What follows belongs to an exercise in optimizing a design on an open flow for small area, a short achievable clock period and few clock cycles; a production flow would make more cautious choices.
Where RTL was checked, it was by simulation tests only, not by an equivalence proof against the original.
Not every run is shown, and edits may drop behaviour that the tests do not exercise.
The RTL of runs 5 to 11, 14 and 15 was laid out without a check of its function.

### flow/design.v
module MM(clk,i,j,reset,read,write,index,read_data,write_data,finish);
	input reset, clk;
	input [19:0]read_data;
	output [19:0]i, j;
	output read, write, index, finish;
	output [39:0]write_data;
	parameter IDLE = 4'b0000, MAT0 = 4'b0001, MAT1 = 4'b0010,
			  MULADD = 4'b0011, CHANGECOL1 = 4'b0100, WRITE = 4'b0101,
			  S1 = 4'b0111, S2 = 4'b1000, CHANGECOL2 = 4'b1010,
			  CHANGEROW1 =4'b1011;
	reg [3:0]state, next_state;
	reg [19:0]row1, col1, col2, next_row1, next_col1, next_col2;
	reg signed [19:0]a, b, next_a, next_b;
	reg readd, writee, indexx;
	reg [19:0]i_now,  j_now,  k, next_k, m,  next_m, n, next_n, ii, next_ii;
	reg signed [39:0]pres_sum, next_sum, write_data1;
	always@(posedge clk or posedge reset)begin
		if(reset)begin
			state <= IDLE;
			ii <= 20'd0;
			row1 <= 1'b0;
			col1 <= 1'b0;
			col2 <= 1'b0;
			m <= 1'b0;
			n <= 1'b0;
			k <= 1'b0;
			pres_sum <= 1'b0;
			a <= 0;
			b <= 0;
		end
		else begin
			state <= next_state;
			ii <= next_ii;
			row1 <= next_row1;
			col1 <= next_col1;
			col2 <= next_col2;
			m <= next_m;
			n <= next_n;
			k <= next_k;
			pres_sum <= next_sum;
			a <= next_a;
			b <= next_b;
		end
	end
	always@(*)begin
		next_state = state;
		next_ii = ii;
		next_row1 = row1;
		next_col1 = col1;
		next_col2 = col2;
		next_m = m;
		next_n = n;
		next_k = k;
		next_a = a;
		next_b = b;
		next_sum = pres_sum;
		readd = 1'b0;
		writee = 1'b0;
		indexx = 1'b0;
		i_now = 20'd0;
		j_now = 20'd0;
		write_data1 = 40'd0;
		case(state)
		  IDLE:begin
			next_state = (!reset)? S1 : IDLE;
		  end
		  S1:begin
			readd = 1'b1;
			writee = 1'b1;
			i_now = ii;
			next_row1 = (ii == 20'd0)? read_data : row1;
			next_col1 = (ii == 20'd1)? read_data : col1;
			next_col2 = (ii == 20'd2)? read_data : col2;
			next_state = (ii < 20'd3)? S2 : MAT0;
		  end
		  S2:begin
			next_ii = ii + 20'd1;
			next_state = S1;
		  end
		  MAT0:begin
			readd = 1'b1;
			writee = 1'b0;
			indexx = 1'b0;
			i_now = 1'b0 + m;
			j_now = 1'b0 + n;
			next_a = read_data;
			next_state = MAT1;
		  end
		  MAT1:begin
			readd = 1'b1;
			writee = 1'b0;
			indexx = 1'b1;
			i_now = 1'b0 + n;
			j_now = 1'b0 + k;
			next_b = read_data;
			next_state = MULADD;
		  end
		  MULADD:begin
			next_sum = pres_sum + a*b;
			next_state = CHANGECOL1;
		  end
		  CHANGECOL1:begin
			next_n = (n < col1-1)? n+1'b1 : 1'b0;
			next_state = (n < col1-1)? MAT0 : WRITE;
		  end
		  WRITE:begin
			readd = 1'b0;
			writee = 1'b1;
			write_data1 = pres_sum;
			next_state = CHANGECOL2;
		  end
		  CHANGECOL2:begin
			writee = 1'b0;
			next_k = (k < col2-1)? k+1'b1 : 1'b0;
			next_state = (k < col2-1)? MAT0 : CHANGEROW1;
			next_sum = 1'b0;
		  end
		  CHANGEROW1:begin
			if(m < row1-1)begin
				next_m = m + 1'b1;
				next_state = MAT0;
			end
			else begin
				next_m = m;
				next_n = col1;
				next_k = col2;
			end
		  end
		endcase
	end
	assign read = readd;
	assign write = writee;
	assign index = indexx;
	assign i = i_now;
	assign j = j_now;
	assign finish = (state == CHANGEROW1 && m == row1-1 && n == col1 && k == col2 && reset != 1'b1)? 1'b1 : 1'b0;
	assign write_data = write_data1; 
endmodule
### flow/run.sh
#!/bin/bash
# synth_recipe.tcl (not shown) runs the flow's synth.tcl, then flattens the netlist and writes it again
# the make line also repeats each setting of config.mk as NAME=value (left out here)
make -C /OpenROAD-flow-scripts/flow DESIGN_CONFIG=/design/flow/config.mk WORK_HOME=/design/flow/orfs CLKGATE_MAP_FILE= SYNTH_SCRIPT=/design/flow/synth_recipe.tcl finish
### flow/config.mk
export PLATFORM = sky130hd
export DESIGN_NAME = MM
export DESIGN_NICKNAME = MM
export VERILOG_FILES = /design/flow/design.v
export SDC_FILE = /design/flow/constraint.sdc
export NUM_CORES = 4
export LEC_CHECK = 0
export CAP_MARGIN = 20
export CORE_MARGIN = 2
export CORE_UTILIZATION = 40
export PLACE_DENSITY = 0.6
export SLEW_MARGIN = 20
### flow/constraint.sdc
create_clock -name core_clock -period 10.0 [get_ports {clk}]
set_input_delay 2.0000 -clock core_clock [delete_from_list [all_inputs] [get_ports {clk}]]
set_output_delay 2.0000 -clock core_clock [all_outputs]
set_load 0.01 [all_outputs]
**Run 1: metal 1**

(1.5 px per um) Supply wires on this layer in gray.
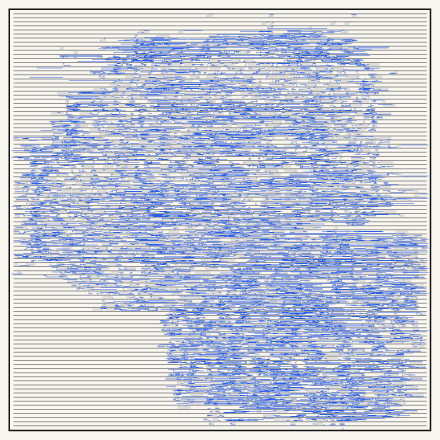
The longest straight run is 90.2 um. 3723 nets have wire on it. The wires run mostly horizontal.

**Run 1: final layout**

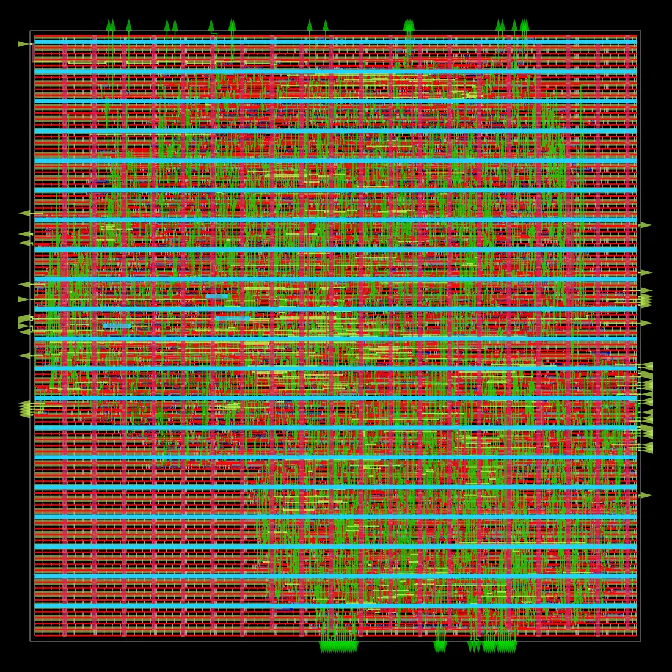
final WL: 82.6 mm
Die Wd: 280 um
Vert. Die Dim: 280 um
post-route insts no fill: 4319
placement row count: 101

**Run 1: placement density heat map**

(1.5 px per um) The die is cut into 28 by 28 equal tiles; white is low, dark blue is high, 0 to 100% covered.
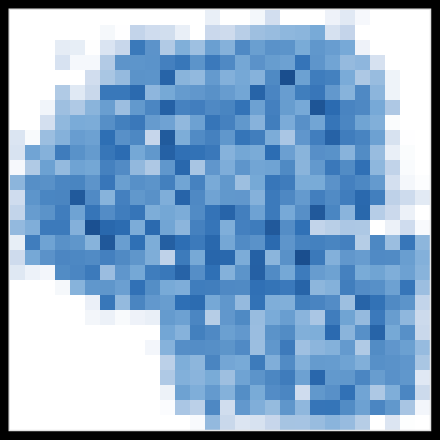
5.1% of the tiles are over 75% full. The mean over all tiles is 41%. The fullest tile reaches 88%. 21% of the tiles are nearly empty. The emptiest ninth of the die: bottom left. The densest ninth of the die: middle.

==> run_results.csv, run 1 <==
group,metric,value,unit
setup_path,critical_path_buf_inv_count,6,
route,wl_met3,4.28,mm
place,dp.cells,4265,
setup_path,worstSetupEndpoint,"pres_sum[38]",
grt,top_usage_layer,"met2",
setup_path,worstPathMaxFanout,21,
outcome,status,"finished clean",
clock_tree,cts-resized-gates,0,
run,drv_cap,0,
clock_tree,clock_latency,600,ps
route,drc_errors,0,
route,wl_met1,38.4,mm
timing,tns,0,ps
finish,bufAreaShareNonClock,3.86,%
finish,design_area,33300,um2
setup_path,cp.required,10490,ps
setup_path,end_kind,"flop",
setup_path,cp_common_cell,"fa_1",
finish,inverters_excl_clock,710,
worst_hold_path,hold_start,"pres_sum[5]",
logic_synthesis,ys_types,72,
clock_tree,cts_root_buffer,"clkbuf_16",
finish,areaGrowthSynthToFinish,9.29,%
finish,drive_above_1_share,6.02,%
setup_path,startpoint,"b[0]",
worst_hold_path,min_path_type,"flop to flop",
finish,layout_common_cells,"inv_1 (709), fa_1 (468), nand2_1 (364)",
Testbench counts for the RTL of run 1, summed over its fixed seeds: cycles 189,656.
==> run 2: a larger rewrite; changed files in full <==
==> flow/design.v <==
module MM(clk,i,j,reset,read,write,index,read_data,write_data,finish);
	input reset, clk;
	input [19:0]read_data;
	output [19:0]i, j;
	output read, write, index, finish;
	output [39:0]write_data;
	reg rd_o, wr_o, idx_o, fin_o;
	reg [9:0] i_o, j_o, x;
	reg [9:0] rm1, km1, cm1;
	reg alldone, wfin;
	reg q1, q2, q3;
	reg f1, f2, l1, l2, l3, e1, e2, e3;
	reg signed [19:0] a;
	reg [19:0] b, hb;
	reg [39:0] s, c, acc;
	wire hdr   = rd_o & wr_o;
	wire cur_b = rd_o & ~wr_o & idx_o;
	wire cur_a = rd_o & ~wr_o & ~idx_o;
	wire cur_w = wr_o & ~rd_o;
	wire lastn = (j_o == km1);
	wire lastc = (x == cm1);
	wire lastr = (i_o == rm1);
	wire need_w = q3 & l3;
	wire [9:0] hdr_m1 = read_data[9:0] - 10'd1;
	always @(posedge clk or posedge reset) begin
		if (reset) begin
			rd_o <= 1'b1;
			wr_o <= 1'b1;
			idx_o <= 1'b0;
			i_o <= 10'd0;
			fin_o <= 1'b0;
			alldone <= 1'b0;
			wfin <= 1'b0;
			q1 <= 1'b0;
			q2 <= 1'b0;
			q3 <= 1'b0;
		end else begin
			q1 <= cur_a;
			q2 <= q1;
			q3 <= q2;
			if (hdr) begin
				if (i_o[1]) begin
					rd_o <= 1'b1;
					wr_o <= 1'b0;
					idx_o <= 1'b1;
					i_o <= 10'd0;
				end else begin
					i_o <= i_o + 10'd1;
				end
			end else begin
				if (cur_b) begin
					i_o <= x;
					idx_o <= 1'b0;
				end else if (cur_a) begin
					idx_o <= 1'b1;
					if (!lastn) i_o <= j_o + 10'd1;
					else if (!lastc) i_o <= 10'd0;
					else if (!lastr) i_o <= 10'd0;
					if (lastn & lastc & lastr) alldone <= 1'b1;
				end
				if (need_w) begin
					rd_o <= 1'b0;
					wr_o <= 1'b1;
					wfin <= e3;
				end else if (alldone | (cur_a & lastn & lastc & lastr)) begin
					rd_o <= 1'b0;
					wr_o <= 1'b0;
				end else begin
					rd_o <= 1'b1;
					wr_o <= 1'b0;
				end
				if (cur_w & wfin) fin_o <= 1'b1;
			end
		end
	end
	always @(posedge clk) begin
		if (hdr) begin
			if (i_o[1:0] == 2'd0) rm1 <= hdr_m1;
			if (i_o[1:0] == 2'd1) km1 <= hdr_m1;
			if (i_o[1:0] == 2'd2) cm1 <= hdr_m1;
			j_o <= 10'd0;
			x <= 10'd0;
		end else if (cur_b) begin
			j_o <= i_o;
			x <= j_o;
		end else if (cur_a) begin
			x <= i_o;
			if (!lastn) j_o <= x;
			else if (!lastc) j_o <= x + 10'd1;
			else begin
				j_o <= 10'd0;
				x <= i_o + 10'd1;
			end
		end
	end
	always @(posedge clk) begin
		if (cur_b) b <= read_data;
		if (cur_a) begin
			a <= read_data;
			f1 <= (j_o == 10'd0);
			l1 <= lastn;
			e1 <= lastn & lastc & lastr;
		end
		if (q1) hb <= b;
		f2 <= f1;
		l2 <= l1;
		e2 <= l1 & e1;
		l3 <= l2;
		e3 <= e2;
	end
	wire ph_odd = q1;
	wire [21:0] a2 = ph_odd ? {a, 2'b00} : {{2{a[19]}}, a};
	wire [20:0] bx = ph_odd ? {b, 1'b0} : {hb[19:0], 1'b0};
	reg [39:0] row [0:4];
	reg [39:0] row5;
	reg [2:0] trp;
	reg neg, one, two;
	reg [22:0] sel, f;
	integer m;
	always @(*) begin
		row5 = -(40'h11111 << 22);
		for (m = 0; m < 5; m = m + 1) begin
			trp = ph_odd ? bx[4*m+2 +: 3] : bx[4*m +: 3];
			neg = trp[2] & ~(trp[1] & trp[0]);
			one = trp[1] ^ trp[0];
			two = (trp[2] & ~trp[1] & ~trp[0]) | (~trp[2] & trp[1] & trp[0]);
			sel = one ? {a2[21], a2} : (two ? {a2, 1'b0} : 23'd0);
			f = sel ^ {23{neg}};
			row[m] = {17'd0, ~f[22], f[21:0]} << (4*m);
			row5[4*m] = neg;
		end
	end
	wire [39:0] s1a = row[0] ^ row[1] ^ row[2];
	wire [39:0] c1a = {(row[0][38:0] & row[1][38:0]) | (row[0][38:0] & row[2][38:0]) | (row[1][38:0] & row[2][38:0]), 1'b0};
	wire [39:0] s1b = row[3] ^ row[4] ^ row5;
	wire [39:0] c1b = {(row[3][38:0] & row[4][38:0]) | (row[3][38:0] & row5[38:0]) | (row[4][38:0] & row5[38:0]), 1'b0};
	wire [39:0] s2 = s1a ^ c1a ^ s1b;
	wire [39:0] c2 = {(s1a[38:0] & c1a[38:0]) | (s1a[38:0] & s1b[38:0]) | (c1a[38:0] & s1b[38:0]), 1'b0};
	wire [39:0] s3 = s2 ^ c2 ^ c1b;
	wire [39:0] c3 = {(s2[38:0] & c2[38:0]) | (s2[38:0] & c1b[38:0]) | (c2[38:0] & c1b[38:0]), 1'b0};
	always @(posedge clk) begin
		if (q1 | q2) begin
			s <= s3;
			c <= c3;
		end
		if (q2 | q3) acc <= ((q2 & f2) ? 40'd0 : acc) + s + c;
	end
	assign read = rd_o;
	assign write = wr_o;
	assign index = idx_o;
	assign i = {10'd0, i_o};
	assign j = {10'd0, j_o};
	assign finish = fin_o;
	assign write_data = acc;
endmodule
**Run 2: final layout**

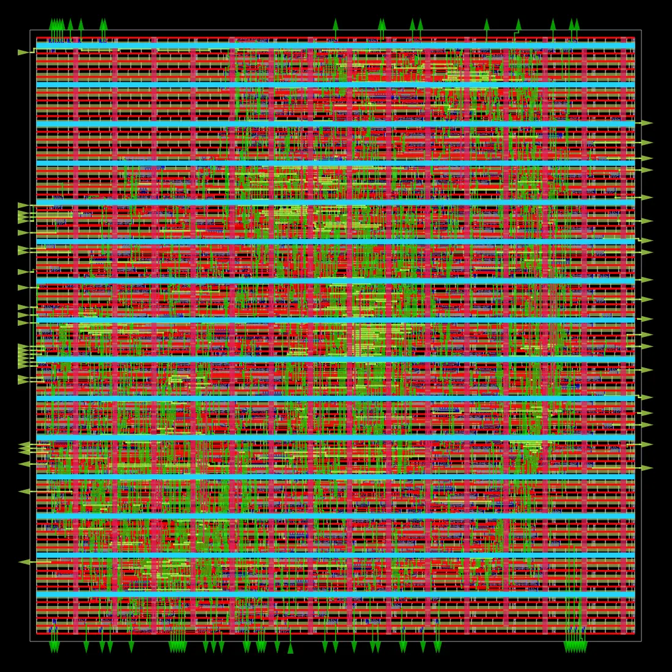
Vert. Die Dim: 212 um
final WL: 43.5 mm
placement row count: 76
I/O Pins: 106
Layout Utilization: 45.5%

**Run 2: I/O nets highlighted**

(2 px per um)
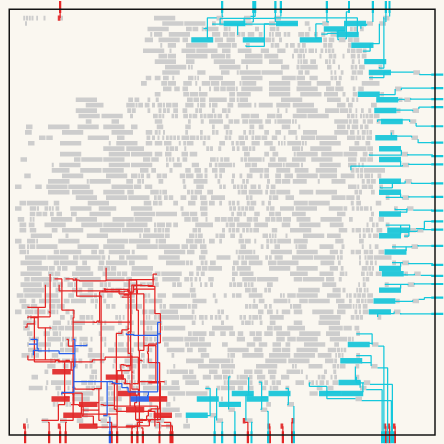
Red stands for i, bits 20, direction output, end cells 20, wire 1540 um. Blue stands for index, bits 1, direction output, end cells 1, wire 213 um. Cyan stands for write_data, bits 40, direction output, end cells 40, wire 1230 um.

==> run 2 against run 1 <==
  * Global-route usage fell by 2.4 points
  * Critical endpoint is now s[25]
  * Routed wire length is 47% lower
==> run_results.csv, run 2 <==
group,metric,value,unit
setup_path,cp.required,10300,ps
grt,top_usage_layer,"met2",
route,first_pass_iters,5,
finish,areaGrowthSynthToFinish,12.7,%
route,wl_met1,20.0,mm
finish,nets,1871,
setup_path,end_kind,"flop",
logic_synthesis,syn_inst,1611,
run,drv_cap,0,
place,gp_congestion,0.897,
setup_path,startpoint,"q1",
finish,bufAreaShareNonClock,5.23,%
logic_synthesis,syn-cell-area,17300,um2
worst_hold_path,min_path_type,"flop to flop",
timing,tns,0,ps
floorplan,dieArea,45000,um2
place,post-place-ws,5330,ps
setup_path,cp_cell_sequence,"mux2_2 > ha_1 > a21oi_1 > buf_4 > a22oi_1 > xor2_1 > ha_1 > fa_1 > inv_1 > fa_1",
setup_path,cp_num_cells,10,
clock_tree,cts_made_buffers,27,
worst_hold_path,hold_start,"l2",
outcome,status,"finished clean",
setup_path,worstPathMaxFanout,78,
setup_path,path_class,"flop to flop",
setup_path,worstSetupEndpoint,"s[25]",
finish,design_area,19500,um2
place,dp.cells,2208,
logic_synthesis,synthFlopType,"edfxtp_1",
logic_synthesis,synth_top_area_share,34.8,%
route,wl_met3,2.93,mm
logic_synthesis,yosys.area_share.xor_xnor,10.8,%
finish,drive_above_1_share,6.69,%
clock_tree,cts_root_buffer,"clkbuf_16",
clock_tree,clock_latency,580,ps
floorplan,fp.dieW,212,um
clock_tree,cts-resized-gates,0,
finish,top_regs,"acc: 40 flops, s: 39 flops, c: 35 flops",
finish,layout_common_cells,"edfxtp_1 (201), a21oi_1 (139), xnor2_1 (128)",
logic_synthesis,ys_types,69,
finish,inverters_excl_clock,95,
route,drc_errors,0,
setup_path,critical_path_buf_inv_count,2,
finish,finalNonFillerCells,2259,
route,drtIter0Drc,1066,
route,met2WireLength,19.4,mm
logic_synthesis,synth_top_family_by_area,"adder cells",
Testbench counts for the RTL of run 2, summed over its fixed seeds: cycles 94,744.
**Run 2: I/O pins on the die edge**

(2 px per um) Pins as bars across the die edge, other pins in gray.
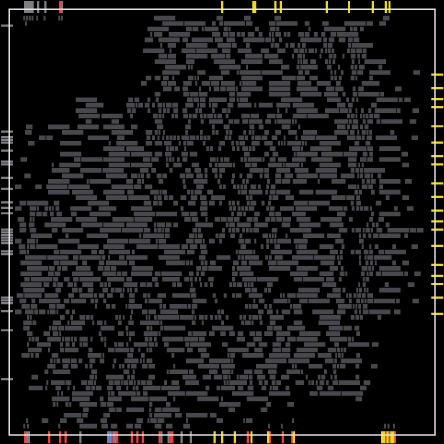
Blue stands for index, pins 1, direction output, edge bottom. Yellow stands for write_data, pins 40, direction output, edge 19 right, 11 bottom, 10 top. Red stands for i, pins 20, direction output, edge 19 bottom, 1 top.

**Run 2: metal 1**

(2 px per um) Supply wires on this layer in gray.
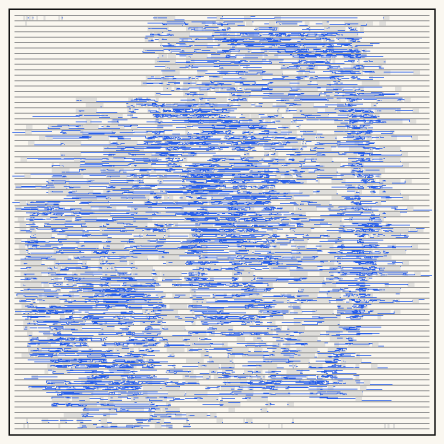
The layer carries 20000 um of wire. The wires run mostly horizontal.

==> run 2 -> run 3 <==
--- a/flow/design.v
+++ b/flow/design.v
@@ -12,4 +12,3 @@
 	reg f1, f2, l1, l2, l3, e1, e2, e3;
-	reg signed [19:0] a;
-	reg [19:0] b, hb;
+	reg [19:0] b;
 	reg [39:0] s, c, acc;
@@ -95,11 +94,26 @@
 	end
+	reg signed [21:0] a2;
+	reg [14:0] dg;
+	reg [14:0] dg_odd, dg_even;
+	reg [2:0] tp, te;
+	integer m;
+	always @(*) begin
+		for (m = 0; m < 5; m = m + 1) begin
+			tp = (m == 4) ? b[19:17] : b[4*m+1 +: 3];
+			te = (m == 0) ? {b[1:0], 1'b0} : b[4*m-1 +: 3];
+			dg_odd[3*m]   = tp[2] & ~(tp[1] & tp[0]);
+			dg_odd[3*m+1] = tp[1] ^ tp[0];
+			dg_odd[3*m+2] = (tp[2] & ~tp[1] & ~tp[0]) | (~tp[2] & tp[1] & tp[0]);
+			dg_even[3*m]   = te[2] & ~(te[1] & te[0]);
+			dg_even[3*m+1] = te[1] ^ te[0];
+			dg_even[3*m+2] = (te[2] & ~te[1] & ~te[0]) | (~te[2] & te[1] & te[0]);
+		end
+	end
 	always @(posedge clk) begin
 		if (cur_b) b <= read_data;
-		if (cur_a) begin
-			a <= read_data;
-			f1 <= (j_o == 10'd0);
-			l1 <= lastn;
-			e1 <= lastn & lastc & lastr;
-		end
-		if (q1) hb <= b;
+		a2 <= cur_a ? {read_data, 2'b00} : {{2{a2[21]}}, a2[21:2]};
+		dg <= cur_a ? dg_odd : (q1 ? dg_even : 15'd0);
+		f1 <= (j_o == 10'd0);
+		l1 <= lastn;
+		e1 <= lastn & lastc & lastr;
 		f2 <= f1;
@@ -110,11 +124,5 @@
 	end
-	wire ph_odd = q1;
-	wire [21:0] a2 = ph_odd ? {a, 2'b00} : {{2{a[19]}}, a};
-	wire [20:0] bx = ph_odd ? {b, 1'b0} : {hb[19:0], 1'b0};
 	reg [39:0] row [0:4];
 	reg [39:0] row5;
-	reg [2:0] trp;
-	reg neg, one, two;
 	reg [22:0] sel, f;
-	integer m;
 	always @(*) begin
@@ -122,10 +130,6 @@
 		for (m = 0; m < 5; m = m + 1) begin
-			trp = ph_odd ? bx[4*m+2 +: 3] : bx[4*m +: 3];
-			neg = trp[2] & ~(trp[1] & trp[0]);
-			one = trp[1] ^ trp[0];
-			two = (trp[2] & ~trp[1] & ~trp[0]) | (~trp[2] & trp[1] & trp[0]);
-			sel = one ? {a2[21], a2} : (two ? {a2, 1'b0} : 23'd0);
-			f = sel ^ {23{neg}};
+			sel = dg[3*m+1] ? {a2[21], a2} : (dg[3*m+2] ? {a2, 1'b0} : 23'd0);
+			f = sel ^ {23{dg[3*m]}};
 			row[m] = {17'd0, ~f[22], f[21:0]} << (4*m);
-			row5[4*m] = neg;
+			row5[4*m] = dg[3*m];
 		end
@@ -141,7 +145,5 @@
 	always @(posedge clk) begin
-		if (q1 | q2) begin
-			s <= s3;
-			c <= c3;
-		end
-		if (q2 | q3) acc <= ((q2 & f2) ? 40'd0 : acc) + s + c;
+		s <= s3;
+		c <= c3;
+		acc <= ((q2 & f2) ? 40'd0 : acc) + s + c;
 	end
==> flow/flow/run.sh (new file) <==
#!/bin/bash
# The standard layout, with ORFS's timing repair aiming for a clock period
# well below the design's (the constraints themselves are unchanged).
set -euo pipefail
bash standard.sh SETUP_SLACK_MARGIN=6.9 finish > standard_flow.log 2>&1
==> flow/standard.sh (new file) <==
#!/bin/bash
# synth_recipe.tcl (not shown) runs the flow's synth.tcl, then flattens the netlist and writes it again
# the make line also repeats each setting of config.mk as NAME=value (left out here)
make -C /OpenROAD-flow-scripts/flow DESIGN_CONFIG=/design/flow/config.mk WORK_HOME=/design/flow/orfs CLKGATE_MAP_FILE= SYNTH_SCRIPT=/design/flow/synth_recipe.tcl "${@:-finish}"
removed: flow/run.sh
**Run 3: I/O pins on the die edge**

(2 px per um) Pins as bars across the die edge, other pins in gray.
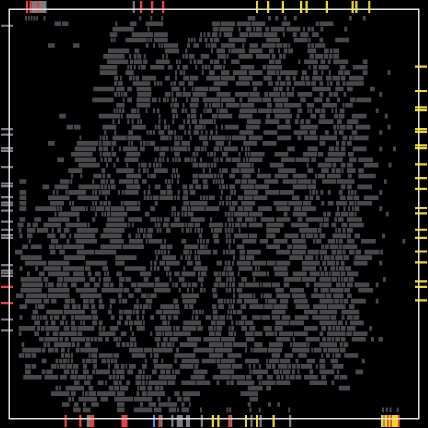
Blue stands for index, pins 1, direction output, edge bottom. Red stands for i, pins 20, direction output, edge 12 bottom, 6 top, 2 left. Yellow stands for write_data, pins 40, direction output, edge 20 right, 11 bottom, 9 top.
All pins by edge: 39 bottom, 24 left, 23 top, 20 right.

**Run 3: metal 1**

(2 px per um) Supply wires on this layer in gray.
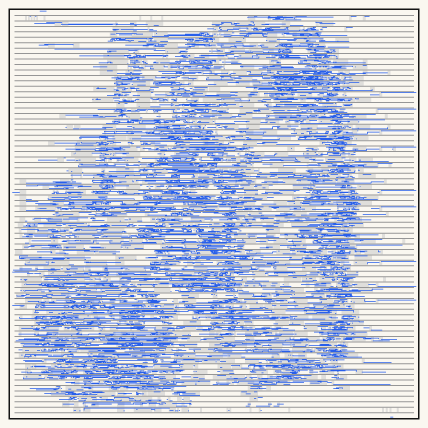
The wires run mostly horizontal. 1896 nets have wire on it. The layer carries 19700 um of wire. The layer holds 48% of the routed length.

==> run 3 against run 2 <==
  * Non-clock buffer count rose by 55
  * Critical endpoint is now acc[39]
  * Critical path depth is 4 higher
  * Clock skew fell by 4.2 ps
  * Synthesized area decreased by 7.6%
  * Still clean
  * Die area is 7.5% lower
==> run_results.csv, run 3 <==
group,metric,value,unit
finish,inverters_excl_clock,90,
floorplan,die_height,204,um
timing,setup_viol,0,
route,wl_met3,2.25,mm
timing,tns,0,ps
place,dp.cells,2249,
finish,bufAreaShareNonClock,6.56,%
floorplan,std_cell_rows,73,
setup_path,worstPathMaxFanout,6,
logic_synthesis,synthFlopType,"dfxtp_1",
logic_synthesis,synth_compound_area_share,12.4,%
setup_path,cp.required,10440,ps
logic_synthesis,yosys-top-cells-count,"nand2_1 (306), dfxtp_1 (178), o21ai_0 (124)",
finish,top_register,"acc",
finish,finalNonFillerCells,2369,
setup_path,cp_num_cells,14,
run,drv_cap,0,
route,wl,41.4,mm
setup_path,path_class,"flop to flop",
floorplan,dieArea,41600,um2
outcome,status,"finished clean",
floorplan,fp.dieW,204,um
place,gp_congestion,0.872,
logic_synthesis,yosys.area_share.xor_xnor,12.1,%
setup_path,startpoint,"q2",
setup_path,start_kind,"flop",
logic_synthesis,ys_types,68,
worst_hold_path,min_path_type,"flop to flop",
setup_path,cp_cell_sequence,"buf_12 > nand2_4 > buf_12 > and2_1 > fa_1 > ha_4 > and3_1 > nor2b_2 > nand3_1 > a211oi_2 > buf_4 > o2111ai_4 > a311oi_2 > nor3_1",
finish,design_area,19300,um2
place,post-place-ws,5840,ps
route,first_pass_iters,5,
finish,top_regs,"acc: 40 flops, s: 39 flops, c: 35 flops",
clock_tree,cts_root_buffer,"clkbuf_16",
clock_tree,cts_made_buffers,28,
grt,top_usage_layer,"met2",
route,wl_met1,19.7,mm
finish,areaGrowthSynthToFinish,20.4,%
logic_synthesis,synth_top_family_by_area,"adder cells",
logic_synthesis,syn_inst,1743,
logic_synthesis,syn-cell-area,16000,um2
finish,layout_common_cells,"nand2_1 (299), dfxtp_1 (136), o21ai_0 (116)",
finish,drive_above_1_share,20.3,%
clock_tree,clock_latency,570,ps
Testbench counts for the RTL of run 3, summed over its fixed seeds: cycles 94,744.
**Run 3: placement density heat map**

(2 px per um) The die is cut into 20 by 20 equal tiles; white is low, dark blue is high, 0 to 100% covered.
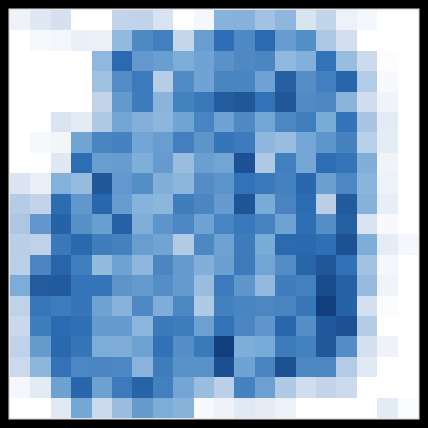
The mean over all tiles is 45%. The fullest tile reaches 94%. The emptiest ninth of the die: top left. 14% of the tiles are nearly empty. 11% of the tiles are over 75% full.

**Run 3: I/O nets highlighted**

(2 px per um)
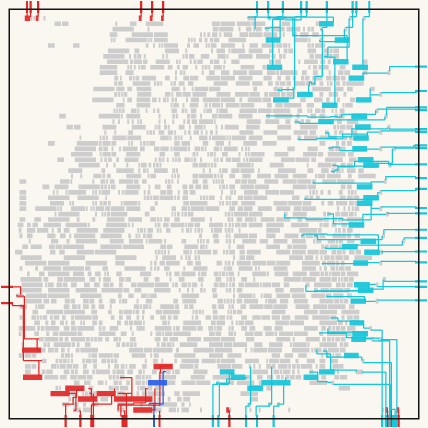
Cyan stands for write_data, bits 40, direction output, end cells 40, wire 2130 um. Red stands for i, bits 20, direction output, end cells 20, wire 360 um. Blue stands for index, bits 1, direction output, end cells 1, wire 33.0 um.

==> run 3 -> run 4 <==
==> flow/run.sh (new file) <==
#!/bin/bash
# synth_recipe.tcl (not shown) runs the flow's synth.tcl, then flattens the netlist and writes it again
# the make line also repeats each setting of config.mk as NAME=value (left out here)
make -C /OpenROAD-flow-scripts/flow DESIGN_CONFIG=/design/flow/config.mk WORK_HOME=/design/flow/orfs CLKGATE_MAP_FILE= SYNTH_SCRIPT=/design/flow/synth_recipe.tcl finish
removed: flow/flow/run.sh
removed: flow/standard.sh
**Run 4: metal 1**

(2 px per um) Supply wires on this layer in gray.
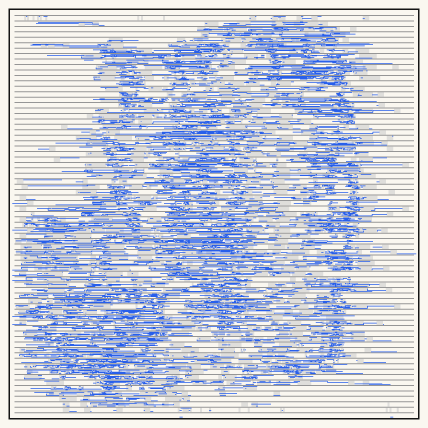
The longest straight run is 47.4 um. The wires run mostly horizontal. The layer carries 18700 um of wire. The layer holds 49% of the routed length.

**Run 4: placement density heat map**

(2 px per um) The die is cut into 20 by 20 equal tiles; white is low, dark blue is high, 0 to 100% covered.
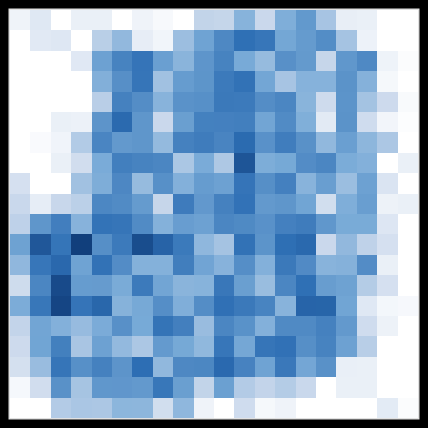
The mean over all tiles is 42%. The densest ninth of the die: middle. 13% of the tiles are nearly empty. 4.0% of the tiles are over 75% full. The emptiest ninth of the die: top left. The fullest tile reaches 94%.

==> run 4 against run 3 <==
  * Still clean on timing, DRC and antenna
  * Critical path depth shrank 1
  * Setup slack lost 840 ps
  * Non-clock buffer count shrank 61
  * Register-to-register slack lost 840 ps
  * Utilization shrank 3.1 points
  * Hold slack lost 2.8 ps
  * Synthesized area is the same
  * Critical path type unchanged
  * Critical endpoint unchanged
==> run_results.csv, run 4 <==
group,metric,value,unit
setup_path,cp_cell_sequence,"nand2_2 > and2_1 > ha_1 > ha_1 > inv_1 > fa_1 > nand2b_1 > a21oi_1 > o2111ai_1 > a211oi_1 > o2111ai_1 > a311oi_1 > nor3_1",
logic_synthesis,syn-cell-area,16000,um2
run,drv_cap,0,
clock_tree,cts_root_buffer,"clkbuf_16",
route,wl_met1,18.7,mm
logic_synthesis,yosys.area_share.xor_xnor,12.1,%
finish,top_regs,"acc: 40 flops, s: 39 flops, c: 35 flops",
logic_synthesis,synth_top_family_by_area,"adder cells",
logic_synthesis,synth_compound_area_share,12.4,%
timing,final.setup_skew,47.8,ps
place,dp.cells,2251,
setup_path,cp_num_cells,13,
setup_path,startpoint,"q2",
worst_hold_path,min_path_type,"flop to flop",
logic_synthesis,ys_types,68,
setup_path,worstPathMaxFanout,40,
clock_tree,cts_made_buffers,28,
setup_path,path_class,"flop to flop",
timing,setup_viol,0,
finish,bufAreaShareNonClock,5.30,%
finish,areaGrowthSynthToFinish,12.6,%
timing,max_freq,0.240,GHz
finish,design_area,18000,um2
place,post-place-ws,5460,ps
setup_path,critPathTopFamily,"compound AO/OA/AOI/OAI gates",
route,wl_met3,2.19,mm
route,first_pass_iters,5,
finish,clkbuf_count,39,
grt,grtUsageMet1,26.6,%
grt,top_usage_layer,"met2",
finish,layout_common_cells,"nand2_1 (305), dfxtp_1 (178), o21ai_0 (124)",
outcome,status,"finished clean",
route,wl,38.4,mm
finish,drive_above_1_share,4.44,%
finish,inverters_excl_clock,90,
logic_synthesis,synthFlopType,"dfxtp_1",
grt,use_met3,2.81,%
place,gp_congestion,0.876,
setup_path,start_kind,"flop",
setup_path,cp.required,10440,ps
setup_path,reg2reg_to,"acc[39]",
**Run 4: final layout**

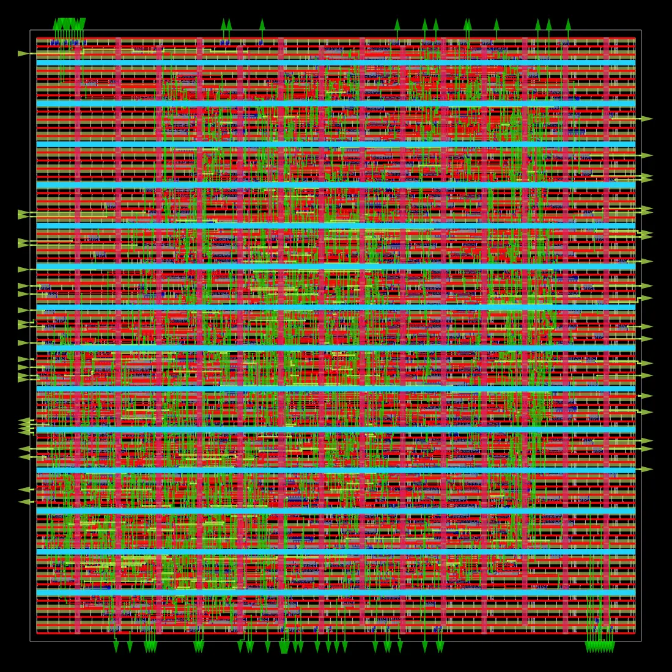
placement row count: 73
Layout Utilization: 45.5%
Die Wd: 204 um
full die area: 41600 um2
post-route insts no fill: 2303

**Run 4: I/O nets highlighted**

(2 px per um)
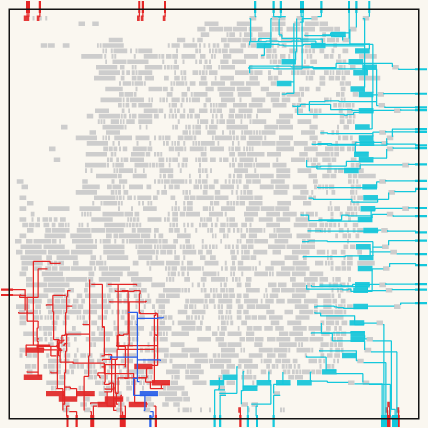
Blue stands for index, bits 1, direction output, end cells 1, wire 118 um. Red stands for i, bits 20, direction output, end cells 20, wire 1200 um. Cyan stands for write_data, bits 40, direction output, end cells 40, wire 2330 um.

==> run 4 -> run 5 <==
--- a/flow/design.v
+++ b/flow/design.v
@@ -8,6 +8,6 @@
 	reg [9:0] i_o, j_o, x;
-	reg [9:0] rm1, km1, cm1;
-	reg alldone, wfin;
+	reg [9:0] rr, kk, cc;
+	reg hs, alldone, wfin;
 	reg q1, q2, q3;
-	reg f1, f2, l1, l2, l3, e1, e2, e3;
+	reg f1, l1, l2, l3, e1, e2, e3, ld;
 	reg [19:0] b;
@@ -18,13 +18,14 @@
 	wire cur_w = wr_o & ~rd_o;
-	wire lastn = (j_o == km1);
-	wire lastc = (x == cm1);
-	wire lastr = (i_o == rm1);
+	wire [9:0] i_inc = i_o + 10'd1;
+	wire [9:0] j_inc = j_o + 10'd1;
+	wire [9:0] x_inc = x + 10'd1;
+	wire lastn = (j_inc == kk);
+	wire lastc = (x_inc == cc);
+	wire lastr = (i_inc == rr);
 	wire need_w = q3 & l3;
-	wire [9:0] hdr_m1 = read_data[9:0] - 10'd1;
 	always @(posedge clk or posedge reset) begin
 		if (reset) begin
-			rd_o <= 1'b1;
-			wr_o <= 1'b1;
-			idx_o <= 1'b0;
-			i_o <= 10'd0;
+			rd_o <= 1'b0;
+			wr_o <= 1'b0;
+			hs <= 1'b0;
 			fin_o <= 1'b0;
@@ -39,3 +40,7 @@
 			q3 <= q2;
-			if (hdr) begin
+			if (!hs) begin
+				hs <= 1'b1;
+				rd_o <= 1'b1;
+				wr_o <= 1'b1;
+			end else if (hdr) begin
 				if (i_o[1]) begin
@@ -43,18 +48,5 @@
 					wr_o <= 1'b0;
-					idx_o <= 1'b1;
-					i_o <= 10'd0;
-				end else begin
-					i_o <= i_o + 10'd1;
 				end
 			end else begin
-				if (cur_b) begin
-					i_o <= x;
-					idx_o <= 1'b0;
-				end else if (cur_a) begin
-					idx_o <= 1'b1;
-					if (!lastn) i_o <= j_o + 10'd1;
-					else if (!lastc) i_o <= 10'd0;
-					else if (!lastr) i_o <= 10'd0;
-					if (lastn & lastc & lastr) alldone <= 1'b1;
-				end
+				if (cur_a & lastn & lastc & lastr) alldone <= 1'b1;
 				if (need_w) begin
@@ -75,6 +67,14 @@
 	always @(posedge clk) begin
-		if (hdr) begin
-			if (i_o[1:0] == 2'd0) rm1 <= hdr_m1;
-			if (i_o[1:0] == 2'd1) km1 <= hdr_m1;
-			if (i_o[1:0] == 2'd2) cm1 <= hdr_m1;
+		if (!hs) begin
+			i_o <= 10'd0;
+		end else if (hdr) begin
+			if (i_o[1:0] == 2'd0) rr <= read_data[9:0];
+			if (i_o[1:0] == 2'd1) kk <= read_data[9:0];
+			if (i_o[1:0] == 2'd2) cc <= read_data[9:0];
+			if (i_o[1]) begin
+				i_o <= 10'd0;
+				idx_o <= 1'b1;
+			end else begin
+				i_o <= i_inc;
+			end
 			j_o <= 10'd0;
@@ -82,11 +82,19 @@
 		end else if (cur_b) begin
+			i_o <= x;
 			j_o <= i_o;
 			x <= j_o;
+			idx_o <= 1'b0;
 		end else if (cur_a) begin
+			idx_o <= 1'b1;
 			x <= i_o;
-			if (!lastn) j_o <= x;
-			else if (!lastc) j_o <= x + 10'd1;
-			else begin
+			if (!lastn) begin
+				i_o <= j_inc;
+				j_o <= x;
+			end else if (!lastc) begin
+				i_o <= 10'd0;
+				j_o <= x_inc;
+			end else begin
+				i_o <= 10'd0;
 				j_o <= 10'd0;
-				x <= i_o + 10'd1;
+				x <= i_inc;
 			end
@@ -118,3 +126,3 @@
 		e1 <= lastn & lastc & lastr;
-		f2 <= f1;
+		ld <= q1 & f1;
 		l2 <= l1;
@@ -147,3 +155,3 @@
 		c <= c3;
-		acc <= ((q2 & f2) ? 40'd0 : acc) + s + c;
+		acc <= (ld ? 40'd0 : acc) + s + c;
 	end
==> flow/flow/run.sh (new file) <==
#!/bin/bash
# The standard layout, with ORFS's timing repair aiming for a clock period
# well below the design's (the constraints themselves are unchanged).
set -euo pipefail
bash standard.sh SETUP_SLACK_MARGIN=7.0 finish > standard_flow.log 2>&1
==> flow/standard.sh (new file) <==
#!/bin/bash
# synth_recipe.tcl (not shown) runs the flow's synth.tcl, then flattens the netlist and writes it again
# the make line also repeats each setting of config.mk as NAME=value (left out here)
make -C /OpenROAD-flow-scripts/flow DESIGN_CONFIG=/design/flow/config.mk WORK_HOME=/design/flow/orfs CLKGATE_MAP_FILE= SYNTH_SCRIPT=/design/flow/synth_recipe.tcl "${@:-finish}"
removed: flow/run.sh
**Run 5: placement density heat map**

(2 px per um) The die is cut into 21 by 21 equal tiles; white is low, dark blue is high, 0 to 100% covered.
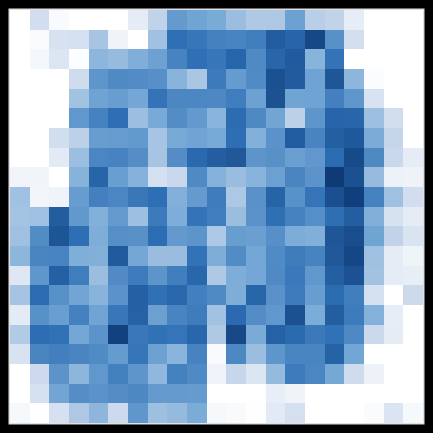
The fullest tile reaches 96%. 13% of the tiles are over 75% full. 14% of the tiles are nearly empty. The mean over all tiles is 45%. The emptiest ninth of the die: top left.

**Run 5: final layout**

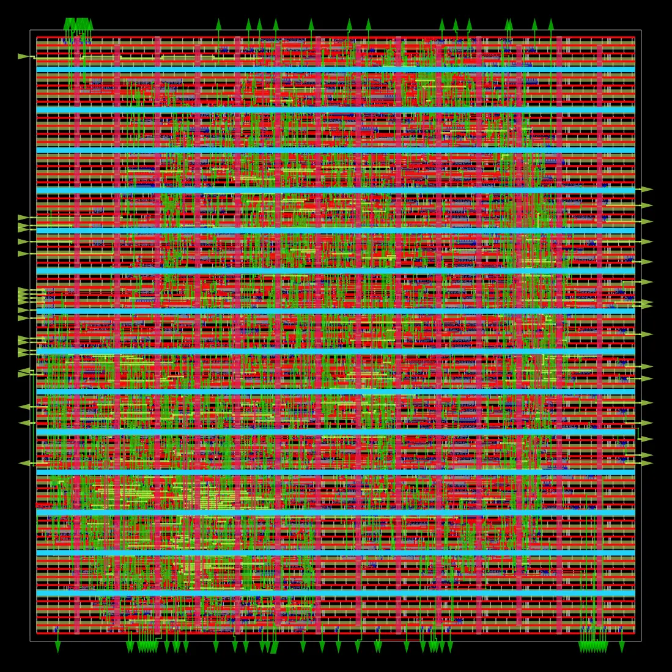
placement row count: 74
Design Area, Final: 19900 um2
Die Wd: 206 um
final WL: 43.7 mm
Layout Utilization: 48.9%

==> run 5 against run 4 <==
  * Still clean
  * Routed wire length is 14% higher
  * Hold slack better by 0.63 ps
  * First-iteration DRC count is 29% higher
  * Die area is 2.4% higher
  * Final cell count is 5.5% higher
  * Sequential share of layout area is 1.4 points lower
  * Register-to-register slack better by 710 ps
  * Maximum frequency is 20% higher
  * Global-route usage is 1.7 points higher
  * Highest routed layer unchanged
==> run_results.csv, run 5 <==
group,metric,value,unit
outcome,status,"finished clean",
finish,clkbuf_count,37,
worst_hold_path,min_path_type,"flop to flop",
timing,setup_viol,0,
logic_synthesis,synth_top_family_by_area,"adder cells",
route,wl_met3,2.33,mm
place,gp_congestion,0.881,
finish,layout_common_cells,"nand2_1 (295), o21ai_0 (138), xnor2_1 (118)",
setup_path,critPathTopFamily,"compound AO/OA/AOI/OAI gates",
setup_path,cp_num_cells,13,
timing,final.setup_skew,23.2,ps
setup_path,cp_cell_sequence,"nand2b_4 > fa_2 > inv_2 > ha_4 > a211o_1 > a211o_1 > a211oi_4 > buf_4 > a21oi_2 > a211o_1 > a221o_1 > a21oi_2 > xnor2_1",
finish,drive_above_1_share,20.6,%
finish,inverters_excl_clock,98,
route,first_pass_iters,6,
finish,top_regs,"acc: 40 flops, s: 39 flops, c: 35 flops",
logic_synthesis,ys_types,77,
grt,grtUsageMet1,28.2,%
place,post-place-ws,5920,ps
grt,use_met3,2.46,%
floorplan,dieArea,42600,um2
finish,areaGrowthSynthToFinish,21.3,%
setup_path,start_kind,"flop",
logic_synthesis,syn-cell-area,16400,um2
logic_synthesis,yosys.area_share.xor_xnor,11.5,%
setup_path,worstPathMaxFanout,5,
logic_synthesis,synth_compound_area_share,12.9,%
finish,bufAreaShareNonClock,8.83,%
place,dp.cells,2286,
**Run 5: I/O pins on the die edge**

(2 px per um) Pins as bars across the die edge, other pins in gray.
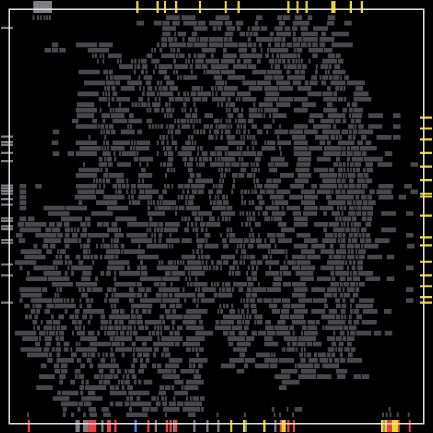
Blue stands for index, pins 1, direction output, edge bottom. Yellow stands for write_data, pins 40, direction output, edge 16 right, 14 top, 10 bottom. Red stands for i, pins 20, direction output, edge bottom.
All pins by edge: 45 bottom, 24 top, 21 left, 16 right.

**Run 5: I/O nets highlighted**

(2 px per um)
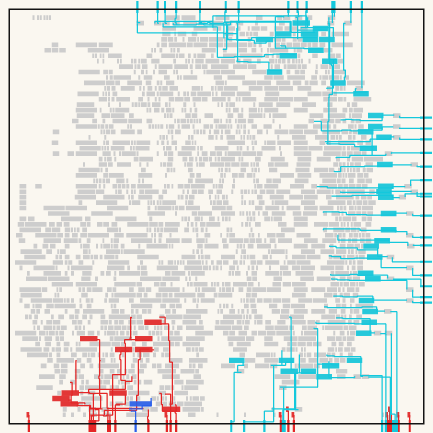
Cyan stands for write_data, bits 40, direction output, end cells 40, wire 2370 um. Blue stands for index, bits 1, direction output, end cells 1, wire 24.4 um. Red stands for i, bits 20, direction output, end cells 20, wire 538 um.

==> run 5 -> run 6 <==
--- a/flow/flow/run.sh
+++ b/flow/flow/run.sh
@@ -4,2 +4,2 @@
 set -euo pipefail
-bash standard.sh SETUP_SLACK_MARGIN=7.0 finish > standard_flow.log 2>&1
+bash standard.sh SETUP_SLACK_MARGIN=6.8 finish > standard_flow.log 2>&1
**Run 6: I/O pins on the die edge**

(2 px per um) Pins as bars across the die edge, other pins in gray.
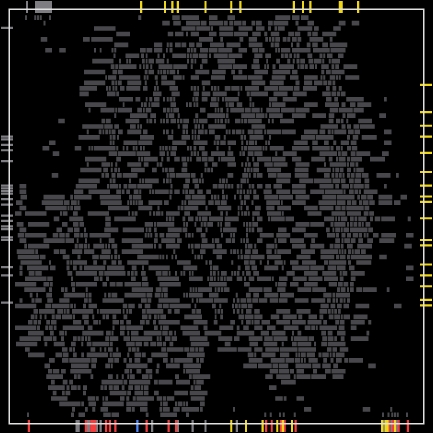
Yellow stands for write_data, pins 40, direction output, edge 17 right, 13 top, 10 bottom. Blue stands for index, pins 1, direction output, edge bottom. Red stands for i, pins 20, direction output, edge bottom.
All pins by edge: 45 bottom, 23 top, 21 left, 17 right.

**Run 6: final layout**

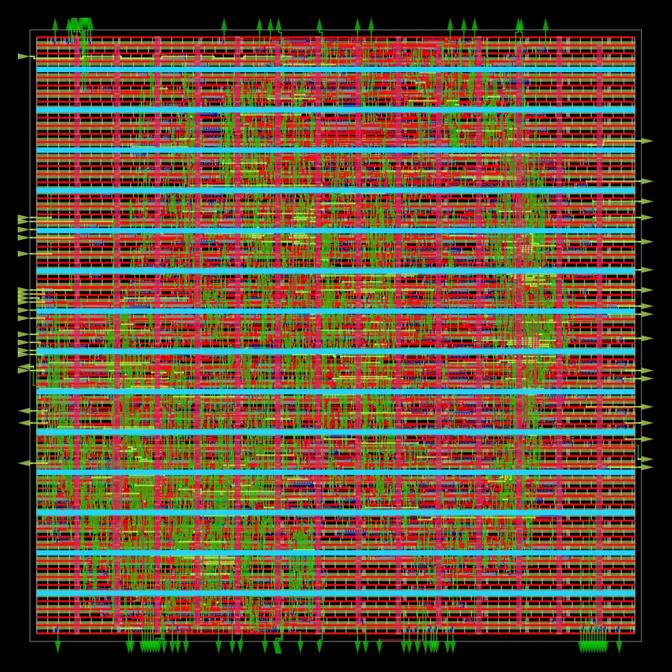
Layout Utilization: 47.7%
Design Area, Final: 19400 um2
full die area: 42600 um2

==> run 6 against run 5 <==
  * Sequential share of layout area grew 0.55 points
  * Clock-buffer cell count grew 4
  * Global-route usage is 0.32 points lower
  * Critical path type unchanged
  * Largest cell class unchanged
  * Final area fell by 2.6%
==> run_results.csv, run 6 <==
group,metric,value,unit
finish,drive_above_1_share,15.9,%
outcome,status,"finished clean",
floorplan,fp.dieW,206,um
run,drv_cap,0,
worst_hold_path,min_path_type,"flop to flop",
finish,layout_common_cells,"nand2_1 (297), o21ai_0 (142), dfxtp_1 (138)",
finish,areaGrowthSynthToFinish,18.1,%
route,drtIter0Drc,946,
grt,antenna_found_initial,0,
finish,multi_input_area,10100,um2
setup_path,critPathTopFamily,"compound AO/OA/AOI/OAI gates",
logic_synthesis,yosys-top-cells-count,"nand2_1 (299), dfxtp_1 (168), o21ai_0 (145)",
finish,inverters_excl_clock,98,
grt,grtUsageMet1,27.8,%
logic_synthesis,yosys.area_share.xor_xnor,11.5,%
worst_hold_path,hold_depth,0,
logic_synthesis,ys_types,77,
floorplan,std_cell_rows,74,
setup_path,arrival,3940,ps
clock_tree,cts_buffer_depth,3,
logic_synthesis,synth_compound_area_share,12.9,%
setup_path,startpoint,"ld",
setup_path,cp_cell_sequence,"nand2b_4 > fa_1 > inv_2 > ha_4 > a211o_1 > a211o_1 > a211oi_4 > o21ai_4 > a2111o_1 > a31o_2 > a21oi_2 > xnor2_1",
finish,top_register,"acc",
place,gp_congestion,0.915,
place,dp.cells,2289,
worst_hold_path,whs_endpoint,"e3",
grt,use_met3,2.32,%
setup_path,cp_num_cells,12,
logic_synthesis,syn_inst,1765,
logic_synthesis,syn-cell-area,16400,um2
route,wl_met3,2.16,mm
clock_tree,cts-resized-gates,264,
finish,bufAreaShareNonClock,7.06,%
finish,clkbuf_count,41,
setup_path,start_kind,"flop",
timing,final.setup_skew,30.2,ps
place,post-place-ws,5630,ps
timing,setup_viol,0,
timing,setup_ws,6540,ps
finish,top_regs,"acc: 40 flops, s: 39 flops, c: 35 flops",
setup_path,r2r_start,"ld",
setup_path,worstPathMaxFanout,6,
logic_synthesis,synth_top_family_by_area,"adder cells",
**Run 6: I/O nets highlighted**

(2 px per um)
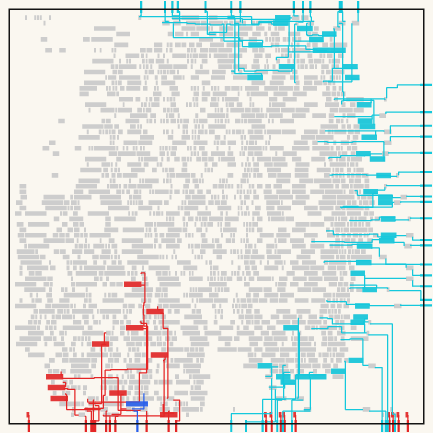
Blue stands for index, bits 1, direction output, end cells 1, wire 22.9 um. Red stands for i, bits 20, direction output, end cells 20, wire 588 um. Cyan stands for write_data, bits 40, direction output, end cells 40, wire 2250 um.

**Run 6: metal 1**

(2 px per um) Supply wires on this layer in gray.
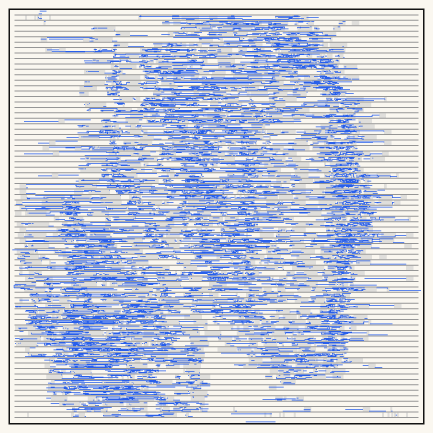
1896 nets have wire on it. The layer holds 47% of the routed length.

==> run 6 -> run 7 <==
--- a/flow/design.v
+++ b/flow/design.v
@@ -10,4 +10,4 @@
 	reg hs, alldone, wfin;
-	reg q1, q2, q3;
-	reg f1, l1, l2, l3, e1, e2, e3, ld;
+	reg q1, q2, q3, q4;
+	reg f1, l1, l2, l3, l4, e1, e2, e3, e4, ld, cm;
 	reg [19:0] b;
@@ -24,3 +24,3 @@
 	wire lastr = (i_inc == rr);
-	wire need_w = q3 & l3;
+	wire need_w = q4 & l4;
 	always @(posedge clk or posedge reset) begin
@@ -36,2 +36,3 @@
 			q3 <= 1'b0;
+			q4 <= 1'b0;
 		end else begin
@@ -40,2 +41,3 @@
 			q3 <= q2;
+			q4 <= q3;
 			if (!hs) begin
@@ -54,4 +56,4 @@
 					wr_o <= 1'b1;
-					wfin <= e3;
-				end else if (alldone | (cur_a & lastn & lastc & lastr)) begin
+					wfin <= e4;
+				end else if (alldone | (cur_a & lastn)) begin
 					rd_o <= 1'b0;
@@ -131,2 +133,4 @@
 		e3 <= e2;
+		l4 <= l3;
+		e4 <= e3;
 	end
@@ -152,2 +156,9 @@
 	wire [39:0] c3 = {(s2[38:0] & c2[38:0]) | (s2[38:0] & c1b[38:0]) | (c2[38:0] & c1b[38:0]), 1'b0};
+	wire [39:0] am = ld ? 40'd0 : acc;
+	wire [39:0] ax = am ^ s ^ c;
+	wire [39:0] ay = {(am[38:0] & s[38:0]) | (am[38:0] & c[38:0]) | (s[38:0] & c[38:0]), 1'b0};
+	wire [19:0] sum_lo;
+	wire cout_lo;
+	assign {cout_lo, sum_lo} = {1'b0, ax[19:0]} + {1'b0, ay[19:0]};
+	wire [19:0] sum_hi = ax[39:20] + ay[39:20] + {19'd0, cm & ~ld};
 	always @(posedge clk) begin
@@ -155,3 +166,4 @@
 		c <= c3;
-		acc <= (ld ? 40'd0 : acc) + s + c;
+		acc <= {sum_hi, sum_lo};
+		cm <= cout_lo;
 	end
--- a/flow/flow/run.sh
+++ b/flow/flow/run.sh
@@ -4,2 +4,2 @@
 set -euo pipefail
-bash standard.sh SETUP_SLACK_MARGIN=6.8 finish > standard_flow.log 2>&1
+bash standard.sh SETUP_SLACK_MARGIN=7.0 finish > standard_flow.log 2>&1
**Run 7: I/O nets highlighted**

(2 px per um)
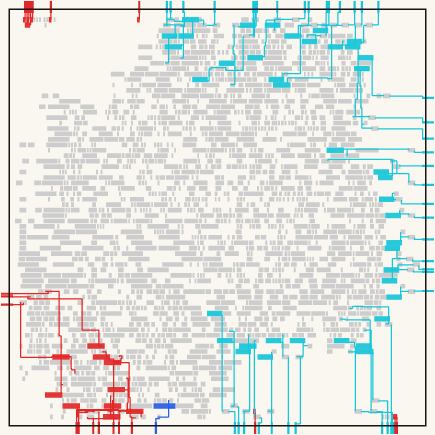
Blue stands for index, bits 1, direction output, end cells 1, wire 21.7 um. Red stands for i, bits 20, direction output, end cells 20, wire 525 um. Cyan stands for write_data, bits 40, direction output, end cells 40, wire 1550 um.

**Run 7: final layout**

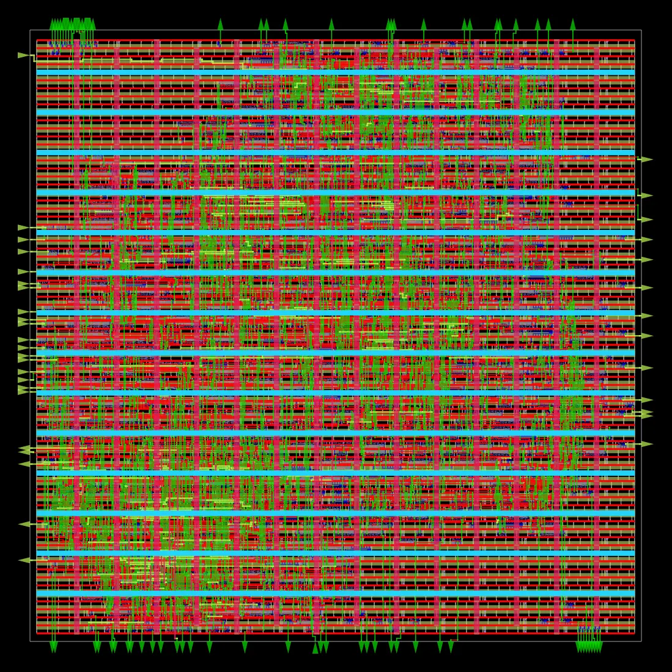
full die area: 43100 um2
Die Wd: 207 um
final WL: 42.1 mm

==> run 7 against run 6 <==
  * Hold slack worse by 11 ps
  * First-iteration DRC count down 8.7%
  * Register-to-register slack better by 160 ps
  * Clock skew down 7.1 ps
  * Die area up 0.99%
==> run_results.csv, run 7 <==
group,metric,value,unit
clock_tree,cts_buffer_depth,3,
finish,inverters_excl_clock,219,
setup_path,cp_cell_sequence,"buf_12 > nand2b_4 > fa_1 > inv_2 > fa_2 > a211oi_2 > nor2_2 > o311ai_2 > o211ai_1 > a2111oi_4 > o31ai_1 > a21oi_1 > xnor2_1",
worst_hold_path,whs_endpoint,"e3",
finish,layout_common_cells,"nand2_1 (291), inv_1 (212), o21ai_0 (124)",
timing,final.setup_skew,23.1,ps
logic_synthesis,yosys.area_share.xor_xnor,11.0,%
timing,setup_viol,0,
grt,antenna_found_initial,0,
place,post-place-ws,6350,ps
logic_synthesis,synth_compound_area_share,11.3,%
finish,design_area,20100,um2
timing,setup_ws,6710,ps
grt,grtUsageMet1,25.9,%
outcome,status,"finished clean",
place,dp.cells,2361,
finish,multi_input_area,9890,um2
grt,use_met3,2.10,%
worst_hold_path,min_path_type,"flop to flop",
finish,final_core_util,49.2,%
setup_path,cp_num_cells,13,
route,wl_met3,2.02,mm
setup_path,startpoint,"ld",
finish,drive_above_1_share,18.7,%
finish,top_regs,"acc: 40 flops, s: 39 flops, c: 35 flops",
logic_synthesis,synth_top_family_by_area,"adder cells",
floorplan,std_cell_rows,74,
finish,clkbuf_count,32,
run,drv_cap,0,
setup_path,worstPathMaxFanout,10,
place,gp_congestion,0.904,
setup_path,critPathTopFamily,"compound AO/OA/AOI/OAI gates",
route,drtIter0Drc,864,
setup_path,arrival,3780,ps
worst_hold_path,hold_depth,0,
**Run 7: placement density heat map**

(2 px per um) The die is cut into 21 by 21 equal tiles; white is low, dark blue is high, 0 to 100% covered.
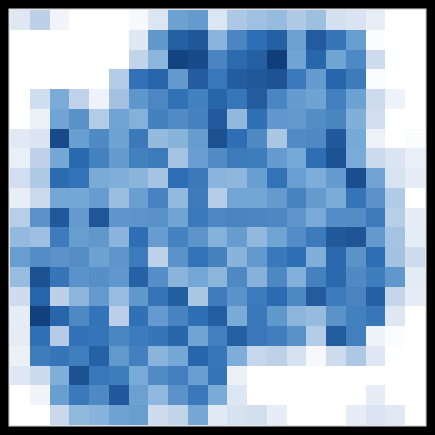
12% of the tiles are over 75% full. The fullest tile reaches 94%. The densest ninth of the die: top middle. The mean over all tiles is 45%.

**Run 7: I/O pins on the die edge**

(2 px per um) Pins as bars across the die edge, other pins in gray.
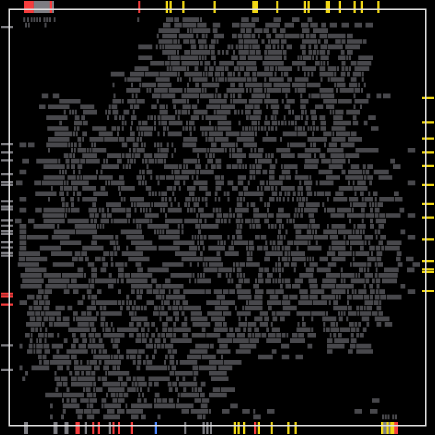
Blue stands for index, pins 1, direction output, edge bottom. Red stands for i, pins 20, direction output, edge 10 bottom, 7 top, 3 left. Yellow stands for write_data, pins 40, direction output, edge 16 top, 13 right, 11 bottom.
All pins by edge: 37 bottom, 33 top, 23 left, 13 right.

==> run 7 -> run 8 <==
--- a/flow/design.v
+++ b/flow/design.v
@@ -159,6 +159,8 @@
 	wire [39:0] ay = {(am[38:0] & s[38:0]) | (am[38:0] & c[38:0]) | (s[38:0] & c[38:0]), 1'b0};
-	wire [19:0] sum_lo;
-	wire cout_lo;
-	assign {cout_lo, sum_lo} = {1'b0, ax[19:0]} + {1'b0, ay[19:0]};
-	wire [19:0] sum_hi = ax[39:20] + ay[39:20] + {19'd0, cm & ~ld};
+	wire cin_h = cm & ~ld;
+	wire [20:0] add_lo = {1'b0, ax[19:0]} + {1'b0, ay[19:0]};
+	wire [20:0] add_hi = {ax[39:20], cin_h} + {ay[39:20], cin_h};
+	wire [19:0] sum_lo = add_lo[19:0];
+	wire cout_lo = add_lo[20];
+	wire [19:0] sum_hi = add_hi[20:1];
 	always @(posedge clk) begin
**Run 8: I/O pins on the die edge**

(2 px per um) Pins as bars across the die edge, other pins in gray.
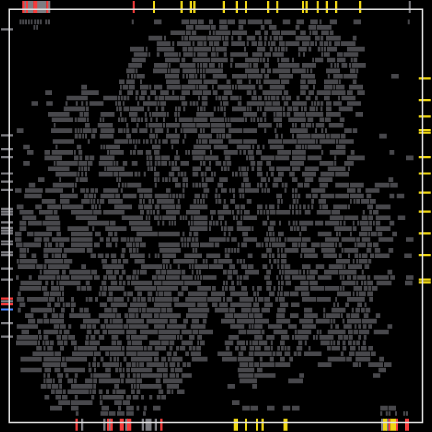
Blue stands for index, pins 1, direction output, edge left. Yellow stands for write_data, pins 40, direction output, edge 15 top, 13 right, 12 bottom. Red stands for i, pins 20, direction output, edge 12 bottom, 6 top, 2 left.
All pins by edge: 35 bottom, 32 top, 26 left, 13 right.

**Run 8: I/O nets highlighted**

(2 px per um)
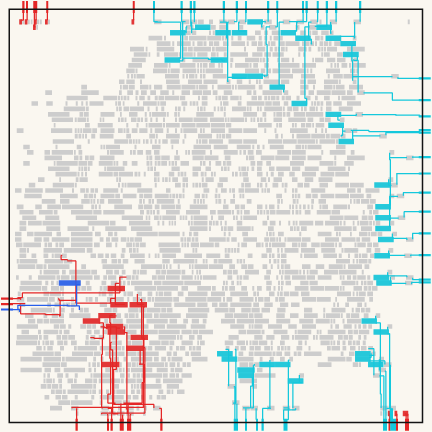
Cyan stands for write_data, bits 40, direction output, end cells 40, wire 1290 um. Red stands for i, bits 20, direction output, end cells 20, wire 771 um. Blue stands for index, bits 1, direction output, end cells 1, wire 53.3 um.

==> run 8 against run 7 <==
  * Non-clock buffer count grew 12
  * Flip-flop and latch count did not move
  * Via count down 1.3%
  * Synthesized area decreased by 1.6%
  * Critical endpoint is now i[1]
  * Largest cell class unchanged
==> run_results.csv, run 8 <==
group,metric,value,unit
clock_tree,cts_tree,"done",
route,wl,42.2,mm
grt,grtUsageMet1,26.4,%
setup_path,worstPathMaxFanout,9,
finish,design_area,20400,um2
run,drv_cap,0,
place,post-place-ws,6260,ps
worst_hold_path,whs_endpoint,"e3",
logic_synthesis,synth_compound_area_share,10.7,%
grt,grt_pass1_vias,12257,
finish,multi_input_area,10000,um2
finish,drive_above_1_share,20.9,%
timing,setup_viol,0,
timing,setup_ws,6750,ps
logic_synthesis,yosys.area_share.xor_xnor,10.6,%
worst_hold_path,hold_start,"e2",
setup_path,cp_cell_sequence,"dlygate4sd2_1",
place,dp.cells,2315,
timing,final.setup_skew,22.5,ps
outcome,status,"finished clean",
setup_path,cp_num_cells,1,
grt,use_met3,2.21,%
clock_tree,cts_buffer_depth,3,
finish,clkbuf_count,37,
worst_hold_path,min_path_type,"flop to flop",
finish,final_core_util,50.9,%
setup_path,critPathTopFamily,"flip-flops",
place,gp_congestion,0.887,
route,drtIter0Drc,845,
finish,layout_common_cells,"nand2_1 (276), inv_1 (199), o21ai_0 (128)",
worst_hold_path,hold_depth,0,
finish,top_regs,"acc: 40 flops, s: 39 flops, c: 35 flops",
route,wl_met3,2.36,mm
setup_path,reg2reg_to,"cm",
**Run 8: metal 1**

(2 px per um) Supply wires on this layer in gray.
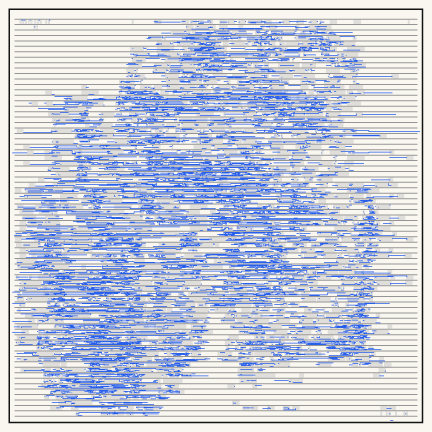
The layer carries 18700 um of wire. 1981 nets have wire on it. The wires run mostly horizontal.

**Run 8: final layout**

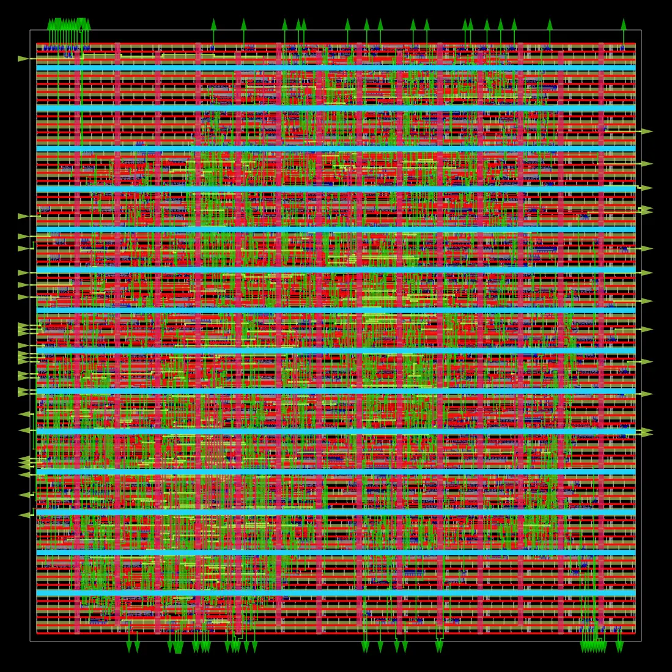
post-route insts no fill: 2474
full die area: 42400 um2
placement row count: 73
Die Wd: 206 um
Vert. Die Dim: 206 um

==> run 8 -> run 9 <==
--- a/flow/design.v
+++ b/flow/design.v
@@ -68,6 +68,17 @@
 	end
+	wire s_h  = hs & hdr;
+	wire s_a1 = cur_a & ~lastn;
+	wire s_a2 = cur_a & lastn & ~lastc;
+	wire s_a3 = cur_a & lastn & lastc;
+	wire hold = hs & ~rd_o;
+	wire [9:0] i_d = ({10{s_h & ~i_o[1]}} & i_inc) | ({10{cur_b}} & x) |
+	                 ({10{s_a1}} & j_inc) | ({10{hold}} & i_o);
+	wire [9:0] j_d = ({10{cur_b}} & i_o) | ({10{s_a1}} & x) |
+	                 ({10{s_a2}} & x_inc) | ({10{hold}} & j_o);
+	wire idx_d = s_h | cur_a | (hold & idx_o);
 	always @(posedge clk) begin
-		if (!hs) begin
-			i_o <= 10'd0;
-		end else if (hdr) begin
+		i_o <= i_d;
+		j_o <= j_d;
+		idx_o <= idx_d;
+		if (s_h) begin
 			if (i_o[1:0] == 2'd0) rr <= read_data[9:0];
@@ -75,29 +86,7 @@
 			if (i_o[1:0] == 2'd2) cc <= read_data[9:0];
-			if (i_o[1]) begin
-				i_o <= 10'd0;
-				idx_o <= 1'b1;
-			end else begin
-				i_o <= i_inc;
-			end
-			j_o <= 10'd0;
 			x <= 10'd0;
 		end else if (cur_b) begin
-			i_o <= x;
-			j_o <= i_o;
 			x <= j_o;
-			idx_o <= 1'b0;
 		end else if (cur_a) begin
-			idx_o <= 1'b1;
-			x <= i_o;
-			if (!lastn) begin
-				i_o <= j_inc;
-				j_o <= x;
-			end else if (!lastc) begin
-				i_o <= 10'd0;
-				j_o <= x_inc;
-			end else begin
-				i_o <= 10'd0;
-				j_o <= 10'd0;
-				x <= i_inc;
-			end
+			x <= s_a3 ? i_inc : i_o;
 		end
**Run 9: metal 1**

(2 px per um) Supply wires on this layer in gray.
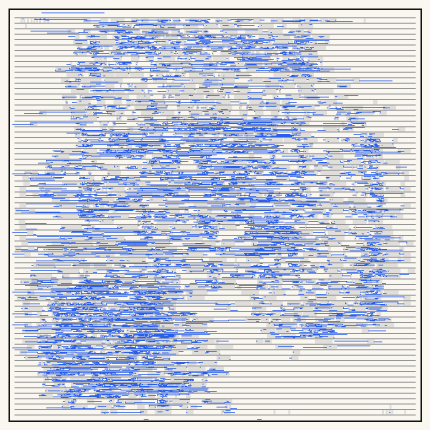
The wires run mostly horizontal. The layer holds 45% of the routed length. 1982 nets have wire on it.

**Run 9: placement density heat map**

(2 px per um) The die is cut into 21 by 21 equal tiles; white is low, dark blue is high, 0 to 100% covered.
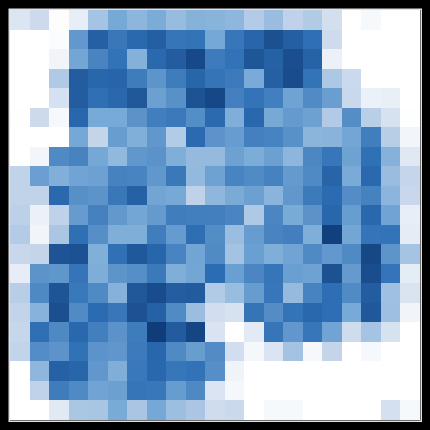
14% of the tiles are over 75% full. The fullest tile reaches 95%. 14% of the tiles are nearly empty. The emptiest ninth of the die: bottom right. The mean over all tiles is 46%. The densest ninth of the die: top middle.

==> run 9 against run 8 <==
  * First-iteration DRC count decreased by 15%
  * Still clean
  * Final area is 1.0% lower
  * Clock skew grew 1.7 ps
  * Clock-buffer cell count grew 5
  * Largest cell class unchanged
  * Hold slack gained 10 ps
  * Critical endpoint is now acc[19]
  * Sequential share of layout area fell by 0.47 points
==> run_results.csv, run 9 <==
group,metric,value,unit
setup_path,worstPathMaxFanout,6,
run,drv_cap,0,
timing,final.setup_skew,24.2,ps
finish,top_regs,"acc: 40 flops, s: 39 flops, c: 35 flops",
timing,relSlewSlack,29.0,%
logic_synthesis,syn-cell-area,16200,um2
finish,multi_input_area,9940,um2
setup_path,path_class,"flop to flop",
floorplan,dieArea,42100,um2
setup_path,cp_num_cells,14,
outcome,status,"finished clean",
worst_hold_path,whs_endpoint,"l4",
place,gp_congestion,0.882,
clock_tree,cts_buffer_depth,3,
clock_tree,cts_tree,"done",
logic_synthesis,yosys.area_share.xor_xnor,11.1,%
finish,layout_common_cells,"nand2_1 (288), inv_1 (176), buf_4 (120)",
worst_hold_path,hold_depth,0,
route,wl_met3,1.85,mm
timing,setup_ws,6740,ps
worst_hold_path,hold_start,"l3",
setup_path,reg2reg_to,"acc[19]",
setup_path,cp_cell_sequence,"buf_12 > nand2b_4 > fa_1 > inv_2 > ha_4 > a2111oi_4 > o21ai_1 > and3_4 > o41ai_4 > o21ai_2 > a2111o_1 > buf_4 > nand4_1 > nand3_1",
place,dp.cells,2301,
logic_synthesis,synth_top_cell_by_area,"dfxtp_1",
place,post-place-ws,6370,ps
timing,setup_viol,0,
**Run 9: final layout**

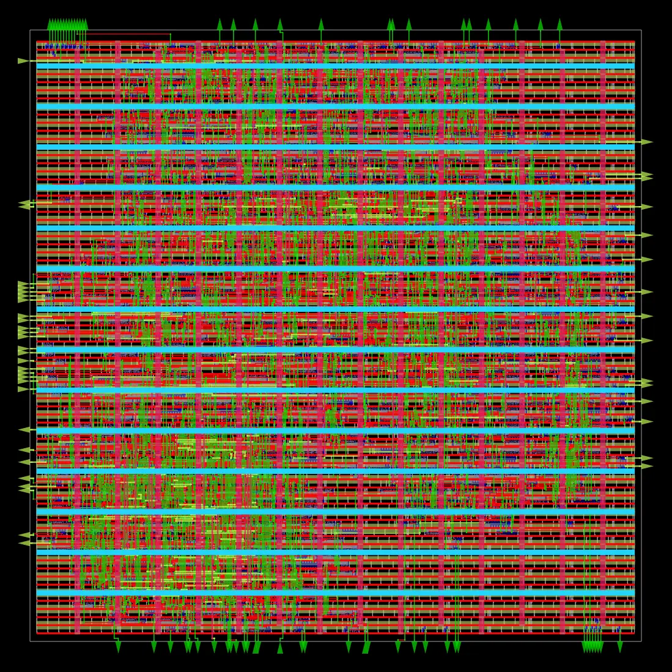
post-route insts no fill: 2475
Design Area, Final: 20200 um2
final WL: 39.9 mm
Die Wd: 205 um

**Run 9: I/O pins on the die edge**

(2 px per um) Pins as bars across the die edge, other pins in gray.
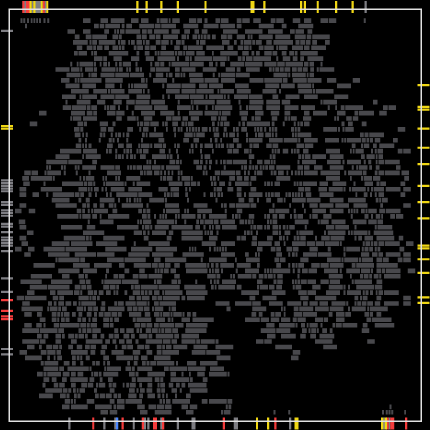
Red stands for i, pins 20, direction output, edge 12 bottom, 4 top, 4 left. Yellow stands for write_data, pins 40, direction output, edge 17 top, 15 right, 6 bottom, 2 left. Blue stands for index, pins 1, direction output, edge bottom.
All pins by edge: 34 bottom, 29 left, 28 top, 15 right.

==> run 9 -> run 10 <==
--- a/flow/design.v
+++ b/flow/design.v
@@ -10,4 +10,4 @@
 	reg hs, alldone, wfin;
-	reg q1, q2, q3, q4;
-	reg f1, l1, l2, l3, l4, e1, e2, e3, e4, ld, cm;
+	reg q1, q2, q3;
+	reg f1, l1, l2, l3, e1, e2, e3, ld;
 	reg [19:0] b;
@@ -24,3 +24,3 @@
 	wire lastr = (i_inc == rr);
-	wire need_w = q4 & l4;
+	wire need_w = q3 & l3;
 	always @(posedge clk or posedge reset) begin
@@ -36,3 +36,2 @@
 			q3 <= 1'b0;
-			q4 <= 1'b0;
 		end else begin
@@ -41,3 +40,2 @@
 			q3 <= q2;
-			q4 <= q3;
 			if (!hs) begin
@@ -56,4 +54,4 @@
 					wr_o <= 1'b1;
-					wfin <= e4;
-				end else if (alldone | (cur_a & lastn)) begin
+					wfin <= e3;
+				end else if (alldone | (cur_a & lastn & lastc & lastr)) begin
 					rd_o <= 1'b0;
@@ -122,4 +120,2 @@
 		e3 <= e2;
-		l4 <= l3;
-		e4 <= e3;
 	end
@@ -145,11 +141,2 @@
 	wire [39:0] c3 = {(s2[38:0] & c2[38:0]) | (s2[38:0] & c1b[38:0]) | (c2[38:0] & c1b[38:0]), 1'b0};
-	wire [39:0] am = ld ? 40'd0 : acc;
-	wire [39:0] ax = am ^ s ^ c;
-	wire [39:0] ay = {(am[38:0] & s[38:0]) | (am[38:0] & c[38:0]) | (s[38:0] & c[38:0]), 1'b0};
-	wire cin_h = cm & ~ld;
-	wire [20:0] add_lo = {1'b0, ax[19:0]} + {1'b0, ay[19:0]};
-	wire [20:0] add_hi = {ax[39:20], cin_h} + {ay[39:20], cin_h};
-	wire [19:0] sum_lo = add_lo[19:0];
-	wire cout_lo = add_lo[20];
-	wire [19:0] sum_hi = add_hi[20:1];
 	always @(posedge clk) begin
@@ -157,4 +144,3 @@
 		c <= c3;
-		acc <= {sum_hi, sum_lo};
-		cm <= cout_lo;
+		acc <= (ld ? 40'd0 : acc) + s + c;
 	end
**Run 10: I/O nets highlighted**

(2 px per um)
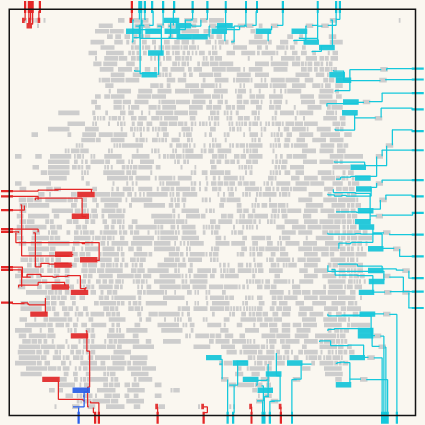
Cyan stands for write_data, bits 40, direction output, end cells 40, wire 1630 um. Red stands for i, bits 20, direction output, end cells 20, wire 527 um. Blue stands for index, bits 1, direction output, end cells 1, wire 18.1 um.

**Run 10: metal 1**

(2 px per um) Supply wires on this layer in gray.
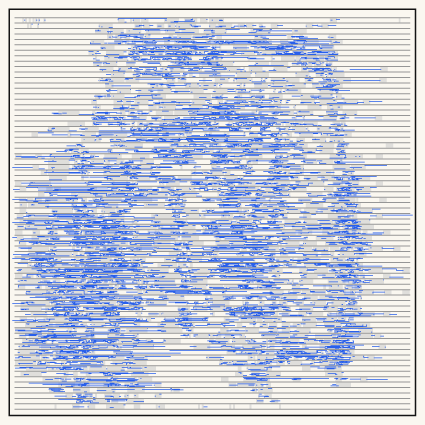
The layer carries 17000 um of wire. 1861 nets have wire on it. The layer holds 43% of the routed length.

==> run 10 against run 9 <==
  * Register-to-register slack got worse by 480 ps
  * Setup slack worse by 480 ps
  * Maximum frequency shrank 13%
  * Global-route usage is 0.15 points higher
  * Critical path depth unchanged
  * Clock skew increased by 2.0 ps
  * Synthesized cell count is 4.5% lower
  * First-iteration DRC count shrank 10%
  * Flip-flop and latch count shrank 4
  * Largest cell class unchanged
  * Highest routed layer unchanged
==> run_results.csv, run 10 <==
group,metric,value,unit
outcome,status,"finished clean",
grt,grt_pass1_vias,12363,
run,drv_cap,0,
place,dp.cells,2225,
logic_synthesis,yosys.area_share.xor_xnor,11.4,%
timing,fin_crit_sh,37.4,%
timing,relSlewSlack,29.2,%
setup_path,worstPathMaxFanout,7,
timing,tightest_slew,1060,ps
finish,layout_common_cells,"nand2_1 (312), dfxtp_1 (119), xnor2_1 (112), o21ai_0 (112), ha_1 (100)",
logic_synthesis,synth_top_family_by_area,"adder cells",
timing,setup_ws,6260,ps
setup_path,path_class,"flop to flop",
setup_path,end_kind,"flop",
place,gp_congestion,0.851,
timing,setup_viol,0,
clock_tree,cts_buffer_depth,3,
timing,tns,0,ps
logic_synthesis,syn-cell-area,15700,um2
timing,final.setup_skew,26.2,ps
place,post-place-ws,5320,ps
finish,top_regs,"acc: 40 flops, s: 39 flops, c: 35 flops",
setup_path,cp_cell_sequence,"buf_6 > nor2b_4 > fa_1 > ha_4 > and2_4 > a221o_1 > a221o_1 > or3_4 > o2111ai_4 > a21oi_2 > o21a_1 > o21ai_2 > o21ai_1 > xor2_1",
worst_hold_path,whs_endpoint,"l3",
logic_synthesis,synth_top_cell_by_area,"dfxtp_1",
finish,multi_input_area,9920,um2
logic_synthesis,synth_compound_area_share,12.5,%
worst_hold_path,hold_depth,0,
floorplan,dieArea,41000,um2
floorplan,fp.dieW,202,um
worst_hold_path,hold_start,"l2",
route,wl_met3,2.50,mm
setup_path,cp_num_cells,14,
setup_path,reg2reg_to,"acc[38]",
**Run 10: final layout**

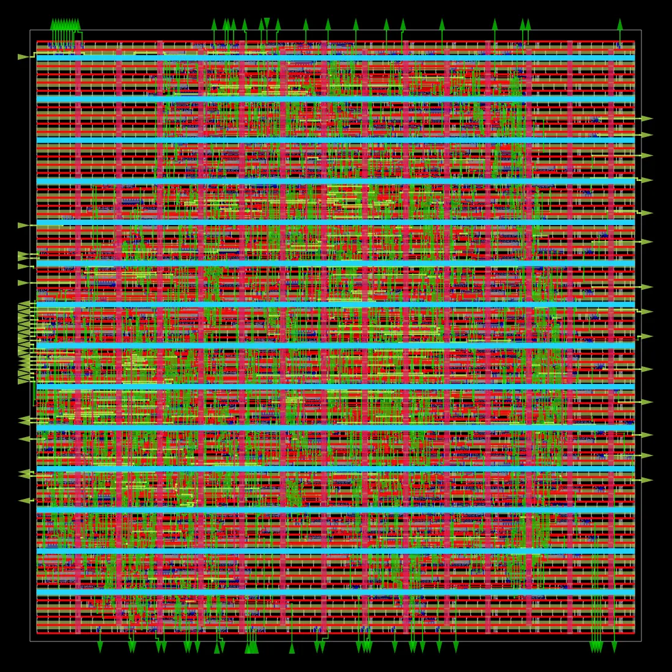
placement row count: 72
post-route insts no fill: 2357
final WL: 39.3 mm

**Run 10: placement density heat map**

(2 px per um) The die is cut into 20 by 20 equal tiles; white is low, dark blue is high, 0 to 100% covered.
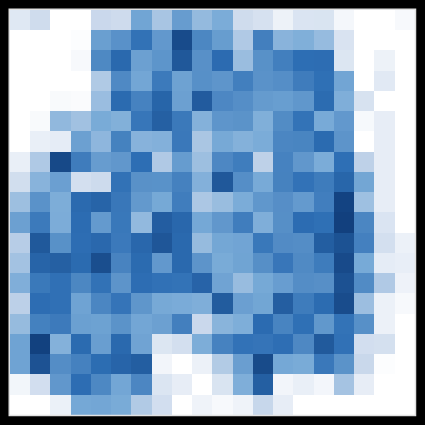
The mean over all tiles is 46%. 14% of the tiles are over 75% full. The fullest tile reaches 93%. The emptiest ninth of the die: top left.

==> run 10 -> run 11 <==
==> flow/flow/run.sh (replaced) <==
#!/bin/bash
# The standard layout, with ORFS's timing repair aiming for a clock period
# well below the design's (the constraints themselves are unchanged), and
# repairing only the worst endpoints.
set -euo pipefail
bash standard.sh SETUP_SLACK_MARGIN=7.0 TNS_END_PERCENT=10 finish > standard_flow.log 2>&1
**Run 11: I/O pins on the die edge**

(2 px per um) Pins as bars across the die edge, other pins in gray.
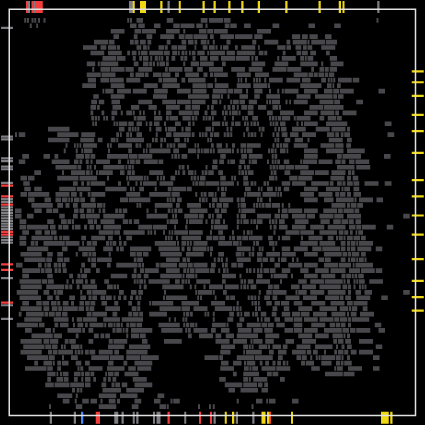
Yellow stands for write_data, pins 40, direction output, edge 15 top, 14 right, 11 bottom. Blue stands for index, pins 1, direction output, edge bottom. Red stands for i, pins 20, direction output, edge 8 left, 6 bottom, 6 top.

**Run 11: metal 1**

(2 px per um) Supply wires on this layer in gray.
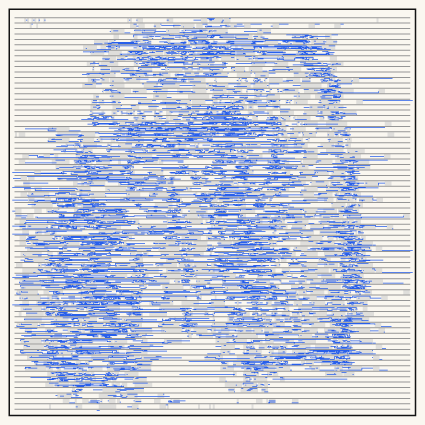
The longest straight run is 40.9 um. 1827 nets have wire on it. The wires run mostly horizontal. The layer carries 17200 um of wire.

==> run 11 against run 10 <==
  * Still clean
  * Maximum frequency is 1.8% higher
  * Utilization fell by 1.2 points
  * Synthesized cell count stayed put
  * First-iteration DRC count up 14%
  * Critical path type unchanged
==> run_results.csv, run 11 <==
group,metric,value,unit
timing,setup_viol,0,
finish,finalNonFillerCells,2324,
setup_path,worstPathMaxFanout,7,
setup_path,path_class,"flop to flop",
outcome,status,"finished clean",
place,gp_congestion,0.865,
setup_path,reg2reg_to,"acc[37]",
timing,tightest_slew,1030,ps
route,wl_met3,1.94,mm
worst_hold_path,whs_endpoint,"e3",
run,drv_cap,0,
timing,setup_ws,6320,ps
timing,fin_crit_sh,36.8,%
grt,grt_pass1_vias,12101,
logic_synthesis,synth_top_cell_by_area,"dfxtp_1",
logic_synthesis,yosys.area_share.xor_xnor,11.4,%
logic_synthesis,synth_top_family_by_area,"adder cells",
worst_hold_path,hold_start,"e2",
logic_synthesis,syn-cell-area,15700,um2
timing,tns,0,ps
floorplan,std_cell_rows,72,
finish,top_regs,"acc: 40 flops, s: 39 flops, c: 35 flops",
worst_hold_path,hold_depth,0,
clock_tree,cts_buffer_depth,3,
**Run 11: placement density heat map**

(2 px per um) The die is cut into 20 by 20 equal tiles; white is low, dark blue is high, 0 to 100% covered.
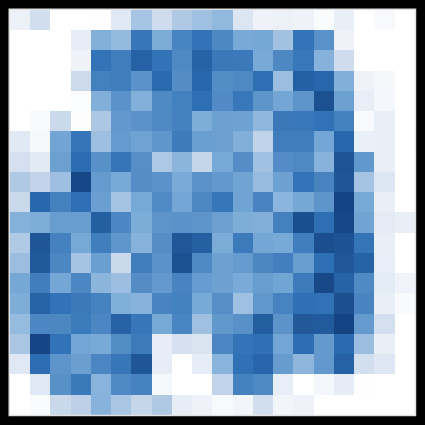
The emptiest ninth of the die: top left. 13% of the tiles are nearly empty. The fullest tile reaches 92%.

**Run 11: final layout**

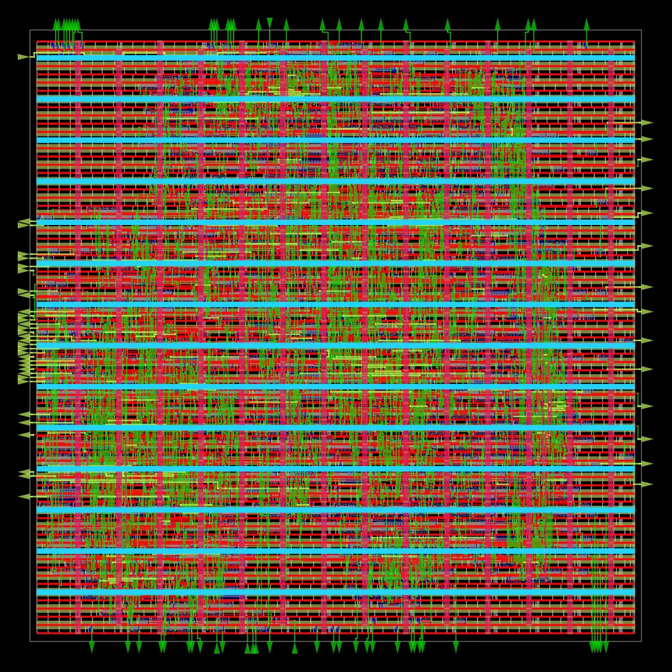
full die area: 41000 um2
final WL: 38.5 mm

==> run 11 -> run 12 <==
--- a/flow/design.v
+++ b/flow/design.v
@@ -10,4 +10,5 @@
 	reg hs, alldone, wfin;
-	reg q1, q2, q3;
-	reg f1, l1, l2, l3, e1, e2, e3, ld;
+	reg q1, q2, q3, q4;
+	reg ln, lc, lr, fz;
+	reg f1, l1, l2, l3, l4, e1, e2, e3, e4, ld, cm;
 	reg [19:0] b;
@@ -18,15 +19,16 @@
 	wire cur_w = wr_o & ~rd_o;
-	wire [9:0] i_inc = i_o + 10'd1;
-	wire [9:0] j_inc = j_o + 10'd1;
-	wire [9:0] x_inc = x + 10'd1;
-	wire lastn = (j_inc == kk);
-	wire lastc = (x_inc == cc);
-	wire lastr = (i_inc == rr);
-	wire need_w = q3 & l3;
+	wire s_h   = hs & hdr;
+	wire hold  = hs & ~rd_o;
+	wire need_w = q4 & l4;
+	wire rd_d  = ~hs | hdr | (~need_w & ~alldone & ~(cur_a & ln));
+	wire wr_d  = ~hs | (hdr & ~i_o[1]) | (~hdr & need_w);
+	wire fin_d = hs & (fin_o | (cur_w & wfin));
+	always @(posedge clk) begin
+		rd_o <= rd_d;
+		wr_o <= wr_d;
+		fin_o <= fin_d;
+	end
 	always @(posedge clk or posedge reset) begin
 		if (reset) begin
-			rd_o <= 1'b0;
-			wr_o <= 1'b0;
 			hs <= 1'b0;
-			fin_o <= 1'b0;
 			alldone <= 1'b0;
@@ -36,3 +38,5 @@
 			q3 <= 1'b0;
+			q4 <= 1'b0;
 		end else begin
+			hs <= 1'b1;
 			q1 <= cur_a;
@@ -40,33 +44,13 @@
 			q3 <= q2;
-			if (!hs) begin
-				hs <= 1'b1;
-				rd_o <= 1'b1;
-				wr_o <= 1'b1;
-			end else if (hdr) begin
-				if (i_o[1]) begin
-					rd_o <= 1'b1;
-					wr_o <= 1'b0;
-				end
-			end else begin
-				if (cur_a & lastn & lastc & lastr) alldone <= 1'b1;
-				if (need_w) begin
-					rd_o <= 1'b0;
-					wr_o <= 1'b1;
-					wfin <= e3;
-				end else if (alldone | (cur_a & lastn & lastc & lastr)) begin
-					rd_o <= 1'b0;
-					wr_o <= 1'b0;
-				end else begin
-					rd_o <= 1'b1;
-					wr_o <= 1'b0;
-				end
-				if (cur_w & wfin) fin_o <= 1'b1;
-			end
+			q4 <= q3;
+			if (cur_a & ln & lc & lr) alldone <= 1'b1;
+			if (hs & ~hdr & need_w) wfin <= e4;
 		end
 	end
-	wire s_h  = hs & hdr;
-	wire s_a1 = cur_a & ~lastn;
-	wire s_a2 = cur_a & lastn & ~lastc;
-	wire s_a3 = cur_a & lastn & lastc;
-	wire hold = hs & ~rd_o;
+	wire [9:0] i_inc = i_o + 10'd1;
+	wire [9:0] j_inc = j_o + 10'd1;
+	wire [9:0] x_inc = x + 10'd1;
+	wire s_a1 = cur_a & ~ln;
+	wire s_a2 = cur_a & ln & ~lc;
+	wire s_a3 = cur_a & ln & lc;
 	wire [9:0] i_d = ({10{s_h & ~i_o[1]}} & i_inc) | ({10{cur_b}} & x) |
@@ -87,2 +71,6 @@
 			x <= j_o;
+			ln <= (i_inc == kk);
+			lc <= (j_inc == cc);
+			lr <= (x_inc == rr);
+			fz <= (i_o == 10'd0);
 		end else if (cur_a) begin
@@ -112,5 +100,5 @@
 		dg <= cur_a ? dg_odd : (q1 ? dg_even : 15'd0);
-		f1 <= (j_o == 10'd0);
-		l1 <= lastn;
-		e1 <= lastn & lastc & lastr;
+		f1 <= fz;
+		l1 <= ln;
+		e1 <= ln & lc & lr;
 		ld <= q1 & f1;
@@ -120,2 +108,4 @@
 		e3 <= e2;
+		l4 <= l3;
+		e4 <= e3;
 	end
@@ -141,2 +131,11 @@
 	wire [39:0] c3 = {(s2[38:0] & c2[38:0]) | (s2[38:0] & c1b[38:0]) | (c2[38:0] & c1b[38:0]), 1'b0};
+	wire [39:0] am = ld ? 40'd0 : acc;
+	wire [39:0] ax = am ^ s ^ c;
+	wire [39:0] ay = {(am[38:0] & s[38:0]) | (am[38:0] & c[38:0]) | (s[38:0] & c[38:0]), 1'b0};
+	wire cin_h = cm & ~ld;
+	wire [20:0] add_lo = {1'b0, ax[19:0]} + {1'b0, ay[19:0]};
+	wire [20:0] add_hi = {ax[39:20], cin_h} + {ay[39:20], cin_h};
+	wire [19:0] sum_lo = add_lo[19:0];
+	wire cout_lo = add_lo[20];
+	wire [19:0] sum_hi = add_hi[20:1];
 	always @(posedge clk) begin
@@ -144,3 +143,4 @@
 		c <= c3;
-		acc <= (ld ? 40'd0 : acc) + s + c;
+		acc <= {sum_hi, sum_lo};
+		cm <= cout_lo;
 	end
**Run 12: metal 1**

(2 px per um) Supply wires on this layer in gray.
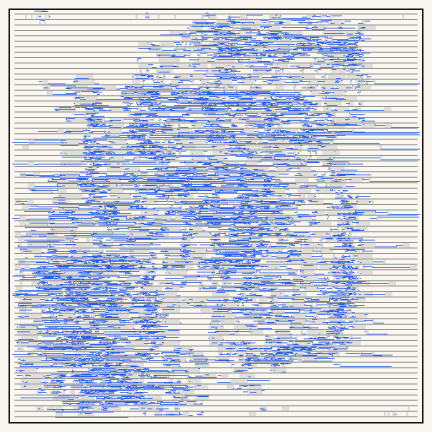
The layer holds 46% of the routed length. The layer carries 18000 um of wire. The longest straight run is 54.3 um. The wires run mostly horizontal. 1970 nets have wire on it.

**Run 12: final layout**

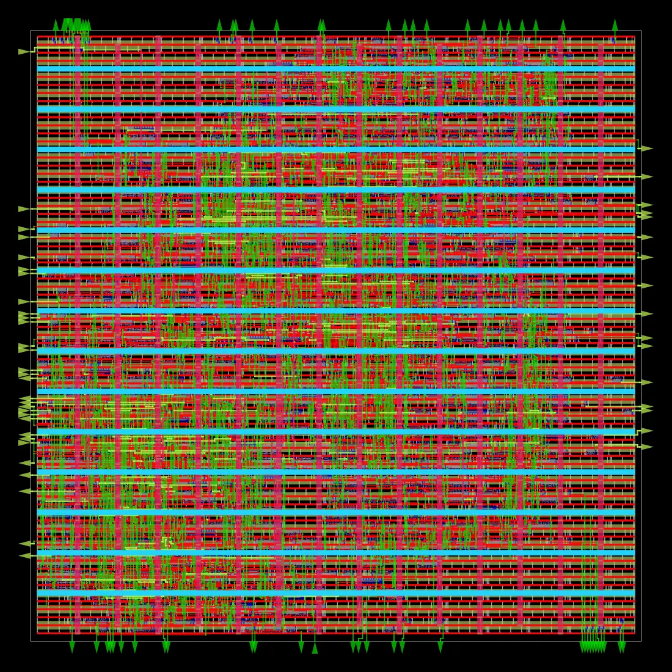
Vert. Die Dim: 206 um
Design Area, Final: 19000 um2

==> run 12 against run 11 <==
  * Clock skew down 18 ps
  * Utilization down 1.7 points
  * Register-to-register slack better by 660 ps
  * Routed wire length up 0.75%
  * Setup slack better by 520 ps
  * Final cell count up 5.6%
  * Non-clock buffer count down 14
  * Final area up 1.0%
  * Largest cell class unchanged
  * Highest routed layer unchanged
==> run_results.csv, run 12 <==
group,metric,value,unit
outcome,status,"finished clean",
route,wl,38.8,mm
place,gp_congestion,0.865,
timing,setup_viol,0,
worst_hold_path,hold_depth,0,
setup_path,critPathTopFamily,"flip-flops",
timing,tightest_slew,942,ps
logic_synthesis,syn-cell-area,16300,um2
logic_synthesis,ys_seq_area_share,35.1,%
clock_tree,cts_buffer_depth,3,
finish,area.sequential,5850,um2
clock_tree,cts_hold_buf,0,
timing,tns,0,ps
grt,grt_pass1_vias,12017,
floorplan,fp.dieW,206,um
route,top_layer,"met4",
setup_path,worstPathMaxFanout,2,
run,drv_cap,0,
logic_synthesis,synthTopCellsByArea,"dfxtp_1 (24%), fa_1 (10%), edfxtp_1 (10%)",
clock_tree,clock_latency,580,ps
route,met2WireLength,17.9,mm
timing,max_freq,0.317,GHz
finish,finalNonFillerCells,2454,
grt,gr-total-overflow,0,
finish,top_regs,"acc: 40 flops, s: 39 flops, c: 35 flops",
clock_tree,cts_made_buffers,29,
setup_path,reg2reg_to,"cm",
clock_tree,clk_pin_slew,60,ps
logic_synthesis,yosys.area_share.xor_xnor,11.3,%
setup_path,path_class,"flop to primary output",
timing,fin_crit_sh,31.5,%
clock_tree,cts-resized-gates,289,
timing,setup_ws,6850,ps
floorplan,std_cell_rows,74,
route,wl_met3,2.09,mm
worst_hold_path,hold_start,"e2",
finish,layout_common_cells,"nand2_1 (325), inv_1 (201), dfxtp_1 (150)",
worst_hold_path,whs_endpoint,"e3",
floorplan,dieArea,42500,um2
logic_synthesis,synth_top_family_by_area,"adder cells",
Testbench counts for the RTL of run 12, summed over its fixed seeds: cycles 98,480.
**Run 12: placement density heat map**

(2 px per um) The die is cut into 21 by 21 equal tiles; white is low, dark blue is high, 0 to 100% covered.
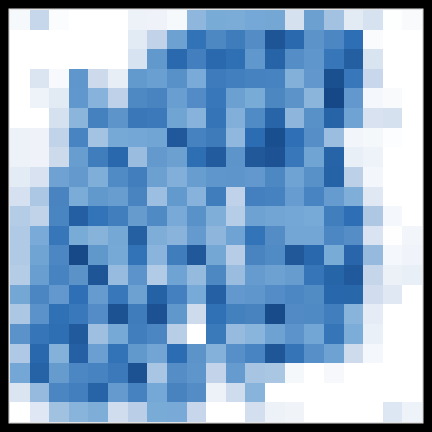
15% of the tiles are nearly empty. 10% of the tiles are over 75% full. The mean over all tiles is 43%.

**Run 12: I/O pins on the die edge**

(2 px per um) Pins as bars across the die edge, other pins in gray.
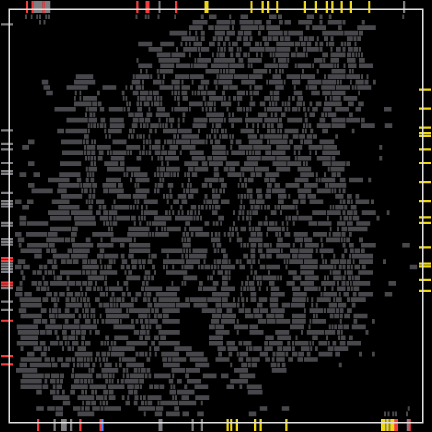
Red stands for i, pins 20, direction output, edge 7 left, 7 top, 6 bottom. Blue stands for index, pins 1, direction output, edge bottom. Yellow stands for write_data, pins 40, direction output, edge 16 right, 13 top, 11 bottom.
All pins by edge: 30 left, 30 bottom, 30 top, 16 right.

==> run 12 -> run 13 <==
--- a/flow/config.mk
+++ b/flow/config.mk
@@ -10,2 +10,4 @@
 export CORE_UTILIZATION = 40
+export CTS_CLUSTER_DIAMETER = 80
+export CTS_CLUSTER_SIZE = 24
 export PLACE_DENSITY = 0.6
**Run 13: I/O pins on the die edge**

(2 px per um) Pins as bars across the die edge, other pins in gray.
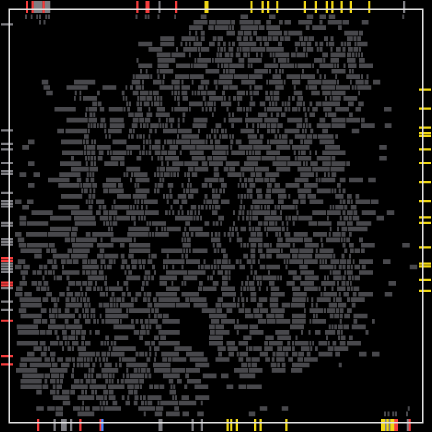
Blue stands for index, pins 1, direction output, edge bottom. Yellow stands for write_data, pins 40, direction output, edge 16 right, 13 top, 11 bottom. Red stands for i, pins 20, direction output, edge 7 left, 7 top, 6 bottom.
All pins by edge: 30 left, 30 bottom, 30 top, 16 right.

**Run 13: metal 1**

(2 px per um) Supply wires on this layer in gray.
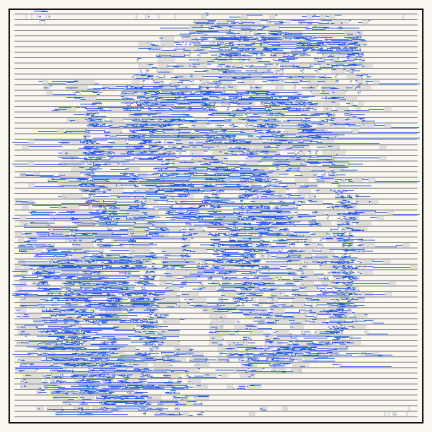
The wires run mostly horizontal. The longest straight run is 42.5 um. 1960 nets have wire on it.

==> run 13 against run 12 <==
  * Maximum frequency is 0.88% higher
  * Die area stayed put
  * Setup slack better by 27 ps
  * Sequential share of layout area is 0.34 points higher
  * Register-to-register slack hardly changed
==> run_results.csv, run 13 <==
group,metric,value,unit
outcome,status,"finished clean",
logic_synthesis,yosys.area_share.simple,14.4,%
route,met2WireLength,17.8,mm
finish,layout_commonest_cell,"nand2_1",
clock_tree,cts_hold_buf,0,
finish,inverters_excl_clock,202,
worst_hold_path,whs_endpoint,"l4",
floorplan,die_height,206,um
logic_synthesis,synthTopCellsByArea,"dfxtp_1 (24%), fa_1 (10%), edfxtp_1 (10%)",
clock_tree,cts_buffer_depth,3,
timing,fin_crit_sh,31.3,%
floorplan,std_cell_rows,74,
route,top_layer,"met4",
place,gp_congestion,0.865,
finish,nets,2114,
finish,top_regs,"acc: 40 flops, s: 39 flops, c: 35 flops",
timing,tightest_slew,937,ps
grt,gr-total-overflow,0,
route,wl_met3,2.39,mm
timing,tns,0,ps
setup_path,path_class,"flop to primary output",
setup_path,startpoint,"acc[2]",
clock_tree,cts_made_buffers,18,
setup_path,worstPathMaxFanout,2,
finish,num_antenna_cells,0,
run,drv_cap,0,
floorplan,fp.dieW,206,um
worst_hold_path,hold_start,"l3",
finish,layout_common_cells,"nand2_1 (325), inv_1 (199), dfxtp_1 (155)",
logic_synthesis,syn-cell-area,16300,um2
logic_synthesis,yosys.area_share.xor_xnor,11.3,%
setup_path,critPathTopFamily,"flip-flops",
clock_tree,clk_pin_slew,80,ps
worst_hold_path,min_path_type,"flop to flop",
finish,design_area,18800,um2
timing,setup_viol,0,
timing,max_freq,0.320,GHz
worst_hold_path,hold_depth,0,
place,dp.cells,2368,
floorplan,taps,532,
setup_path,reg2reg_to,"cm",
grt,grt_pass1_vias,11952,
clock_tree,clock_latency,530,ps
logic_synthesis,ys_seq_area_share,35.1,%
setup_path,critical_path_buf_inv_count,1,
**Run 13: placement density heat map**

(2 px per um) The die is cut into 21 by 21 equal tiles; white is low, dark blue is high, 0 to 100% covered.
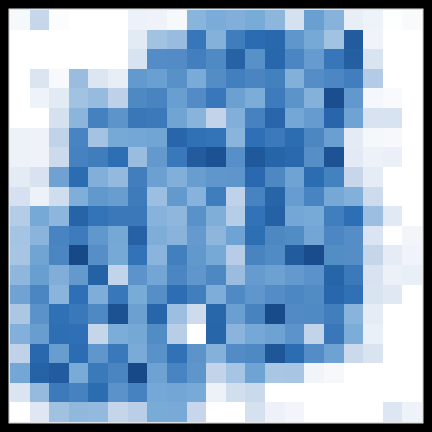
The fullest tile reaches 90%. 14% of the tiles are nearly empty. 10% of the tiles are over 75% full.

**Run 13: final layout**

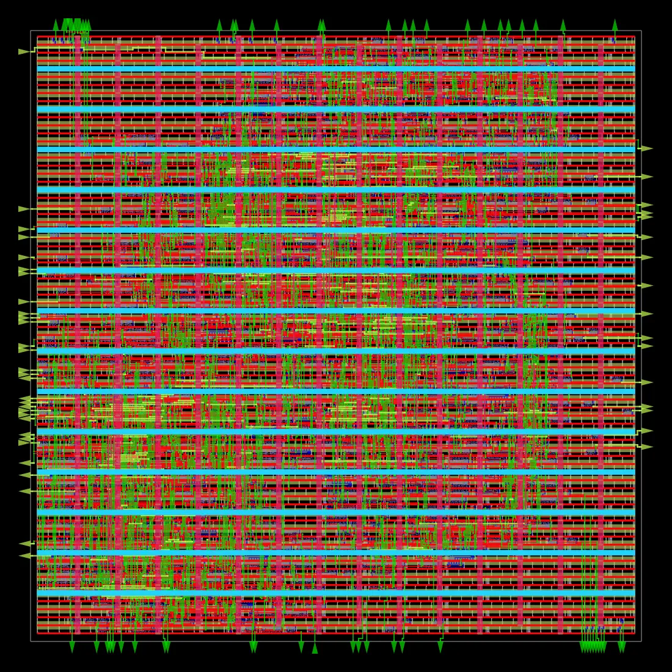
full die area: 42500 um2
Layout Utilization: 46.4%
post-route insts no fill: 2437
final WL: 39.0 mm

==> run 13 -> run 14 <==
--- a/flow/design.v
+++ b/flow/design.v
@@ -8,3 +8,3 @@
 	reg [9:0] i_o, j_o, x;
-	reg [9:0] rr, kk, cc;
+	reg [9:0] rm1, km1, cm1;
 	reg hs, alldone, wfin;
@@ -60,2 +60,3 @@
 	wire idx_d = s_h | cur_a | (hold & idx_o);
+	wire [9:0] hdr_m1 = read_data[9:0] - 10'd1;
 	always @(posedge clk) begin
@@ -65,5 +66,5 @@
 		if (s_h) begin
-			if (i_o[1:0] == 2'd0) rr <= read_data[9:0];
-			if (i_o[1:0] == 2'd1) kk <= read_data[9:0];
-			if (i_o[1:0] == 2'd2) cc <= read_data[9:0];
+			if (i_o[1:0] == 2'd0) rm1 <= hdr_m1;
+			if (i_o[1:0] == 2'd1) km1 <= hdr_m1;
+			if (i_o[1:0] == 2'd2) cm1 <= hdr_m1;
 			x <= 10'd0;
@@ -71,5 +72,5 @@
 			x <= j_o;
-			ln <= (i_inc == kk);
-			lc <= (j_inc == cc);
-			lr <= (x_inc == rr);
+			ln <= (i_o == km1);
+			lc <= (j_o == cm1);
+			lr <= (x == rm1);
 			fz <= (i_o == 10'd0);
--- a/flow/config.mk
+++ b/flow/config.mk
@@ -10,4 +10,2 @@
 export CORE_UTILIZATION = 40
-export CTS_CLUSTER_DIAMETER = 80
-export CTS_CLUSTER_SIZE = 24
 export PLACE_DENSITY = 0.6
**Run 14: placement density heat map**

(2 px per um) The die is cut into 21 by 21 equal tiles; white is low, dark blue is high, 0 to 100% covered.
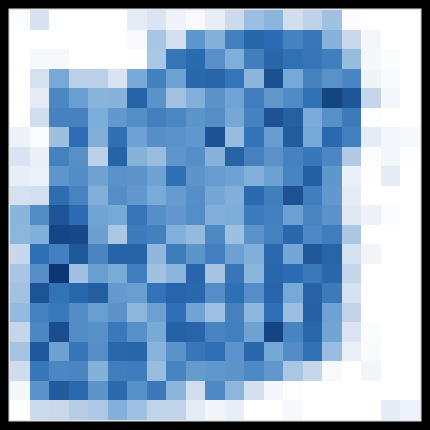
The mean over all tiles is 43%. 17% of the tiles are nearly empty. The emptiest ninth of the die: bottom right. The fullest tile reaches 97%.

**Run 14: metal 1**

(2 px per um) Supply wires on this layer in gray.
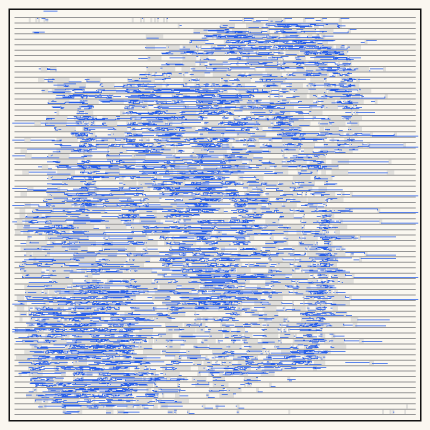
The longest straight run is 50.6 um. The layer holds 47% of the routed length. The layer carries 17900 um of wire. 1953 nets have wire on it.

==> run 14 against run 13 <==
  * Highest routed layer unchanged
  * Via count shrank 2.4%
  * Routed wire length is 1.2% lower
  * Hold slack worse by 7.2 ps
  * Synthesized area down 1.0%
  * Final area is essentially flat
  * Synthesized cell count down 2.3%
  * Flip-flop and latch count unchanged
  * Clock-buffer cell count grew 12
==> run_results.csv, run 14 <==
group,metric,value,unit
outcome,status,"finished clean",
timing,max_freq,0.323,GHz
worst_hold_path,hold_start,"l2",
worst_hold_path,min_path_type,"flop to flop",
finish,layout_common_cells,"nand2_1 (324), inv_1 (201), dfxtp_1 (146)",
place,gp_congestion,0.852,
floorplan,fp.dieW,205,um
clock_tree,cts_made_buffers,28,
clock_tree,cts_hold_buf,0,
run,drv_cap,0,
setup_path,critPathTopFamily,"compound AO/OA/AOI/OAI gates",
clock_tree,clk_pin_slew,70,ps
place,dp.cells,2318,
floorplan,taps,525,
logic_synthesis,syn-cell-area,16200,um2
clock_tree,cts_buffer_depth,3,
finish,layout_commonest_cell,"nand2_1",
worst_hold_path,hold_depth,0,
finish,num_antenna_cells,0,
floorplan,start_util,40.6,%
floorplan,die_height,205,um
logic_synthesis,yosys.area_share.xor_xnor,11.7,%
worst_hold_path,whs_endpoint,"l3",
timing,setup_viol,0,
floorplan,dieArea,42000,um2
finish,nets,2089,
logic_synthesis,yosys.area_share.simple,13.8,%
setup_path,reg2reg_to,"acc[37]",
timing,tightest_slew,997,ps
logic_synthesis,synthTopCellsByArea,"dfxtp_1 (24%), fa_1 (10%), edfxtp_1 (10%)",
logic_synthesis,ys_seq_area_share,35.4,%
grt,grt_pass1_vias,11889,
setup_path,path_class,"flop to flop",
timing,fin_crit_sh,30.9,%
finish,top_regs,"acc: 40 flops, s: 39 flops, c: 35 flops",
route,wl_met3,2.46,mm
finish,design_area,18800,um2
route,top_layer,"met4",
setup_path,startpoint,"ld",
setup_path,worstPathMaxFanout,6,
finish,final_core_util,47.3,%
**Run 14: I/O nets highlighted**

(2 px per um)
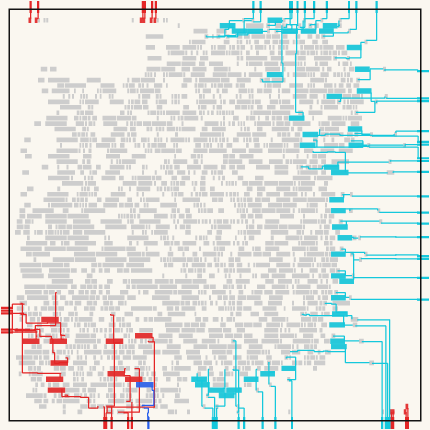
Cyan stands for write_data, bits 40, direction output, end cells 40, wire 1740 um. Blue stands for index, bits 1, direction output, end cells 1, wire 25.6 um. Red stands for i, bits 20, direction output, end cells 20, wire 512 um.

**Run 14: final layout**

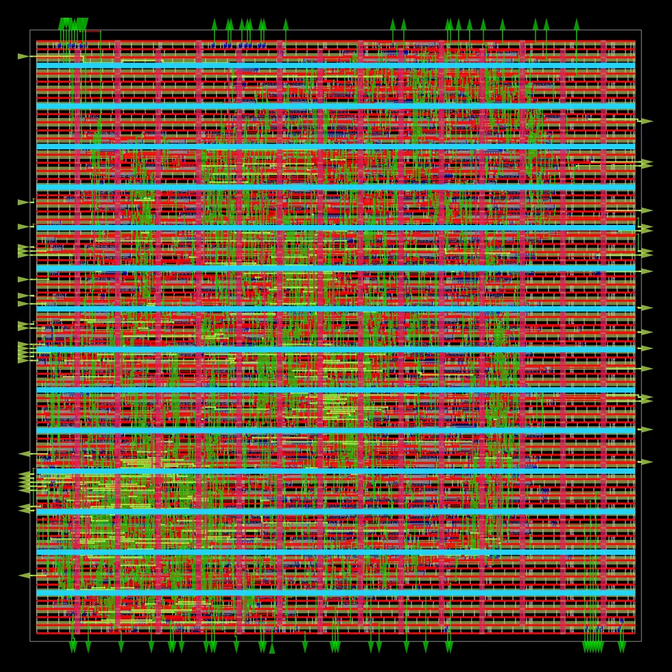
placement row count: 73
post-route insts no fill: 2414

==> run 14 -> run 15 <==
--- a/flow/config.mk
+++ b/flow/config.mk
@@ -7,2 +7,3 @@
 export LEC_CHECK = 0
+export ABC_AREA = 1
 export CAP_MARGIN = 20
**Run 15: final layout**

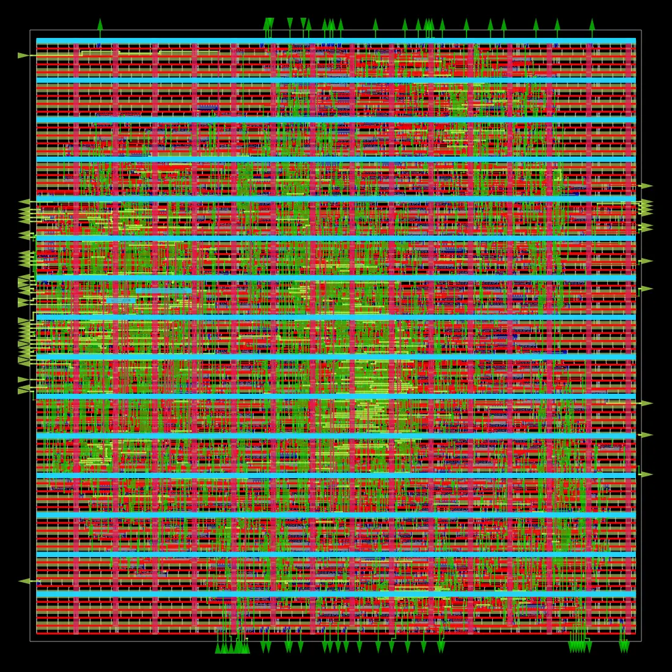
full die area: 44300 um2
Vert. Die Dim: 210 um
Layout Utilization: 46.8%

**Run 15: metal 1**

(2 px per um) Supply wires on this layer in gray.
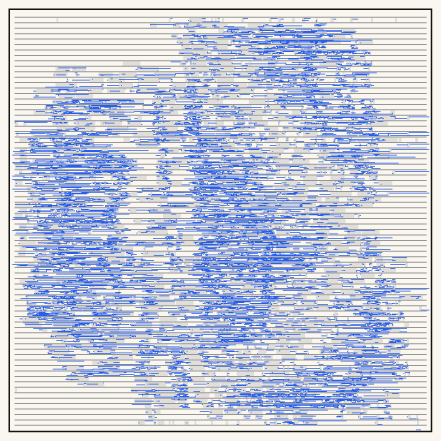
The wires run mostly horizontal. The layer carries 20.8 mm of wire. The longest straight run is 41.9 um. The layer holds 43% of the routed length. 2365 nets have wire on it.

==> run 15 against run 14 <==
  * Routed wire length rose by 26%
  * Register-to-register slack improved by 190 ps
  * Utilization fell by 0.49 points
  * Via count rose by 19%
  * Clock skew fell by 3.9 ps
  * Maximum frequency barely moved
  * Synthesized cell count rose by 19%
  * Setup slack improved by 1.5 ps
  * Critical endpoint is now write_data[34]
  * Highest routed layer is now met5
==> run_results.csv, run 15 <==
group,metric,value,unit
finish,finalNonFillerCells,2827,
logic_synthesis,avgSynthCellArea,7.92,um2
route,top_layer,"met5",
setup_path,rrSetupSlack,7100,ps
clock_tree,clk_pin_slew,70,ps
finish,clkCellAreaFrac,5.54,%
logic_synthesis,ys_seq_area_share,33.6,%
clock_tree,cts_buffer_depth,3,
finish,bufAreaShareNonClock,4.82,%
floorplan,start_util,40.5,%
floorplan,std_cell_rows,75,
worst_hold_path,whs_endpoint,"l3",
worst_hold_path,hold_start,"l2",
timing,final.setup_skew,18.3,ps
outcome,status,"finished clean",
grt,antenna_found_initial,5,
finish,num_antenna_cells,3,
route,wl_met3,2.86,mm
place,dp.cells,2712,
floorplan,fp.dieW,210,um
setup_path,worstPathMaxFanout,2,
run,drv_cap,0,
logic_synthesis,synthTopCellsByArea,"dfxtp_1 (23%), fa_1 (9.9%), edfxtp_1 (9.7%)",
grt,grt_pass1_vias,13806,
clock_tree,cts_made_buffers,31,
logic_synthesis,ys_seq_elements,257,
floorplan,taps,539,
timing,max_freq,0.324,GHz
setup_path,path_class,"flop to primary output",
timing,fin_crit_sh,30.9,%
clock_tree,cts_hold_buf,0,
logic_synthesis,yosys.area_share.xor_xnor,8.64,%
finish,top_regs,"acc: 40 flops, s: 39 flops, c: 35 flops",
finish,nets,2482,
logic_synthesis,syn-cell-area,17000,um2
worst_hold_path,min_path_type,"flop to flop",
setup_path,reg2reg_to,"s[19]",
place,gp_congestion,0.955,
worst_hold_path,hold_depth,0,
**Run 15: placement density heat map**

(2 px per um) The die is cut into 21 by 21 equal tiles; white is low, dark blue is high, 0 to 100% covered.
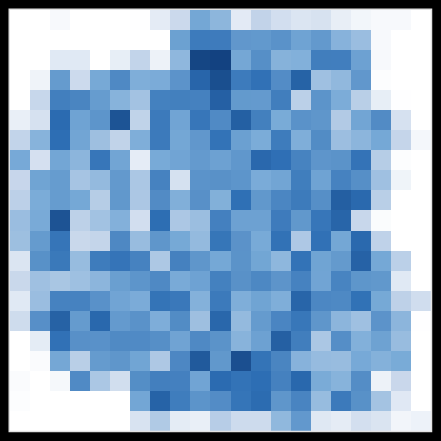
14% of the tiles are nearly empty. The emptiest ninth of the die: top left. 6.6% of the tiles are over 75% full. The fullest tile reaches 93%. The mean over all tiles is 43%.

**Run 15: I/O nets highlighted**

(2 px per um)
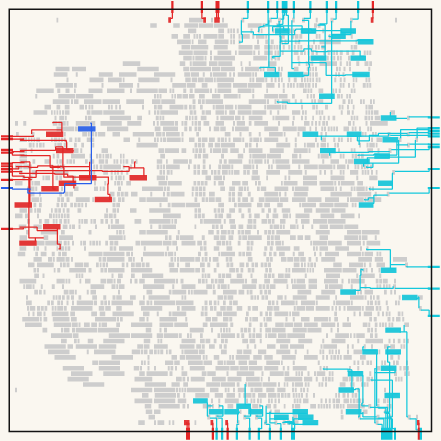
Blue stands for index, bits 1, direction output, end cells 1, wire 80.5 um. Cyan stands for write_data, bits 40, direction output, end cells 40, wire 1690 um. Red stands for i, bits 20, direction output, end cells 20, wire 547 um.


==> notes/layouts.md <==
Pictures saved along the way, in no particular order.

I/O pins on the die edge.
shot_01.png
(2 px per um) Pins as bars across the die edge, other pins in gray.
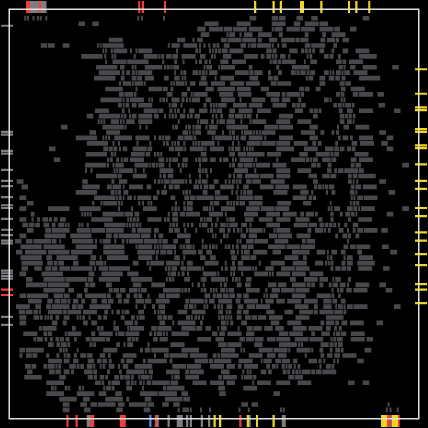
shot_02.png
(2 px per um) Pins as bars across the die edge, other pins in gray.
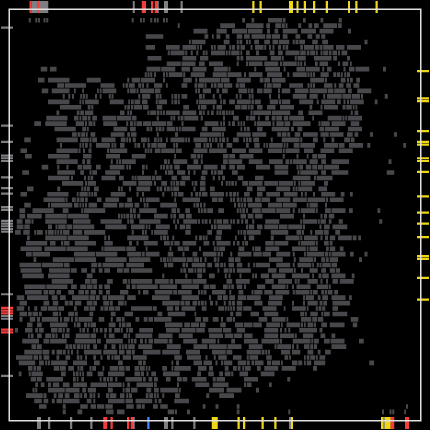
shot_03.png
(2 px per um) Pins as bars across the die edge, other pins in gray.
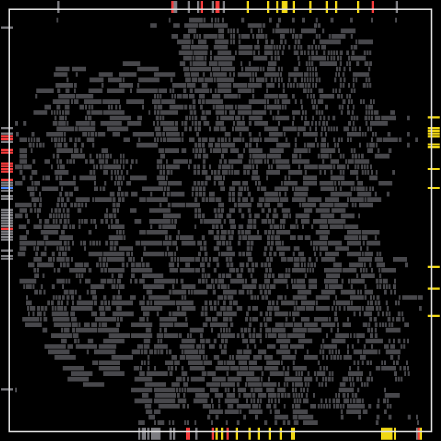
shot_04.png
(2 px per um) Pins as bars across the die edge, other pins in gray.
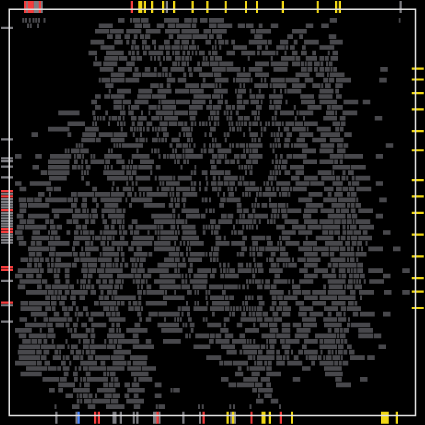
shot_05.png
(1.5 px per um) Pins as bars across the die edge, other pins in gray.
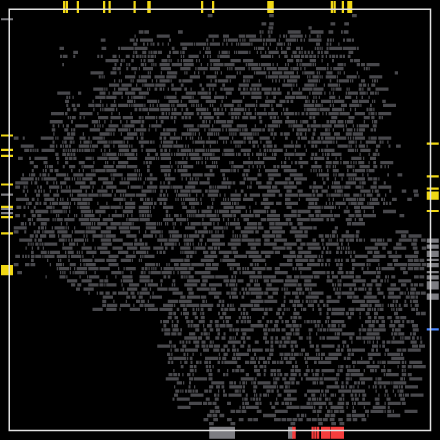
- largest die: shot_05.png
- run 14 = shot_02.png
- run 4 = shot_01.png
- run 10 = shot_04.png
- run 15 = shot_03.png
- run 1 = shot_05.png

Key to shot_01.png:
Yellow stands for write_data, pins 40, direction output, edge 20 right, 11 bottom, 9 top. Blue stands for index, pins 1, direction output, edge bottom. Red stands for i, pins 20, direction output, edge 12 bottom, 6 top, 2 left.
All pins by edge: 39 bottom, 24 left, 23 top, 20 right.


==> notes/layouts.md <==
Pictures saved along the way, in no particular order.

I/O nets highlighted.
panel A
(1.5 px per um)
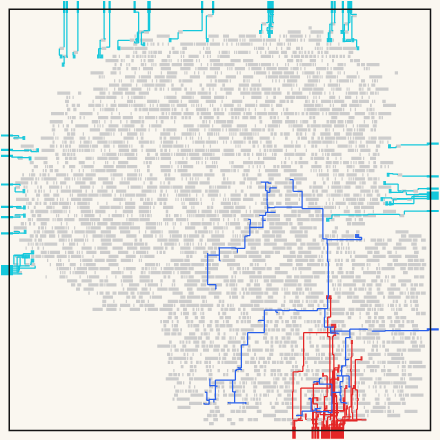
panel B
(2 px per um)
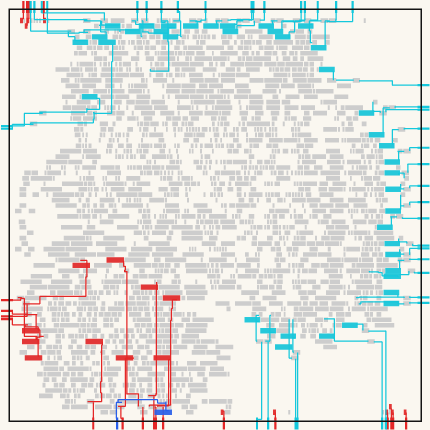
panel C
(2 px per um)
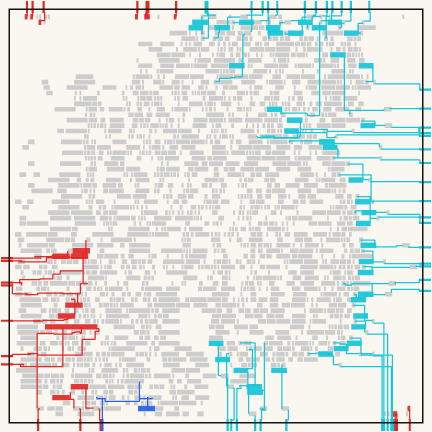
panel D
(2 px per um)
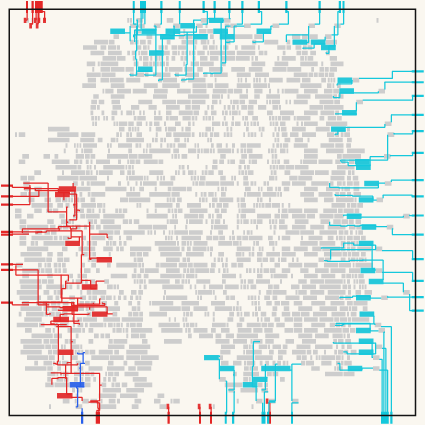
The one with the largest die is panel A.
Run 1 is panel A.
Run 11 is panel D.
Run 9 is panel B.
Run 12 is panel C.

what the ideal ports hide:
The results above use ideal ports. As a check the final layouts listed here were re-extracted and re-timed, cells and wires unchanged.
Step 1, drivers: a clkbuf_16 drives clk and a buf_2 each remaining input, both assumed.
Step 2 adds t to the input delays and takes it off the output delays; t is the mean of the earliest and latest rising clock arrival at the registers after step 1. Input paths then give back, and output paths get back, about the clock's delay inside the block.
Slacks: ideal ports / drivers / drivers and shift; pairs: ideal ports / drivers.
run | t (ns) | slack for setup (ns) | worst hold slack (ns) | latest minus earliest clock arrival (ns) | worst slew at a driven data input, ns
run 1 | 0.665 | 1.855 / 1.855 / 1.855 | 0.474 / 0.474 / 0.474 | 0.019 / 0.019 | 0.13
run 2 | 0.615 | 5.315 / 5.315 / 5.315 | 0.328 / 0.328 / 0.328 | 0.029 / 0.029 | 0.04
run 3 | 0.607 | 6.668 / 6.648 / 6.438 | 0.330 / 0.330 / 0.330 | 0.025 / 0.024 | 0.05
run 4 | 0.617 | 5.825 / 5.825 / 5.825 | 0.327 / 0.327 / 0.327 | 0.048 / 0.048 | 0.05
run 5 | 0.601 | 6.531 / 6.531 / 6.531 | 0.328 / 0.328 / 0.328 | 0.023 / 0.023 | 0.04
run 6 | 0.616 | 6.544 / 6.544 / 6.544 | 0.337 / 0.337 / 0.337 | 0.032 / 0.032 | 0.05
run 7 | 0.622 | 6.707 / 6.706 / 6.707 | 0.326 / 0.326 / 0.326 | 0.026 / 0.026 | 0.05
run 8 | 0.595 | 6.745 / 6.696 / 6.805 | 0.316 / 0.316 / 0.316 | 0.027 / 0.027 | 0.05
run 9 | 0.629 | 6.736 / 6.736 / 6.736 | 0.326 / 0.326 / 0.326 | 0.025 / 0.025 | 0.03
run 10 | 0.611 | 6.257 / 6.257 / 6.257 | 0.327 / 0.327 / 0.327 | 0.029 / 0.029 | 0.04
run 11 | 0.617 | 6.322 / 6.319 / 6.322 | 0.328 / 0.328 / 0.328 | 0.031 / 0.031 | 0.04
run 12 | 0.621 | 6.847 / 6.796 / 6.980 | 0.327 / 0.327 / 0.327 | 0.015 / 0.015 | 0.05
run 13 | 0.569 | 6.874 / 6.823 / 6.970 | 0.335 / 0.335 / 0.335 | 0.021 / 0.021 | 0.05
run 14 | 0.613 | 6.908 / 6.879 / 6.344 | 0.328 / 0.328 / 0.328 | 0.026 / 0.026 | 0.05
run 15 | 0.628 | 6.909 / 6.858 / 6.319 | 0.325 / 0.325 / 0.325 | 0.022 / 0.022 | 0.09
After both steps every run listed still meets setup and hold. For run 15, which loses most, drivers alone change the setup slack by -0.051 ns; drivers and shift together by -0.590 ns.
